Background: an optimization exercise with open tools, aiming at small area, a short achievable clock period and few clock cycles. Do not read the settings as production practice. Only simulation tests tie the RTL to the original design; equivalence was not proved. Not every run is shown, and edits may drop behaviour that the tests do not exercise. Power and IR drop assume default switching activity.

==> run_1/critical_path.png <==
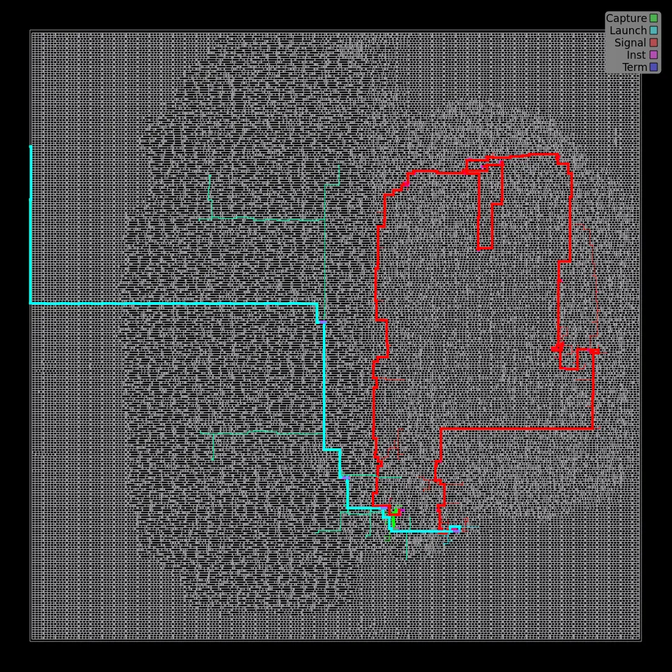
==> run_1/layers.png <==
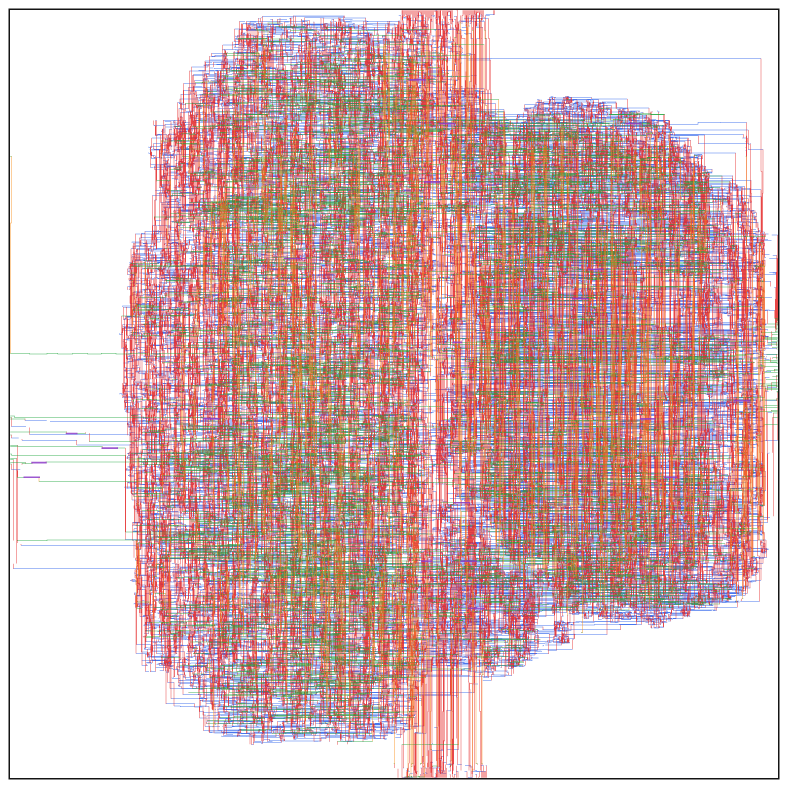
==> run_1/class_map.png <==
Bar = 200 µm.
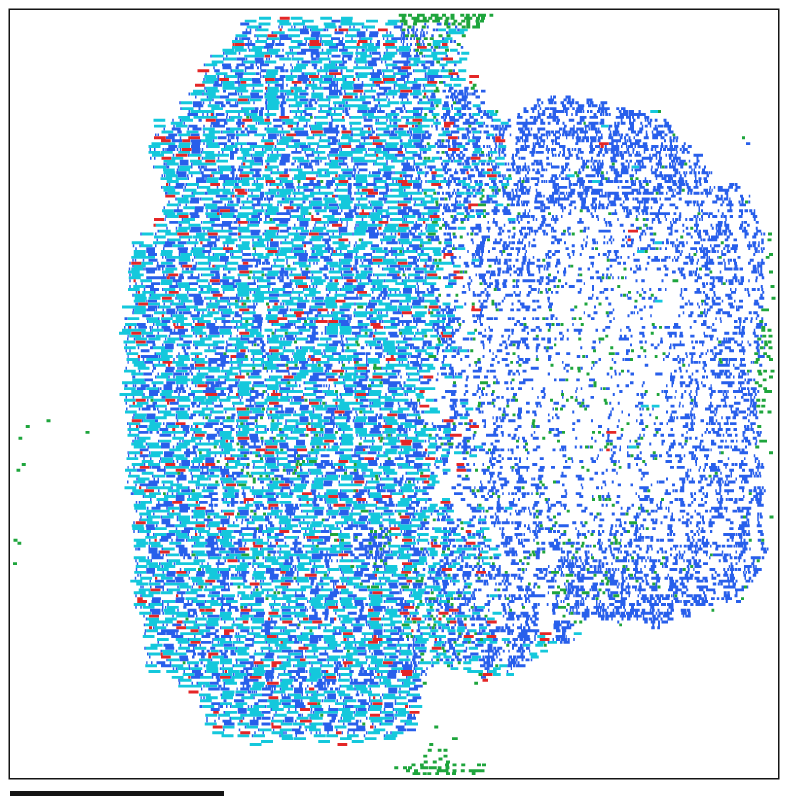
==> design/flow/design.v <==
module alu (a, b, ctrl, y, zero);
  input [63:0] a, b;
  input [3:0] ctrl;
  output [63:0] y;
  output zero;
  wire [63:0]sub;
  assign sub = a-b;
  assign y =  (ctrl == 4'b0000) ? (a & b) :
              (ctrl == 4'b0001) ? (a | b) : 
              (ctrl == 4'b0010) ? (a + b) :
              (ctrl == 4'b0011) ? (a << b) :
              (ctrl == 4'b0100) ? (a >> b) :
              (ctrl == 4'b0110) ? (a - b) : 
              (ctrl == 4'b1000) ? (a + (2*b) - 4):
              (ctrl == 4'b1001) ? (b + (2*a)) : ((sub[63]) ? 64'd1: 64'd0);
  assign zero = (y == 64'd0) ? 1'b1 : 1'b0;
endmodule
module alu_controller (alu_op, func_alu, operation);
  input [2:0] alu_op;
  input [3:0] func_alu;
  output [3:0] operation;
  reg [3:0] operation;
  always @(alu_op, func_alu)
  begin
    operation = 4'b0000;
    if (alu_op == 3'b000)         
      operation = 4'b0010;
    else if (alu_op == 3'b001)    
      operation = 4'b0110;
    else if(alu_op ==3'b010)
      begin
        case (func_alu)
          4'b0000: operation = 4'b0010;   
          4'b1000: operation = 4'b0110;   
          4'b0111: operation = 4'b0000;   
          4'b0110: operation = 4'b0001;   
          4'b0010: operation = 4'b0111;   
          4'b0001: operation = 4'b0011;  
          4'b0101: operation = 4'b0100;  
          default:   operation = 4'b0000;
        endcase
      end
    else if(alu_op==3'b100) operation = 4'b1000;    
    else if(alu_op==3'b101) operation = 4'b1001;    
    else   
     begin
       case (func_alu[2:0])
       3'b010:   operation =4'b0111;  
       3'b000:   operation =4'b0010;  
     endcase
     end
  end
endmodule
module Imm_Gen(inst,Imm_Gen_out);
  input [31:0] inst;
  output [63:0] Imm_Gen_out;
  reg [63:0] Imm_Gen_out;
  wire [9:0] func_op;
  assign func_op={inst[14:12],inst[6:0]};
  always@(inst)begin
    case(func_op)
      10'b0110000011: Imm_Gen_out={{52{inst[31]}},inst[31:20]};   
      10'b0100000011: Imm_Gen_out={{52{inst[31]}},inst[31:20]};   
      10'b1110100011: Imm_Gen_out={{52{inst[31]}},inst[31:25],inst[11:7]};   
      10'b0100100011: Imm_Gen_out={{52{inst[31]}},inst[31:25],inst[11:7]};   
      10'b0000010011: Imm_Gen_out={{52{inst[31]}},inst[31:20]};   
      10'b0100010011: Imm_Gen_out={{52{inst[31]}},inst[31:20]};   
      10'b0001100111: Imm_Gen_out={{52{inst[31]}},inst[31:20]};   
      10'b0001100011: Imm_Gen_out={{52{inst[31]}},inst[31],inst[7],inst[30:25],inst[11:8]};  
      default: Imm_Gen_out=64'd0;
    endcase
    if(func_op[6:0]==7'b1101111)    
      Imm_Gen_out={{44{inst[31]}},inst[31],inst[19:12],inst[20],inst[30:21]};
    end
  endmodule
module sign_ext (d_in, d_out);
  input [31:0] d_in;
  output [63:0] d_out;
  assign d_out = {{32{d_in[31]}}, d_in};
endmodule
module reg_file (wr_data, rd_reg1, rd_reg2, wr_reg, reg_write, rst, clk, rd_data1, rd_data2);
  input [63:0] wr_data;
  input [4:0] rd_reg1, rd_reg2, wr_reg;
  input reg_write, rst, clk;
  output [63:0] rd_data1, rd_data2;
  reg [63:0] register_file [0:63];
  integer i;
  assign rd_data1 = (rd_reg1 == 5'b0) ? 64'd0 : register_file[rd_reg1];
  assign rd_data2 = (rd_reg2 == 5'b0) ? 64'd0 : register_file[rd_reg2];
  always @(posedge clk)
    if (rst == 1'b1)
      for (i=0; i<64 ; i=i+1 )
        register_file[i] <=64'd0;
    else if (reg_write == 1'b1)
      if(wr_reg != 5'd0)
        register_file[wr_reg] <= wr_data;
endmodule
module mux2to1_64b (i0, i1, sel, y);
  input [63:0] i0, i1;
  input sel;
  output [63:0] y;
  assign y = (sel==1'b1) ? i1 : i0;
endmodule
module mux4to1_64b (i0, i1, i2, i3, sel, y);
  input [63:0] i0, i1, i2,i3;
  input [1:0]sel;
  output [63:0] y;
  assign y = (sel==2'd3) ? i3 : 
             (sel==2'd2) ? i2 : 
             (sel==2'd1) ? i1 : i0;
endmodule
module reg_32b (d_in, sclr, ld, clk, d_out);
  input [31:0] d_in;
  input sclr, ld, clk;
  output [31:0] d_out;
  reg [31:0] d_out;
  always @(posedge clk)
  begin
    if (sclr==1'b1)
      d_out <= 32'd0;
    else if (ld)
      d_out <= d_in;
  end
endmodule
module reg_64b (d_in, sclr, ld, clk, d_out);
  input [63:0] d_in;
  input sclr, ld, clk;
  output [63:0] d_out;
  reg [63:0] d_out;
  always @(posedge clk)
  begin
    if (sclr==1'b1)
      d_out <= 64'd0;
    else if (ld)
      d_out <= d_in;
  end
endmodule
module datapath ( clk,rst, pcen, IorD, MemWrite, MemRead, IRWrite, MemtoReg, RegWrite, ALUSrcA, ALUSrcB, PCSrc, sw, alu_ctrl, dataIN, zero, dataOUT, inst_adr, inst, mux6_out);
input clk,rst, pcen, IorD, MemWrite, MemRead, IRWrite, RegWrite, ALUSrcA, PCSrc, sw;
input [1:0] ALUSrcB, MemtoReg;
input [3:0] alu_ctrl;
input [63:0] dataIN;
output zero;
output [63:0] dataOUT,inst_adr;
  wire [63:0] mux1_out;
  wire [63:0] pc_out;
  wire [63:0] alu_result;
  wire [63:0] alu_out;
  output [31:0] inst;
  wire [63:0] MDR_out;
  wire [63:0] mux3_out;
  wire [63:0] read_data1, read_data2;
  wire [63:0] A_out;
  wire [63:0] B_out;
  wire [63:0] mux4_out;
  wire [63:0] mux5_out;
  output [63:0] mux6_out;
  wire [63:0] ImmGen_out;
  wire [63:0] sgn_ext_out1;
  wire [63:0] sgn_ext_out2;
  mux2to1_64b MUX1(alu_result,alu_out,PCSrc,mux1_out);
  reg_64b PC(mux1_out, rst, pcen, clk, pc_out);
  mux2to1_64b MUX2(pc_out,alu_out,IorD,dataOUT);
  reg_32b IR(dataIN[31:0] , rst, IRWrite, clk, inst);
  reg_64b MDR(dataIN, rst, 1'b1, clk, MDR_out);
  mux4to1_64b MUX3(alu_out, MDR_out, pc_out, sgn_ext_out2, MemtoReg, mux3_out);
  reg_file  RF(mux3_out, inst[19:15], inst[24:20], inst[11:7], RegWrite, rst, clk, read_data1, read_data2);
  reg_64b A(read_data1, rst, 1'b1, clk, A_out);
  reg_64b B(read_data2, rst, 1'b1, clk, B_out);
  mux2to1_64b MUX4(pc_out,A_out,ALUSrcA,mux4_out);
  mux4to1_64b MUX5(B_out,64'd4,ImmGen_out,alu_out,ALUSrcB,mux5_out);
  alu ALU(mux4_out, mux5_out, alu_ctrl, alu_result, zero);
  reg_64b ALU_Out(alu_result, rst, 1'b1, clk, alu_out);
  Imm_Gen IMM_GEN(inst, ImmGen_out);
  sign_ext SGN_EXT1(B_out[31:0], sgn_ext_out1);
  mux2to1_64b MUX6(B_out, sgn_ext_out1, sw, mux6_out);
  sign_ext SGN_EXT2(MDR_out[31:0], sgn_ext_out2);
  assign inst_adr = pc_out;
endmodule
module controller (clk,rst, func_alu,inst,zero,pcen, IorD, MemWrite, MemRead, IRWrite, MemtoReg, RegWrite, ALUSrcA,ALUSrcB, PCSrc,sw,operation);
  input [6:0]inst;
  input zero,clk,rst;
  output pcen, IorD, MemWrite, MemRead, IRWrite, RegWrite, ALUSrcA, PCSrc, sw;
  output [1:0] MemtoReg,ALUSrcB;
  reg  IorD, MemWrite, MemRead, IRWrite, RegWrite, ALUSrcA, PCSrc, sw;
  reg [1:0] MemtoReg,ALUSrcB;
  reg [2:0] alu_op;
  reg PCWrite,PCWrite_cond;
  input [3:0] func_alu;
  output [3:0] operation;
  alu_controller aluCtrl(alu_op, func_alu, operation);
  reg [3:0]ps,ns;
  always @(posedge clk) begin
    if(rst)
      ps<=4'b0000;
    else
      ps<=ns;
  end 
  always @(ps or inst or func_alu)
  begin
    ns=ps;
    case (ps)
      4'd0: ns=4'b0001;
      4'd1: begin
                 case (inst)
                   7'b1100011: ns=4'd2;  
                   7'b1101111: ns=4'd3;  
                   7'b1100111: ns=4'd4;  
                   7'b0110011: ns=4'd5;  
                   7'b0010011: ns=4'd7;  
                   7'b0000011: ns=4'd8;  
                   7'b0100011: ns=4'd8;  
                 endcase
               end 
     4'd2: ns=4'd0;
     4'd3: ns=4'd0;
     4'd4: ns=4'd0;  
     4'd5: ns=4'd6;
     4'd6: ns=4'd0; 
     4'd7: ns=4'd6;
     4'd8: begin
             if(inst==7'b0000011)
               ns=4'd9;
             else if(inst==7'b0100011)
               if(func_alu[2:0]==3'b010)
                  ns=4'd11;
                else
                  ns=4'd10;
           end  
     4'd9: begin
            if(func_alu[2:0]==3'b011)
              ns=4'd12;
            else
              ns=4'd13;
            end
     4'd10: ns=4'd0;
     4'd11: ns=4'd0;
     4'd12: ns=4'd0;     
     4'd13: ns=4'd0;
    endcase
  end
  always @(ps)
  begin
    {IorD, MemWrite, MemRead, IRWrite, RegWrite, ALUSrcA, PCSrc,MemtoReg,ALUSrcB,alu_op,PCWrite,PCWrite_cond,sw}=17'd0;
    case (ps)
      4'd0: {MemRead,IRWrite,ALUSrcA,ALUSrcB,IorD,PCSrc,PCWrite,alu_op}=11'b11001001000;   
      4'd1: {ALUSrcA,ALUSrcB,alu_op}=6'b010100;  
      4'd2: {ALUSrcA,ALUSrcB,alu_op,PCWrite_cond,PCSrc}=8'b10000111;  
      4'd3: {MemtoReg,RegWrite,PCWrite,PCSrc}= 5'b10111;   
      4'd4: {ALUSrcA,ALUSrcB,alu_op,MemtoReg,RegWrite,PCWrite,PCSrc}=11'b11110110110;  
      4'd5: {ALUSrcA,ALUSrcB,alu_op}=6'b100010;  
      4'd6: {MemtoReg,RegWrite}=3'b001;  
      4'd7: {ALUSrcA,ALUSrcB,alu_op}=6'b110011;  
      4'd8: {ALUSrcA,ALUSrcB,alu_op}=6'b110000;  
      4'd9: {IorD, MemRead}=2'b11;  
      4'd10: {IorD,MemWrite,sw}=3'b110;  
      4'd11: {IorD,MemWrite,sw}=3'b111;  
      4'd12: {MemtoReg,RegWrite}=3'b011;  
      4'd13: {MemtoReg,RegWrite}=3'b111;  
    endcase
  end
  assign pcen= PCWrite|(PCWrite_cond & zero);
endmodule
module RISCV_multi_cycle (rst, clk,dataIN,dataOUT, MemWrite, MemRead,DATA);
  input clk,rst;
  output  MemWrite, MemRead;
  wire pcen, IorD, IRWrite, RegWrite, ALUSrcA, PCSrc, sw;
  wire [1:0] ALUSrcB, MemtoReg;
  wire [3:0] alu_ctrl;
  input [63:0] dataIN;
  wire zero;
  output [63:0] dataOUT;
  wire [63:0] inst_adr;
  wire [31:0] inst;
  output [63:0] DATA;
  datapath  DP( clk,rst, pcen, IorD, MemWrite, MemRead, IRWrite, MemtoReg,
   RegWrite, ALUSrcA, ALUSrcB, PCSrc, sw, alu_ctrl, dataIN, zero, dataOUT, inst_adr, inst, DATA);
   controller CU(clk,rst, {inst[30],inst[14:12]},inst[6:0],zero,pcen, IorD, MemWrite, MemRead,
    IRWrite, MemtoReg, RegWrite, ALUSrcA,ALUSrcB, PCSrc, sw, alu_ctrl);
endmodule
==> design/flow/run.sh <==
#!/bin/bash
# synth_recipe.tcl (not shown) runs the flow's synth.tcl, then flattens the netlist and writes it again
# the make line also repeats each setting of config.mk as NAME=value (left out here)
make -C /OpenROAD-flow-scripts/flow DESIGN_CONFIG=/design/flow/config.mk WORK_HOME=/design/flow/orfs CLKGATE_MAP_FILE= SYNTH_SCRIPT=/design/flow/synth_recipe.tcl finish
==> design/flow/config.mk <==
export PLATFORM = sky130hd
export DESIGN_NAME = RISCV_multi_cycle
export DESIGN_NICKNAME = RISCV_multi_cycle
export VERILOG_FILES = /design/flow/design.v
export SDC_FILE = /design/flow/constraint.sdc
export NUM_CORES = 4
export LEC_CHECK = 0
export CAP_MARGIN = 20
export CORE_MARGIN = 2
export CORE_UTILIZATION = 30
export SETUP_SLACK_MARGIN = 0.3
export SLEW_MARGIN = 20
==> design/flow/constraint.sdc <==
create_clock -name core_clock -period 10.0 [get_ports {clk}]
set_input_delay 2.0000 -clock core_clock [delete_from_list [all_inputs] [get_ports {clk}]]
set_output_delay 2.0000 -clock core_clock [all_outputs]
set_load 0.01 [all_outputs]
==> run notes, run 1 <==
The worst pin sits at a relative slew slack of 11.5%. 196 I/O pins were placed. The most used cell along the critical path is sky130_fd_sc_hd__a21oi_1. Clock latency on the worst-skew pair, taken at its later pin, is 0.99 ns.

The floorplan row count came out at about 260. The most frequently used flop master after synthesis is sky130_fd_sc_hd__edfxtp_1. TritonCTS built the clock tree.

Summing every instance area after synthesis gives roughly 150,000 µm². Once placement finished, the instance area stood at 164,000 µm². The number of warnings reported in the yosys synthesis log is 6.

The number of antenna violations at the first check in global routing came out at 78. The number of endpoints with negative hold slack in the final report came out at 0. The final total power is 50.4 mW. By area the synthesized netlist is led by sky130_fd_sc_hd__edfxtp_1, sky130_fd_sc_hd__mux4_2, sky130_fd_sc_hd__nor2_1. Counting along the longest clock path gives a buffer depth of 4. The sequential group share of total power came out at between 20% and 30%.

At the worst endpoint, the arrival time is ~10 ns. The part of the power in the clock network is 19.2%. The post-CTS setup-driven buffer insertion count came out at 0. The wire length on met1 came out at 282,000 µm. The synthesized netlist devotes 13.3% of its cell area to simple gates.

STA classifies the critical path startpoint as a flop. sky130_fd_sc_hd__nor2_1 is the most common cell in the netlist. The number of flip-flops under the largest register name came out at 2,048. The layout overhead on the synthesized area is 13.0%. The data required time at the worst endpoint is 10.79 ns. The synthesized design spends more area on one cell type than any other, namely sky130_fd_sc_hd__edfxtp_1. In the global route stage, met2 resource usage came out at a little under half. The worst hold margin is 0.497 ns. In this run, synthesis produced a sequential element count of 2,421. The run finished with no timing, DRC or antenna violations.

The clock skew after layout is 0.107 ns. In this run the remaining antenna-violating nets after routing total 0. The power in sequential cells is approximately 13 mW.

The most critical setup path has its endpoint at DP.PC.d_out[2]$_SDFFE_PP0P_. The number of max-slew violations in the final report is 0. The multi-input combinational cells in the finished layout cover a total of 77,800 µm². Clock tree synthesis inserted a total of 247 buffers. The fraction of layout cells with a size suffix above 1 is 18.5%. The largest family of logic cells by synthesized area is multiplexers. The synthesized instance count is 14.0k. The floorplan die area is just over 500,000 µm². The met1 usage in global routing came out at 36.6%. The sequential cell area in the final layout came out at 69,000 µm². Before antenna repair, the detailed router went through 6 iterations.

Summed over all layers, the routed wires come to slightly below 800,000 µm. After detailed routing, the average wire length per cell comes to 38.2 µm. The initial utilization of the core area, before any placement, comes to 30.1%. For this run, the slowest stage of the critical path takes 0.88 ns. The total length of routed met3 wires came out at 102,000 µm. The compound-cell area share of the yosys netlist came out at 12.0%.

Setup repair after global routing left no endpoint under its margin. The root buffer cell chosen for the clock tree is sky130_fd_sc_hd__clkbuf_16. Of the available clock period, the critical path in the final layout requires 95.9%. The highest-utilization routing layer at the global route stage is met2.

The critical register-to-register path endpoint is DP.PC.d_out[2]$_SDFFE_PP0P_. Entering global routing, the biggest net connects 99 pins. The average vias per placed instance came out at 6.27. The worst slack at placement came out at 0.309 ns. The worst register-to-register path begins at DP.IR.d_out[12]$_SDFFE_PP0P_.

For this design the static power due to leakage is between 50 and 60 nW. The worst hold path begins at DP.PC.d_out[56]$_SDFFE_PP0P_. The total number of clock tree sinks is 2,421.

The family with the most delay on the worst path is simple AND/OR/NAND/NOR gates. The first global-routing pass estimated 1,070,000 µm of wire. The dominant power group in this design is combinational logic. The total clock network power came out at between 9 and 10 mW. The met3 demand-to-capacity share in global routing is 9.06%. For the pin with the worst max-slew slack, the measured transition is 1.29 ns.

The highest layer touched by signal routing is met5. The post-synthesis xor/xnor area fraction came out at 0.748%. The total vias in the final route came out at about 130k. The number of endpoints failing setup at the final stage is 0.

The congestion estimate from routability-driven global placement came to between 1 and 1.5. The adder-cell share of the synthesized area came out at between 3 and 4%. Dividing total power by cell area gives a power density of ~300 nW/µm². The number of cells on the worst reg-to-reg path is 27. The worst supply voltage drop on vdd came out at ~0.00019 V.

The overall overflow remaining after global route came out at 0. For flop-to-flop paths, the worst setup slack is 0.41 ns. The path with the worst hold slack has its endpoint at DP.PC.d_out[56]$_SDFFE_PP0P_. In the final design database the tool counted 14.3k nets. The total length of routed met2 wires is ~350,000 µm.

Counting flops with a built-in enable in the synthesized netlist gives 2,048. STA classifies the critical path endpoint as a flop. After the first detailed-routing iteration, the DRC count stood at ~21k. On the critical path, the stage with the largest delay is an instance of sky130_fd_sc_hd__nor4_1. The sequential element share of the synthesized area is 45.3%. Ranked by flip-flop count, first place goes to DP.RF.register_file. Together, buffers and inverters on the worst path number 3. The floorplan core area is 505,000 µm².

Of all flip-flops after synthesis, the portion carrying an async set or reset was 0%. The reported combinational group power came out at between 20 and 30 mW. The multiplexer share of the synthesized area came out at 21.2%.
Testbench counts for the RTL of run 1, summed over its fixed seeds: cycles 208,297.
## Picture notes: critical_path.png
Post-Route Setup TNS: 0 ns
Layout Cells excl Fill: 20.8k
end-of-flow core utilization: 34.1%
post-layout worst setup margin: 0.406 ns
minimum period implied by the final worst setup slack: 9.59 ns

## Picture notes: layers.png
Key: M2 = red [wire length 348 mm]; M4 = orange [wire length 63.0 mm]; M5 = purple [wire length 260 µm]; M1 = blue [wire length 282 mm]; M3 = green [wire length 102 mm]

## Picture notes: class_map.png
Key: remaining logic cells = blue [cells 10,317]; registers = cyan [cells 2,421]; remaining buffers and delay cells = green [cells 833]; clock drivers and dummy loads = red [cells 458]
area of all placed cells without fillers: 172,000 µm²
register share of the cell area: 40.1%

-- run 1: repair_timing --
action | CTS | global route
setup endpoints to repair | 24 | 64
hold buffers | 0 | 0
gates resized for setup | 1 | 6
-- run 1: cell type report --
cell class	instances	share of cell area (%)
Multi-Input combinational cell	9933	45.2
Timing Repair Buffer	833	4.06
Inverter	384	0.852
Clock buffer	326	3.98
Tap cell	6706	4.88
Clock inverter	132	0.778
Sequential cell	2421	40.1
Antenna cell	55	0.0800
-- run 1: cell usage in the layout, fill, tap and decap left out, types with 60 or more instances in the layout --
master / Yosys / final
sky130_fd_sc_hd__nor2_1: 2810 / 2803
sky130_fd_sc_hd__edfxtp_1: 2048 / 2048
sky130_fd_sc_hd__mux4_2: 993 / 993
sky130_fd_sc_hd__nand2_1: 858 / 795
sky130_fd_sc_hd__mux2i_1: 685 / 676
sky130_fd_sc_hd__buf_4: 48 / 617
sky130_fd_sc_hd__a21oi_1: 616 / 578
sky130_fd_sc_hd__o21ai_0: 535 / 497
sky130_fd_sc_hd__inv_1: 371 / 369
sky130_fd_sc_hd__ha_1: 365 / 365
sky130_fd_sc_hd__dfxtp_1: 373 / 353
sky130_fd_sc_hd__clkbuf_16: 0 / 250
sky130_fd_sc_hd__mux2_2: 229 / 229
sky130_fd_sc_hd__nor3_1: 208 / 194
sky130_fd_sc_hd__clkdlybuf4s50_1: 0 / 194
sky130_fd_sc_hd__nand3_1: 188 / 183
sky130_fd_sc_hd__o22ai_1: 165 / 164
sky130_fd_sc_hd__a221oi_1: 143 / 143
sky130_fd_sc_hd__nor2b_1: 145 / 142
sky130_fd_sc_hd__a21o_1: 121 / 120
sky130_fd_sc_hd__o221ai_1: 113 / 110
sky130_fd_sc_hd__a211oi_1: 111 / 109
sky130_fd_sc_hd__a22oi_1: 109 / 108
sky130_fd_sc_hd__a31oi_1: 99 / 98
sky130_fd_sc_hd__o211ai_1: 94 / 94
sky130_fd_sc_hd__nand4_1: 90 / 90
sky130_fd_sc_hd__xnor2_1: 87 / 87
sky130_fd_sc_hd__nor4_1: 78 / 69
sky130_fd_sc_hd__conb_1: 1 / 64
sky130_fd_sc_hd__nand2_4: 0 / 61
sky130_fd_sc_hd__a211o_1: 61 / 61
sky130_fd_sc_hd__a22o_1: 60 / 60
-- run 1: worst min-delay path: cells and delay by family (launching register included) --
kind,cells,cell delay [ns]
and+or+nand+nor,1,0.06
DFF,1,0.33
muxes,1,0.06
## Run 2: files that changed since run 1, shown whole
==> design/flow/design.v <==
module RISCV_multi_cycle (rst, clk, dataIN, dataOUT, MemWrite, MemRead, DATA);
  input clk, rst;
  input [63:0] dataIN;
  output [63:0] dataOUT;
  output MemWrite, MemRead;
  output [63:0] DATA;
  localparam QN = 3;
  reg [63:0] fa;           
  reg [63:0] rpc;          
  reg [31:0] q [0:QN-1];   
  reg [1:0]  qn;           
  reg [31:0] ir;           
  reg        iv;           
  reg [63:0] xpc;          
  reg [63:0] A, B;         
  reg [63:0] ma;           
  reg [63:0] sdata;        
  reg        mld, mst;     
  reg [4:0]  mrd;          
  reg        mlw;          
  reg [63:0] lr;           
  reg [4:0]  lrd;
  reg        lrv;
  reg [63:0] rf [1:31];
  reg [31:1] vld;          
  wire mcyc = mld | mst;
  assign MemWrite = mst;
  assign MemRead  = ~mst;
  assign dataOUT  = mcyc ? ma : fa;
  assign DATA     = sdata;
  reg d_op, d_ld, d_st, d_br, d_jalr, d_inv, d_useb, d_axpc;
  reg d_sum, d_slt, d_sh, d_srl, d_or, d_and, d_link, d_writes, d_uses2;
  reg [12:0] d_imm;
  wire [2:0] f3  = ir[14:12];
  wire [4:0] rd  = ir[11:7];
  wire [4:0] rs1 = ir[19:15];
  wire [4:0] rs2 = ir[24:20];
  reg jr2;
  wire [63:0] imm = {{51{d_imm[12]}}, d_imm};
  wire [63:0] ax = d_axpc ? xpc : jr2 ? {A[62:0], 1'b0} : A;
  wire [63:0] ay = ((d_useb | jr2) ? B : imm) ^ {64{d_inv}};
  wire [64:0] sum65 = {ax, 1'b1} + {ay, d_inv};    
  wire [63:0] sum = sum65[64:1];
  reg  [63:0] a_rev, sh_rev;
  wire [63:0] sh_l;
  wire sh_big = |B[63:6];
  integer k;
  always @* for (k = 0; k < 64; k = k + 1) a_rev[k] = A[63-k];
  assign sh_l = (d_srl ? a_rev : A) << B[5:0];
  always @* for (k = 0; k < 64; k = k + 1) sh_rev[k] = sh_l[63-k];
  wire [63:0] sh = sh_big ? 64'd0 : (d_srl ? sh_rev : sh_l);
  wire [63:0] link = xpc + 64'd4;
  wire [63:0] xres = ({64{d_sum}}  & sum) |
                     ({64{d_slt}}  & {63'd0, sum[63]}) |
                     ({64{d_sh}}   & sh) |
                     ({64{d_or}}   & (A | B)) |
                     ({64{d_and}}  & (A & B)) |
                     ({64{d_link}} & link);
  wire writes = d_writes;
  wire uses2  = d_uses2;
  wire is_ld  = d_ld;
  wire is_st  = d_st;
  wire is_jalr = d_jalr;
  wire is_br  = d_br;
  reg  dep;
  reg  wconf;
  wire xgo    = iv & ~dep & ~wconf;
  wire jr1    = xgo & is_jalr & ~jr2;
  wire xw     = xgo & writes & ~jr1 & (rd != 5'd0);
  wire redir  = xgo & (jr2 | (is_br & (A == B)));
  always @(posedge clk) begin
    if (rst) jr2 <= 1'b0;
    else jr2 <= jr1;
  end
  wire [63:0] ldval = mlw ? {{32{dataIN[31]}}, dataIN[31:0]} : dataIN;
  wire lw_now = mld & (mrd != 5'd0);
  wire [63:0] wd = xw ? xres : lw_now ? ldval : lr;
  reg  [31:1] wen;
  integer w;
  always @* begin
    for (w = 1; w < 32; w = w + 1)
      wen[w] = xw ? (rd == w) : lw_now ? (mrd == w) : (lrv & (lrd == w));
  end
  always @(posedge clk) begin
    for (w = 1; w < 32; w = w + 1)
      if (wen[w]) rf[w] <= wd;
  end
  always @(posedge clk) begin
    if (rst) vld <= 31'd0;
    else vld <= vld | wen;
  end
  always @(posedge clk) begin
    if (rst) lrv <= 1'b0;
    else if (xw & lw_now) begin
      lrv <= (rd != mrd);
    end else if (xw) begin
      if (lrd == rd) lrv <= 1'b0;
    end else if (lw_now) begin
      if (lrd == mrd) lrv <= 1'b0;
    end else lrv <= 1'b0;
  end
  always @(posedge clk) begin
    if (xw & lw_now) begin
      lr  <= ldval;
      lrd <= mrd;
    end
  end
  wire [31:0] lo = dataIN[31:0];
  wire [31:0] hi = dataIN[63:32];
  wire xfree  = ~iv | (xgo & ~jr1);
  wire radv_q = xfree & (qn != 2'd0);               
  wire [1:0] qrest = qn - {1'b0, radv_q};
  wire fetch  = ~mcyc & (qrest <= QN - 2);
  wire radv_i = xfree & (qn == 2'd0) & fetch;       
  wire radv   = radv_q | radv_i;
  wire [31:0] rin = (qn != 2'd0) ? q[0] : lo;
  wire [4:0]  in_rs1 = rin[19:15];
  wire [4:0]  in_rs2 = rin[24:20];
  wire in_jal  = rin[3];                            
  wire in_jalr = rin[2] & ~rin[3];                  
  wire [20:0] roffJ = {rin[31], rin[19:12], rin[20], rin[30:21], 1'b0};
  wire [20:0] roffI = {{8{rin[31]}}, rin[31:20], 1'b0};
  wire [20:0] roffB = {{8{rin[31]}}, rin[7], rin[30:25], rin[11:8], 1'b0};
  wire [21:0] rloJ = {1'b0, rpc[20:0]} + {1'b0, roffJ};
  wire [21:0] rloI = {1'b0, rpc[20:0]} + {1'b0, roffI};
  wire [21:0] rloB = {1'b0, rpc[20:0]} + {1'b0, roffB};
  wire [21:0] rlo  = rin[3] ? rloJ : rin[2] ? rloI : rloB;
  wire        rneg = rin[31];
  wire [42:0] rhip = rpc[63:21] + 43'd1;
  wire [42:0] rhim = rpc[63:21] - 43'd1;
  wire [42:0] rhi  = (rlo[21] & ~rneg) ? rhip :
                     (~rlo[21] & rneg) ? rhim : rpc[63:21];
  wire [63:0] rtgt = {rhi, rlo[20:0]};
  wire r_jx0   = n_jalr & (rf3 == 3'b000) & (in_rs1 == 5'd0);
  wire r_bsame = n_br & (rf3 == 3'b000) & (in_rs1 == in_rs2);
  wire rjump = radv & (n_jal | r_jx0 | r_bsame) & ~redir;
  wire [6:0] rop = rin[6:0];
  wire [2:0] rf3 = rin[14:12];
  wire [3:0] rfs = {rin[30], rf3};
  wire n_op   = (rop == 7'b0110011);
  wire n_opi  = (rop == 7'b0010011);
  wire n_ld   = (rop == 7'b0000011);
  wire n_st   = (rop == 7'b0100011);
  wire n_br   = (rop == 7'b1100011);
  wire n_jal  = (rop == 7'b1101111);
  wire n_jalr = (rop == 7'b1100111);
  wire nr_add = n_op & (rfs == 4'b0000);
  wire nr_sub = n_op & (rfs == 4'b1000);
  wire nr_slt = n_op & (rfs == 4'b0010);
  wire nr_sll = n_op & (rfs == 4'b0001);
  wire nr_srl = n_op & (rfs == 4'b0101);
  wire nr_or  = n_op & (rfs == 4'b0110);
  wire nr_and = n_op & ~(nr_add | nr_sub | nr_slt | nr_sll | nr_srl | nr_or);
  wire ni_add = n_opi & (rf3 == 3'b000);
  wire ni_slt = n_opi & (rf3 == 3'b010);
  wire [12:0] n_immI = {rin[31], rin[31:20]};
  wire [12:0] n_immS = {rin[31], rin[31:25], rin[11:7]};
  wire [12:0] n_offB = {rin[31], rin[7], rin[30:25], rin[11:8], 1'b0};
  wire [12:0] n_offI = {rin[31:20], 1'b0};
  wire [12:0] n_imm =
      n_br   ? ((rf3 == 3'b000) ? n_offB : 13'd0) :
      n_jalr ? ((rf3 == 3'b000) ? n_offI : 13'd0) :
      n_st   ? (((rf3 == 3'b111) | (rf3 == 3'b010)) ? n_immS : 13'd0) :
      n_ld   ? (((rf3 == 3'b011) | (rf3 == 3'b010)) ? n_immI : 13'd0) : n_immI;
  always @(posedge clk) begin
    if (radv) begin
      d_op   <= n_op;
      d_ld   <= n_ld;
      d_st   <= n_st;
      d_br   <= n_br & ~r_bsame;
      d_jalr <= n_jalr & ~r_jx0;
      d_inv  <= nr_sub | nr_slt | ni_slt;
      d_useb <= n_op;
      d_axpc <= n_br | n_jalr;
      d_sum  <= nr_add | nr_sub | ni_add;
      d_slt  <= nr_slt | ni_slt;
      d_sh   <= nr_sll | nr_srl;
      d_srl  <= nr_srl;
      d_or   <= nr_or;
      d_and  <= nr_and;
      d_link <= n_jal | n_jalr;
      d_writes <= n_op | n_opi | n_jal | n_jalr;
      d_uses2  <= n_op | n_st | n_br;
      d_imm  <= n_imm;
    end else if (jr1) begin
      d_axpc <= 1'b0;
    end
  end
  reg [63:0] rd1, rd2;
  integer r;
  always @* begin
    rd1 = 64'd0; rd2 = 64'd0;
    for (r = 1; r < 32; r = r + 1) begin
      if (in_rs1 == r && vld[r]) rd1 = rd1 | rf[r];
      if (in_rs2 == r && vld[r]) rd2 = rd2 | rf[r];
    end
  end
  wire [63:0] byp1 = (xw && rd == in_rs1) ? xres :
                     (lw_now && mrd == in_rs1) ? ldval :
                     (lrv && lrd == in_rs1) ? lr : rd1;
  wire [63:0] byp2 = (xw && rd == in_rs2) ? xres :
                     (lw_now && mrd == in_rs2) ? ldval :
                     (lrv && lrd == in_rs2) ? lr : rd2;
  reg [31:0] qs [0:QN-1];
  reg [31:0] qnx [0:QN-1];
  reg [1:0]  qnn;
  integer j;
  always @* begin
    for (j = 0; j < QN; j = j + 1) qs[j] = (radv_q && j < QN-1) ? q[j+1] : q[j];
    for (j = 0; j < QN; j = j + 1) begin
      qnx[j] = qs[j];
      if (fetch) begin
        if (radv_i) begin
          if (j == 0) qnx[j] = hi;
        end else begin
          if (j == qrest) qnx[j] = lo;
          if (j == qrest + 1) qnx[j] = hi;
        end
      end
    end
    qnn = qrest;
    if (fetch) qnn = radv_i ? 2'd1 : qrest + 2'd2;
  end
  always @(posedge clk) begin
    for (j = 0; j < QN; j = j + 1) q[j] <= qnx[j];
  end
  always @(posedge clk) begin
    if (rst) begin
      fa  <= 64'd0;
      rpc <= 64'd0;
      qn  <= 2'd0;
      iv  <= 1'b0;
    end else begin
      if (redir) begin
        fa  <= sum;
        rpc <= sum;
        qn  <= 2'd0;
        iv  <= 1'b0;
      end else begin
        if (rjump) begin
          fa  <= rtgt;
          rpc <= rtgt;
          qn  <= 2'd0;
        end else begin
          if (fetch) fa <= fa + 64'd8;
          if (radv) rpc <= rpc + 64'd4;
          qn <= qnn;
        end
        if (xfree) iv <= radv;
      end
    end
  end
  always @(posedge clk) begin
    if (rst) begin
      mld <= 1'b0;
      mst <= 1'b0;
      dep <= 1'b0;
      wconf <= 1'b0;
    end else begin
      wconf <= xgo & is_ld & (rd != 5'd0) & (n_op | n_opi | n_jal | n_jalr) &
               lw_now & lrv & (lrd != mrd) & (lrd != rd);
      dep <= xgo & is_ld & (rd != 5'd0) &
             ((rd == in_rs1) | ((n_op | n_st | n_br) & (rd == in_rs2)));
      mld <= xgo & is_ld;
      mst <= xgo & is_st;
    end
  end
  always @(posedge clk) begin
    ma    <= sum;
    sdata <= (f3 == 3'b010) ? {{32{B[31]}}, B[31:0]} : B;
    if (xgo) begin
      mrd <= rd;
      mlw <= (f3 != 3'b011);
    end
  end
  always @(posedge clk) begin
    if (radv) begin
      ir  <= rin;
      xpc <= rpc;
      A   <= byp1;
      B   <= byp2;
    end else if (jr1) begin
      B   <= sum;
    end else if (lw_now) begin
      if (mrd == rs1) A <= ldval;
      if (mrd == rs2 && uses2) B <= ldval;
    end
  end
endmodule
==> design/flow/config.mk <==
export PLATFORM = sky130hd
export DESIGN_NAME = RISCV_multi_cycle
export DESIGN_NICKNAME = RISCV_multi_cycle
export VERILOG_FILES = /design/flow/design.v
export SDC_FILE = /design/flow/constraint.sdc
export NUM_CORES = 4
export LEC_CHECK = 0
export CAP_MARGIN = 40
export CORE_MARGIN = 2
export CORE_UTILIZATION = 45
export CTS_BUF_LIST = sky130_fd_sc_hd__clkbuf_8 sky130_fd_sc_hd__clkbuf_4
export CTS_CLUSTER_SIZE = 24
export SETUP_SLACK_MARGIN = 5
export SLEW_MARGIN = 20
==> run notes, run 2 <==
More flip-flops sit in one register than any other, and that register is rf. The beginning of the worst register-to-register path is B[1]$_DFFE_PP_. Setup repair after global routing could not meet its margin everywhere. Yosys mapped a number of flops with a built-in enable equal to 2,330. After global routing the overflow that remains totals 0. The most frequent cell after synthesis is sky130_fd_sc_hd__edfxtp_1.

The final layout contains routed wiring with a total length of a little over 800,000 µm. The post-cts hold buffer count is 0. The slew of the pin with the lowest slew margin is 1.26 ns. The final total power is 60.0 mW.

The sequential group share of total power came out at 27.0%. The highest-utilization routing layer at the global route stage is met2. The wire length on met1 came out at approximately 260,000 µm.

The total vias in the final route came out at approximately 130k. Of all cell types, the one taking the most synthesized area is sky130_fd_sc_hd__edfxtp_1. The maximum buffer depth of the clock tree is 4. The floorplan has 200 rows.

The run finished with no timing, DRC or antenna violations. The smallest clock period supported by the final layout is computed as 5.19 ns. Wire segments on met3 add up to 137,000 µm in the final route.

The most common cell after layout, fill and taps aside is sky130_fd_sc_hd__edfxtp_1. The floorplan core area is 297,000 µm². The synthesized netlist occupies a cell area of 134,000 µm². After detailed routing, no signal wire sits above met5. Global routing used 71.1% of the available met2 tracks. On the final layout, the worst clock skew is 0.183 ns. The layout overhead on the synthesized area came out at 21.9%.

After layout, the worst path uses approximately 52% of the clock period. Routability-driven placement finished with a final weighted congestion of 1.07. Per report_power, the clock group accounts for 17.8% of the total. The buffers plus inverters on the worst setup path is 5. The leakage power is 56.2 nW. Leaving out fill and tap cells, the most frequent cells in the layout are sky130_fd_sc_hd__edfxtp_1, sky130_fd_sc_hd__a22oi_1, sky130_fd_sc_hd__nand2_1, sky130_fd_sc_hd__buf_4, sky130_fd_sc_hd__nor2_1. The number of antenna violations at the first check in global routing is 77. In this design, the largest share of critical-path delay is due to buffers and inverters. The number of iterations in the first detailed-routing pass is 15. The number of max-slew violations in the final report came out at 0. The average vias per placed instance is 7.93. The data arrival time at the worst-slack endpoint came out at 6.15 ns. The worst-case setup margin in the final layout came out at 4.81 ns.

The most frequently used flop master after synthesis is sky130_fd_sc_hd__edfxtp_1. The register with the most flip-flops in the layout has 1,984 of them. The pin count of the biggest net entering global routing is 130. The number of cells on the worst reg-to-reg path came out at 13.

The fraction of layout cells with a size suffix above 1 came out at a little over a fifth. For hold timing, the worst endpoint is xpc[0]$_DFFE_PN_. Yosys printed 5 warnings. The largest incremental delay on the critical path came out at 0.62 ns. The most numerous cell type found on the critical path is sky130_fd_sc_hd__nand2_1.

The worst-case register-to-register setup slack is approximately 4.8 ns. The initial DRC count is 30.7k. The sequential element share of the synthesized area is 57.4%. The met3 demand-to-capacity share in global routing came out at 22.8%.

CTS placed an instance of sky130_fd_sc_hd__clkbuf_8 at the clock tree root. The number of endpoints with negative hold slack in the final report came out at 0. The total negative slack for setup checks is 0 ns.

The total number of clock tree sinks came out at about 2.7k. The element type at the critical path start is an input pin. Synthesis handed over a netlist of 11.5k instances. Power spread over the standard cell area amounts to 366 nW/µm². Once the floorplan was initialized, standard cells occupied 45.3% of the core. The endpoint identified for the worst register-to-register timing path is rf[23][13]$_DFFE_PP_. The post-CTS setup-driven buffer insertion count came out at 106.

The detailed-route wire length per cell came out at slightly below 50 µm. The die covers 303,000 µm². Global routing consumed, on the met1 layer, 60.9% of the routing resources.
Testbench counts for the RTL of run 2, summed over its fixed seeds: cycles 58,786.
## run 2: kinds of logic after synthesis
group           Yosys count  share of synthesized area [%]
flops                  2690                           57.4
simple gates           2699                           9.79
xor+xnor                333                           2.17
compound gates         3994                           21.6
buf+inv                1127                           3.20
fa+ha+maj               220                           2.05
mux                     407                           3.76
## run 2: final cells by class
class / instances / area (µm²)
clock inverter: 248 / 2170
multi-input combinational: 7664 / 58300
clock buffer: 578 / 7270
tap: 3939 / 4930
antenna: 77 / 193
timing repair buffer: 1220 / 13000
fill: 24864 / 133000
sequential: 2690 / 77200
inverter: 229 / 888
## run 2: stage by stage
step           area (µm²)  hold WS (ns)  std cells
6_report           164000         0.464      16645
3_5_place_dp       147000         0.416      15436
5_1_grt            164000         0.467      16576
3_3_place_gp       145000         0.425      15285
4_1_cts            160000         0.457      16390
2_1_floorplan      135000         0.372      11470
## run 2: power by group through the flow
stage                     clock network (mW)  registers, mW  logic [mW]
after CTS                               10.6           16.1        29.2
after global placement                     0           16.5        26.5
after detailed placement                   0           16.4        27.3
after floorplan                            0           15.6        12.1
after global routing                    11.1           16.1        33.0
final                                   10.7           16.2        33.1
## run 2: worst max-delay path by stage
stage,startpoint,end,slack [ns],cells past startpoint
after floorplan,wconf$_SDFF_PP0_,rf[23][0]$_DFFE_PP_,3.46,7
after detailed placement,dataIN[21],B[58]$_DFFE_PP_,2.53,14
after global routing,dataIN[18],A[20]$_DFFE_PP_,4.84,15
after global placement,dataIN[2],fa[36]$_SDFFE_PP0P_,2.30,20
after CTS,dataIN[18],A[48]$_DFFE_PP_,4.84,16
final,dataIN[20],B[56]$_DFFE_PP_,4.81,16
## run 2: worst register-to-register path, stage by stage (launching register included)
cell and delay, ns:
sky130_fd_sc_hd__edfxtp_1 0.60, sky130_fd_sc_hd__inv_2 0.47, sky130_fd_sc_hd__buf_6 0.49, sky130_fd_sc_hd__mux2i_1 0.21
sky130_fd_sc_hd__mux2_2 0.34, sky130_fd_sc_hd__nor2_1 0.09, sky130_fd_sc_hd__nor2_1 0.10, sky130_fd_sc_hd__mux2_2 0.40
sky130_fd_sc_hd__o21ai_0 0.52, sky130_fd_sc_hd__a21oi_1 0.23, sky130_fd_sc_hd__o211ai_1 0.83, sky130_fd_sc_hd__nor2_1 0.16
sky130_fd_sc_hd__a31oi_4 0.42, sky130_fd_sc_hd__buf_8 0.23
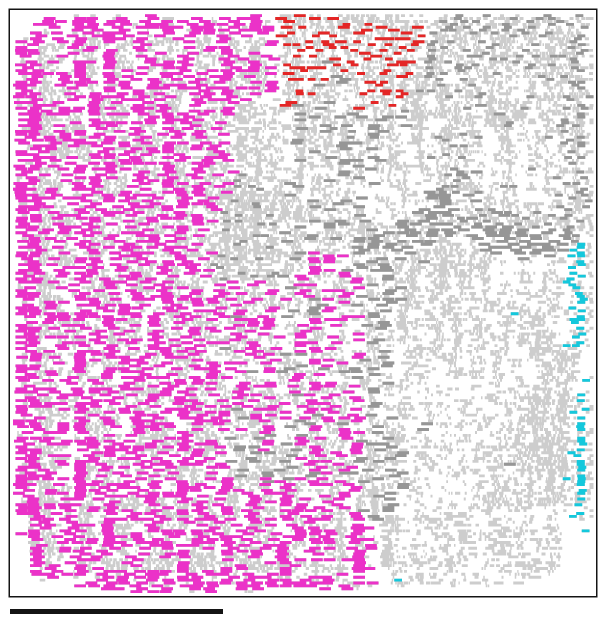
(run_2/ff_map.png)
Bar = 200 µm. Other sequential cells in the stronger grey, the rest of the logic in the fainter grey.
Key: rf = magenta [sequential cells 1,984]; q = red [sequential cells 96, where top centre]; sdata = cyan [sequential cells 64]
Another 546 sequential cells are not coloured.
end-of-flow core utilization: 55.2%
register share of the cell area: 47.1%
storage element area: 77,200 µm²
sequential logic power: 16.2 mW

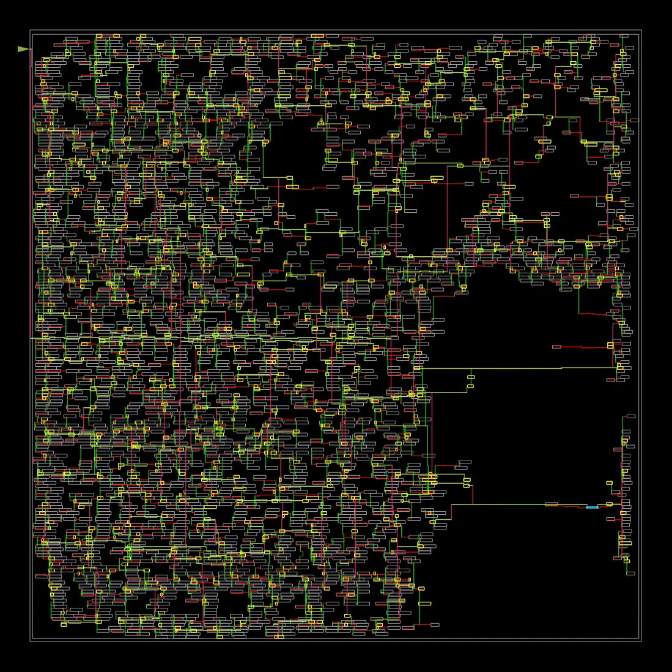
(run_2/clock_nets.png)
cts bufs inserted: 445
Clock net power: 10.7 mW
insertion delay of the later-clocked pin in the worst-skew pair: 1.25 ns

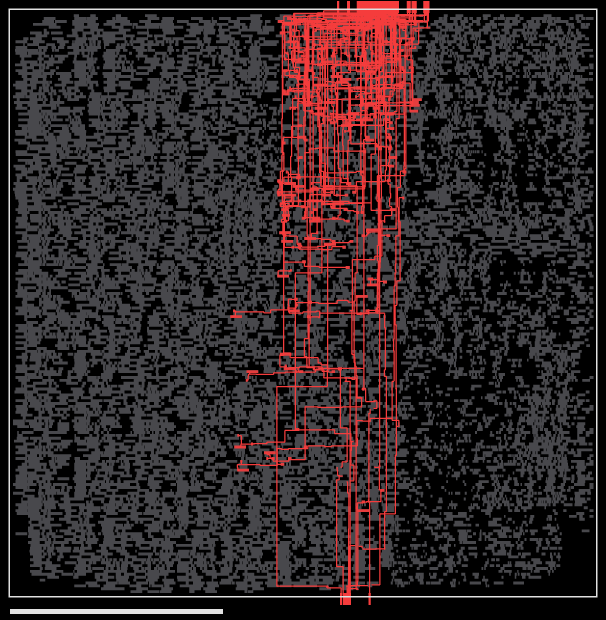
(run_2/port_trees.png)
Bar = 200 µm.
Key: dataIN = red [bits 64, direction input, end cells 348, buffers 102, wire 19,400 µm]
# port buffers: 195
count of pins on the block boundary: 196

==> run 2 -> run 3 <==
--- a/design/flow/design.v
+++ b/design/flow/design.v
@@ -11,7 +11,6 @@
   reg [1:0]  qn;           
   reg [31:0] ir;           
   reg        iv;           
-  reg [63:0] xpc;          
   reg [63:0] A, B;         
   reg [63:0] ma;           
   reg [63:0] sdata;        
@@ -29,15 +28,15 @@
   assign dataOUT  = mcyc ? ma : fa;
   assign DATA     = sdata;
   reg d_op, d_ld, d_st, d_br, d_jalr, d_inv, d_useb, d_axpc;
-  reg d_sum, d_slt, d_sh, d_srl, d_or, d_and, d_link, d_writes, d_uses2;
-  reg [12:0] d_imm;
+  reg d_sum, d_slt, d_sh, d_srl, d_or, d_and, d_link, d_blink, d_writes, d_uses2;
+  reg [13:0] d_imm;
   wire [2:0] f3  = ir[14:12];
   wire [4:0] rd  = ir[11:7];
   wire [4:0] rs1 = ir[19:15];
   wire [4:0] rs2 = ir[24:20];
   reg jr2;
-  wire [63:0] imm = {{51{d_imm[12]}}, d_imm};
-  wire [63:0] ax = d_axpc ? xpc : jr2 ? {A[62:0], 1'b0} : A;
+  wire [63:0] imm = {{50{d_imm[13]}}, d_imm};
+  wire [63:0] ax = d_axpc ? rpc : jr2 ? {A[62:0], 1'b0} : A;
   wire [63:0] ay = ((d_useb | jr2) ? B : imm) ^ {64{d_inv}};
   wire [64:0] sum65 = {ax, 1'b1} + {ay, d_inv};    
   wire [63:0] sum = sum65[64:1];
@@ -49,7 +48,7 @@
   assign sh_l = (d_srl ? a_rev : A) << B[5:0];
   always @* for (k = 0; k < 64; k = k + 1) sh_rev[k] = sh_l[63-k];
   wire [63:0] sh = sh_big ? 64'd0 : (d_srl ? sh_rev : sh_l);
-  wire [63:0] link = xpc + 64'd4;
+  wire [63:0] link = d_blink ? B : rpc;
   wire [63:0] xres = ({64{d_sum}}  & sum) |
                      ({64{d_slt}}  & {63'd0, sum[63]}) |
                      ({64{d_sh}}   & sh) |
@@ -63,8 +62,7 @@
   wire is_jalr = d_jalr;
   wire is_br  = d_br;
   reg  dep;
-  reg  wconf;
-  wire xgo    = iv & ~dep & ~wconf;
+  wire xgo    = iv & ~dep;
   wire jr1    = xgo & is_jalr & ~jr2;
   wire xw     = xgo & writes & ~jr1 & (rd != 5'd0);
   wire redir  = xgo & (jr2 | (is_br & (A == B)));
@@ -118,22 +116,29 @@
   wire [4:0]  in_rs2 = rin[24:20];
   wire in_jal  = rin[3];                            
   wire in_jalr = rin[2] & ~rin[3];                  
-  wire [20:0] roffJ = {rin[31], rin[19:12], rin[20], rin[30:21], 1'b0};
-  wire [20:0] roffI = {{8{rin[31]}}, rin[31:20], 1'b0};
-  wire [20:0] roffB = {{8{rin[31]}}, rin[7], rin[30:25], rin[11:8], 1'b0};
-  wire [21:0] rloJ = {1'b0, rpc[20:0]} + {1'b0, roffJ};
-  wire [21:0] rloI = {1'b0, rpc[20:0]} + {1'b0, roffI};
-  wire [21:0] rloB = {1'b0, rpc[20:0]} + {1'b0, roffB};
-  wire [21:0] rlo  = rin[3] ? rloJ : rin[2] ? rloI : rloB;
+  function [21:0] jlo(input [31:0] w, input [20:0] p);
+    reg [21:0] sj, si, sb;
+    begin
+      sj = {1'b0, p} + {1'b0, w[31], w[19:12], w[20], w[30:21], 1'b0};
+      si = {1'b0, p} + {1'b0, {8{w[31]}}, w[31:20], 1'b0};
+      sb = {1'b0, p} + {1'b0, {8{w[31]}}, w[7], w[30:25], w[11:8], 1'b0};
+      jlo = w[3] ? sj : w[2] ? si : sb;
+    end
+  endfunction
+  wire [21:0] rlo_q = jlo(q[0], rpc[20:0]);
+  wire [21:0] rlo_i = jlo(lo, rpc[20:0]);
+  wire [21:0] rlo   = (qn != 2'd0) ? rlo_q : rlo_i;
   wire        rneg = rin[31];
   wire [42:0] rhip = rpc[63:21] + 43'd1;
   wire [42:0] rhim = rpc[63:21] - 43'd1;
   wire [42:0] rhi  = (rlo[21] & ~rneg) ? rhip :
                      (~rlo[21] & rneg) ? rhim : rpc[63:21];
   wire [63:0] rtgt = {rhi, rlo[20:0]};
+  wire [63:0] rpc4 = rpc + 64'd4;
   wire r_jx0   = n_jalr & (rf3 == 3'b000) & (in_rs1 == 5'd0);
   wire r_bsame = n_br & (rf3 == 3'b000) & (in_rs1 == in_rs2);
-  wire rjump = radv & (n_jal | r_jx0 | r_bsame) & ~redir;
+  wire rjkind = n_jal | r_jx0 | r_bsame;
+  wire rjump = radv & rjkind & ~redir;
   wire [6:0] rop = rin[6:0];
   wire [2:0] rf3 = rin[14:12];
   wire [3:0] rfs = {rin[30], rf3};
@@ -157,11 +162,13 @@
   wire [12:0] n_immS = {rin[31], rin[31:25], rin[11:7]};
   wire [12:0] n_offB = {rin[31], rin[7], rin[30:25], rin[11:8], 1'b0};
   wire [12:0] n_offI = {rin[31:20], 1'b0};
-  wire [12:0] n_imm =
-      n_br   ? ((rf3 == 3'b000) ? n_offB : 13'd0) :
-      n_jalr ? ((rf3 == 3'b000) ? n_offI : 13'd0) :
-      n_st   ? (((rf3 == 3'b111) | (rf3 == 3'b010)) ? n_immS : 13'd0) :
-      n_ld   ? (((rf3 == 3'b011) | (rf3 == 3'b010)) ? n_immI : 13'd0) : n_immI;
+  wire [13:0] n_offB4 = (rf3 == 3'b000) ? ({n_offB[12], n_offB} - 14'd4) : -14'sd4;
+  wire [13:0] n_offI4 = (rf3 == 3'b000) ? ({n_offI[12], n_offI} - 14'd4) : -14'sd4;
+  wire [13:0] n_imm =
+      n_br   ? n_offB4 :
+      n_jalr ? n_offI4 :
+      {n_immI[12], (n_st ? (((rf3 == 3'b111) | (rf3 == 3'b010)) ? n_immS : 13'd0) :
+                    n_ld ? (((rf3 == 3'b011) | (rf3 == 3'b010)) ? n_immI : 13'd0) : n_immI)};
   always @(posedge clk) begin
     if (radv) begin
       d_op   <= n_op;
@@ -179,6 +186,7 @@
       d_or   <= nr_or;
       d_and  <= nr_and;
       d_link <= n_jal | n_jalr;
+      d_blink <= rjkind;
       d_writes <= n_op | n_opi | n_jal | n_jalr;
       d_uses2  <= n_op | n_st | n_br;
       d_imm  <= n_imm;
@@ -243,7 +251,7 @@
           qn  <= 2'd0;
         end else begin
           if (fetch) fa <= fa + 64'd8;
-          if (radv) rpc <= rpc + 64'd4;
+          if (radv) rpc <= rpc4;
           qn <= qnn;
         end
         if (xfree) iv <= radv;
@@ -255,10 +263,7 @@
       mld <= 1'b0;
       mst <= 1'b0;
       dep <= 1'b0;
-      wconf <= 1'b0;
     end else begin
-      wconf <= xgo & is_ld & (rd != 5'd0) & (n_op | n_opi | n_jal | n_jalr) &
-               lw_now & lrv & (lrd != mrd) & (lrd != rd);
       dep <= xgo & is_ld & (rd != 5'd0) &
              ((rd == in_rs1) | ((n_op | n_st | n_br) & (rd == in_rs2)));
       mld <= xgo & is_ld;
@@ -276,9 +281,8 @@
   always @(posedge clk) begin
     if (radv) begin
       ir  <= rin;
-      xpc <= rpc;
       A   <= byp1;
-      B   <= byp2;
+      B   <= rjkind ? rpc4 : byp2;
     end else if (jr1) begin
       B   <= sum;
     end else if (lw_now) begin
--- a/design/flow/config.mk
+++ b/design/flow/config.mk
@@ -7,8 +7,9 @@
 export LEC_CHECK = 0
 export CAP_MARGIN = 40
 export CORE_MARGIN = 2
-export CORE_UTILIZATION = 45
+export CORE_UTILIZATION = 35
 export CTS_BUF_LIST = sky130_fd_sc_hd__clkbuf_8 sky130_fd_sc_hd__clkbuf_4
 export CTS_CLUSTER_SIZE = 24
 export SETUP_SLACK_MARGIN = 5
 export SLEW_MARGIN = 20
+export TNS_END_PERCENT = 10
==> run notes, run 3 <==
The initial standard-cell utilization of the core came out at between 30% and 40%. The areal power density over the cells came out at 356 nW/µm². The floorplan step defined a core boundary enclosing 386,000 µm². Summed over all layers, the global routing overflow is 0. The fraction of registers with async set or reset after synthesis came out at 0%. By instance count, the leading cell after synthesis is sky130_fd_sc_hd__edfxtp_1.

The detailed-route wire length per cell came out at 46.7 µm. More flip-flops sit in one register than any other, and that register is rf. Summed over all failing endpoints, the final setup total negative slack is 0 ns.

The layout overhead on the synthesized area is 20.9%. In the synthesized netlist, the number of instances is 11.8k. The worst setup path is captured at a flop. The final estimated routing congestion in global placement is 1.10. The slew of the pin with the lowest slew margin is about 1.5 ns. The data arrival time at the worst-slack endpoint came out at 6.18 ns. In this run the biggest area consumer among cell types represents 50.2% of the synthesized area.

The worst hold path class is reg2reg. The CTS H-tree depth came out at 5. Across the routed clock network, the largest skew measured is 0.144 ns. Each instance of the synthesized netlist takes up on average 11.5 µm². The biggest area contributor in the post-synthesis netlist is sky130_fd_sc_hd__edfxtp_1. The final wirelength is 850,000 µm. The count of buffers added on input and output ports is 195. The post-route DRC violation count is 0. The total vias in the final route is 135k.

Counting instances in the post-synthesis netlist gives the leading cell types as sky130_fd_sc_hd__edfxtp_1, sky130_fd_sc_hd__nand2_1, sky130_fd_sc_hd__clkbuf_1. Per report_power, the top consumer among the power groups is combinational logic. At the worst endpoint, the required time is around 11 ns. The leakage power came out at 56.2 nW. The largest registers in the layout are rf (1984), q (96). The cell count after placement came out at 17.0k.

The via count of the first global-routing pass came out at approximately 120k. The count of boundary I/O pins came out at just under 200. The clock-pin slew on the worst setup and hold paths came out at 0.07 ns. The total half-perimeter wirelength after legalization and detailed placement is 524,000 µm.

Global routing used about two fifths of the available tracks across all layers. The top cell types in the final layout, fill and taps aside, are sky130_fd_sc_hd__edfxtp_1, sky130_fd_sc_hd__buf_4, sky130_fd_sc_hd__nand2_1, sky130_fd_sc_hd__a22oi_1, sky130_fd_sc_hd__nor2_1. The total clock buffers created by CTS is 439. The number of flops mapped to enable cells by yosys came out at 2,268. The part of the power in the clock network is 17.4%. The finished layout cell area is 164,000 µm². The floorplan die area came out at 393,000 µm². The combinational share of power came out at 55.0%.

The number of max-slew violations in the final report was 0. The final net count is 12.8k. Setup repair after global routing could not meet its margin everywhere. The average vias per placed instance came out at around 7.4. The number of iterations in the first detailed-routing pass is 14.

Summed over all combinational cells, the power is 32.1 mW. The post-placement cell area is 150,000 µm². In this run the clock root is driven by a sky130_fd_sc_hd__clkbuf_8. The maximum buffer depth of the clock tree came out at 4. The clock drives 2,627 sinks.

The analysis attributes to net switching a power of 29.1 mW. The number of antenna violations at the first check in global routing is roughly 110. The global-route wire length before repair came out at between 1,000,000 and 1,500,000 µm. After synthesis, flip-flops and latches occupy 55.5% of the total area. The total clock network power is 10.1 mW. In the final layout, the multi-input gates occupy 58,900 µm². The register with the most flip-flops in the layout has 1,984 of them. The fmax came out at 0.187 GHz. The worst hold margin came out at between 0.4 and 0.5 ns. The number of endpoints with negative hold slack in the final report was 0.

The later pin in the worst-skew pair is clocked with a latency of 1.24 ns. The fraction of power spent switching nets is approximately half. Prior to clock tree synthesis, the placed netlist has a worst setup slack of 2.48 ns. The internal power component is 29.3 mW. The fraction of layout cells with a size suffix above 1 came out at 20.3%. The pin count of the biggest net entering global routing is 130.

The design draws 58.4 mW. In this run the worst path has a maximum fanout of 31. The floorplan row count is 228. The run finished with no timing, DRC or antenna violations. The number of nets with antenna violations after detailed routing came out at 0.

The number of endpoints failing setup at the final stage came out at 0. TritonCTS built the clock tree. Across the run, the number of max-cap violations was 0. In this run, distinct cell masters in the synthesized netlist total 98. For this run, the number of Yosys warnings is 5. The horizontal extent of the die came out at about 630 µm. The height of the die is 627 µm. The worst setup path is launched from a flop.

The post-synthesis instance area is 136,000 µm². The sequential group share of total power is 27.6%. The total of flip-flops plus latches after synthesis is 2,627. The worst slew slack as a fraction of its limit is 3.32%. The initial DRC count is 30.2k. The part of the cycle the worst path needs came out at 53.3%.

Counting the fill cells in the layout gives 36.2k. The post-cts hold buffer count is 0. The critical path in this run is classified as reg2reg.

In the synthesized netlist the dominant register cell turns out to be sky130_fd_sc_hd__edfxtp_1. By area the synthesized netlist is led by sky130_fd_sc_hd__edfxtp_1, sky130_fd_sc_hd__dfxtp_1, sky130_fd_sc_hd__a22oi_1. The worst supply voltage drop on vdd came out at between 0.0005 and 0.0006 V. Leaving out fill and tap cells, the most frequent cell in the layout is sky130_fd_sc_hd__edfxtp_1.
Testbench counts for the RTL of run 3, summed over its fixed seeds: cycles 58,786.
[run 3: critical path, stage by stage, from the launching register on]
cell and delay (ns):
sky130_fd_sc_hd__dfxtp_4 0.47, sky130_fd_sc_hd__or2_4 0.29, sky130_fd_sc_hd__buf_4 0.19, sky130_fd_sc_hd__mux2i_1 0.23
sky130_fd_sc_hd__xnor2_1 0.09, sky130_fd_sc_hd__ha_1 0.39, sky130_fd_sc_hd__a21oi_1 0.54, sky130_fd_sc_hd__o21a_1 0.29
sky130_fd_sc_hd__nor3_4 0.05, sky130_fd_sc_hd__nor2_1 0.16, sky130_fd_sc_hd__o221ai_1 0.16, sky130_fd_sc_hd__buf_4 0.21
sky130_fd_sc_hd__a31oi_2 0.41, sky130_fd_sc_hd__mux2i_1 0.57, sky130_fd_sc_hd__o211ai_1 0.39, sky130_fd_sc_hd__nand2_1 0.18
sky130_fd_sc_hd__o21ai_2 0.07, sky130_fd_sc_hd__buf_4 0.26
[run 3: logic make-up after synthesis]
family	share of synthesized area (%)
compound gates	22.1
simple gates	9.90
flops	55.5
buf+inv	3.51
mux	4.64
xor+xnor	2.29
fa+ha+maj	2.04
[run 3: what timing repair did]
action                                  in CTS  in global routing
buffers inserted                            79                120
endpoints found under the setup margin    2397               2002
pin swaps                                   39                 88
resized for setup                          246                334
gates cloned                                 9                 27
[run 3: layout make-up]
cell class                 instances  share of cell area, %
tap                             5175                   3.95
inverter                         255                  0.605
clock inverter                   224                  0.995
clock buffer                     583                   4.42
timing repair buffer            1299                   7.97
multi-input combinational       7932                   36.0
sequential                      2627                   45.9
antenna                          114                  0.174
[run 3: path summary, 6_finish.rpt]
kind / start / cells after the start / slack, ns / endpoint
setup reg to reg: jr2$_SDFF_PP0_ / 17 / 4.67 / rf[16][39]$_DFFE_PP_
setup / recovery: jr2$_SDFF_PP0_ / 17 / 4.67 / rf[16][39]$_DFFE_PP_
hold / removal: vld[2]$_SDFF_PP0_ / 2 / 0.48 / vld[2]$_SDFF_PP0_
hold reg to reg: vld[2]$_SDFF_PP0_ / 2 / 0.48 / vld[2]$_SDFF_PP0_
[run 3: layer usage]
layer | vias up | routed length [µm] | global-route usage, %
met5 | - | 276 | 0.210
met2 | 15430 | 336000 | 56.9
met4 | 34 | 94600 | 34.2
met3 | 4689 | 141000 | 18.2
met1 | 65550 | 278000 | 47.7
li1 | 49326 | - | -
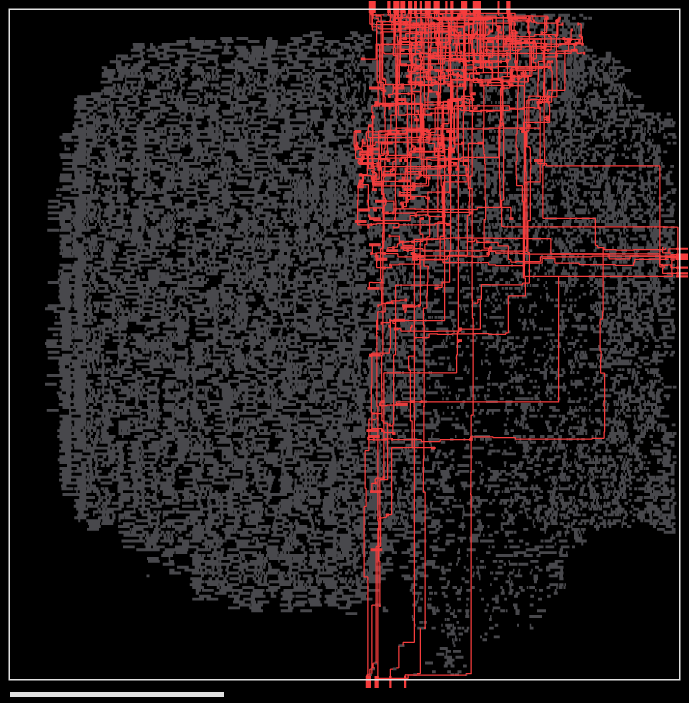
(run_3/port_trees.png)
Bar = 200 µm.
Key: dataIN = red [bits 64, direction input, end cells 415, buffers 109, wire 22.9 mm]

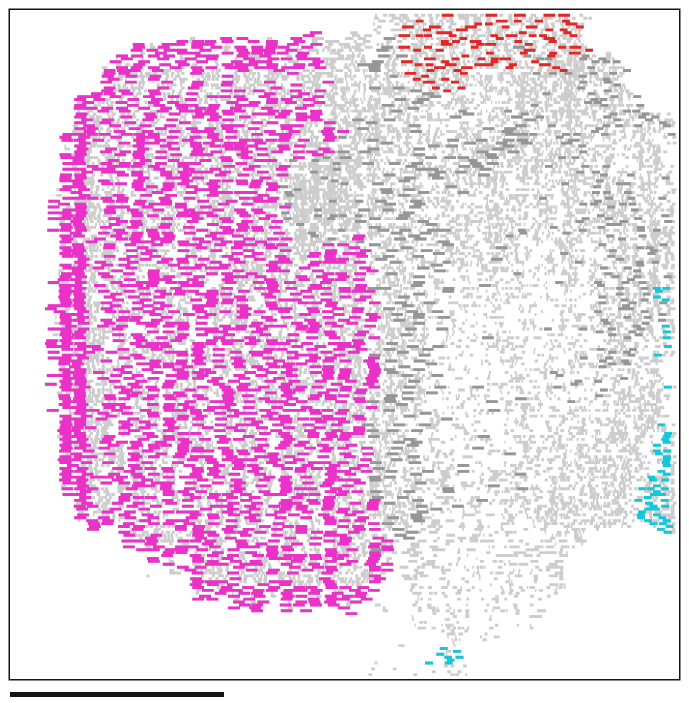
(run_3/ff_map.png)
Bar = 200 µm. Other sequential cells in the stronger grey, the rest of the logic in the fainter grey.
Key: sdata = cyan [sequential cells 64]; rf = magenta [sequential cells 1,984]; q = red [sequential cells 96]
Another 483 sequential cells are not coloured.
sequential logic power: 16.1 mW
register share of the cell area: 45.9%
end-of-flow core utilization: 42.5%
storage element area: 75,300 µm²

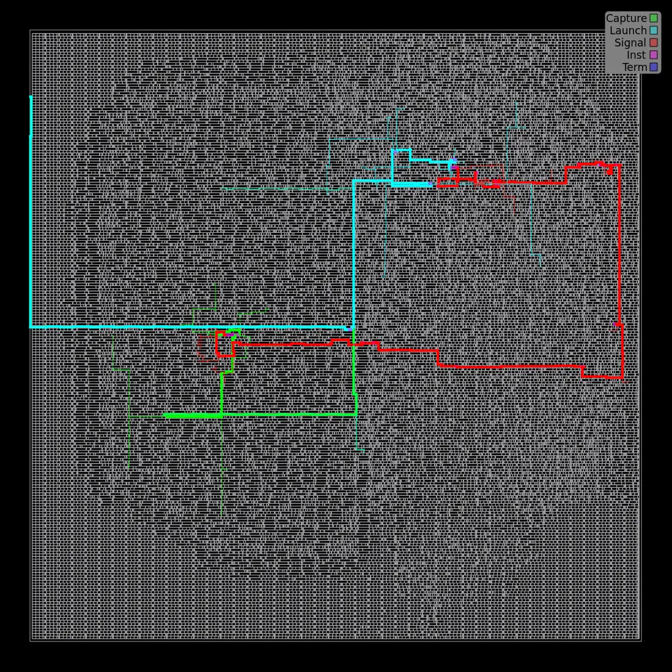
(run_3/critical_path.png)
minimum period implied by the final worst setup slack: 5.33 ns
post-layout worst setup margin: 4.67 ns
Layout Cells excl Fill: 18.2k

-- port drivers added, routing unchanged --
In the flow no input, the clock included, has a driving cell. The finished layouts below were timed again as built, in two steps.
Step 1: set_driving_cell puts a clkbuf_16 on clk and a buf_2 on each other input, an assumption about the parent block.
Step 2 adds t to the input delays and takes it off the output delays; t is the mean of the earliest and latest rising clock arrival at the registers after step 1. Input paths then give back, and output paths get back, about the clock's delay inside the block.
Slacks: ideal ports / drivers / drivers and shift; pairs: ideal ports / drivers.
run | t (ns) | slack for setup (ns) | worst data-port slew with drivers (ns)
run 1 | 1.031 | 0.406 / 0.406 / 0.406 | 0.20
run 2 | 1.263 | 4.813 / 4.779 / 3.516 | 0.25
run 3 | 1.276 | 4.665 / 4.665 / 3.535 | 0.33
After both steps setup and hold are still met in every run listed. The setup slack of run 2, which loses most, moves by -0.034 ns with the drivers and by -1.297 ns with both steps.
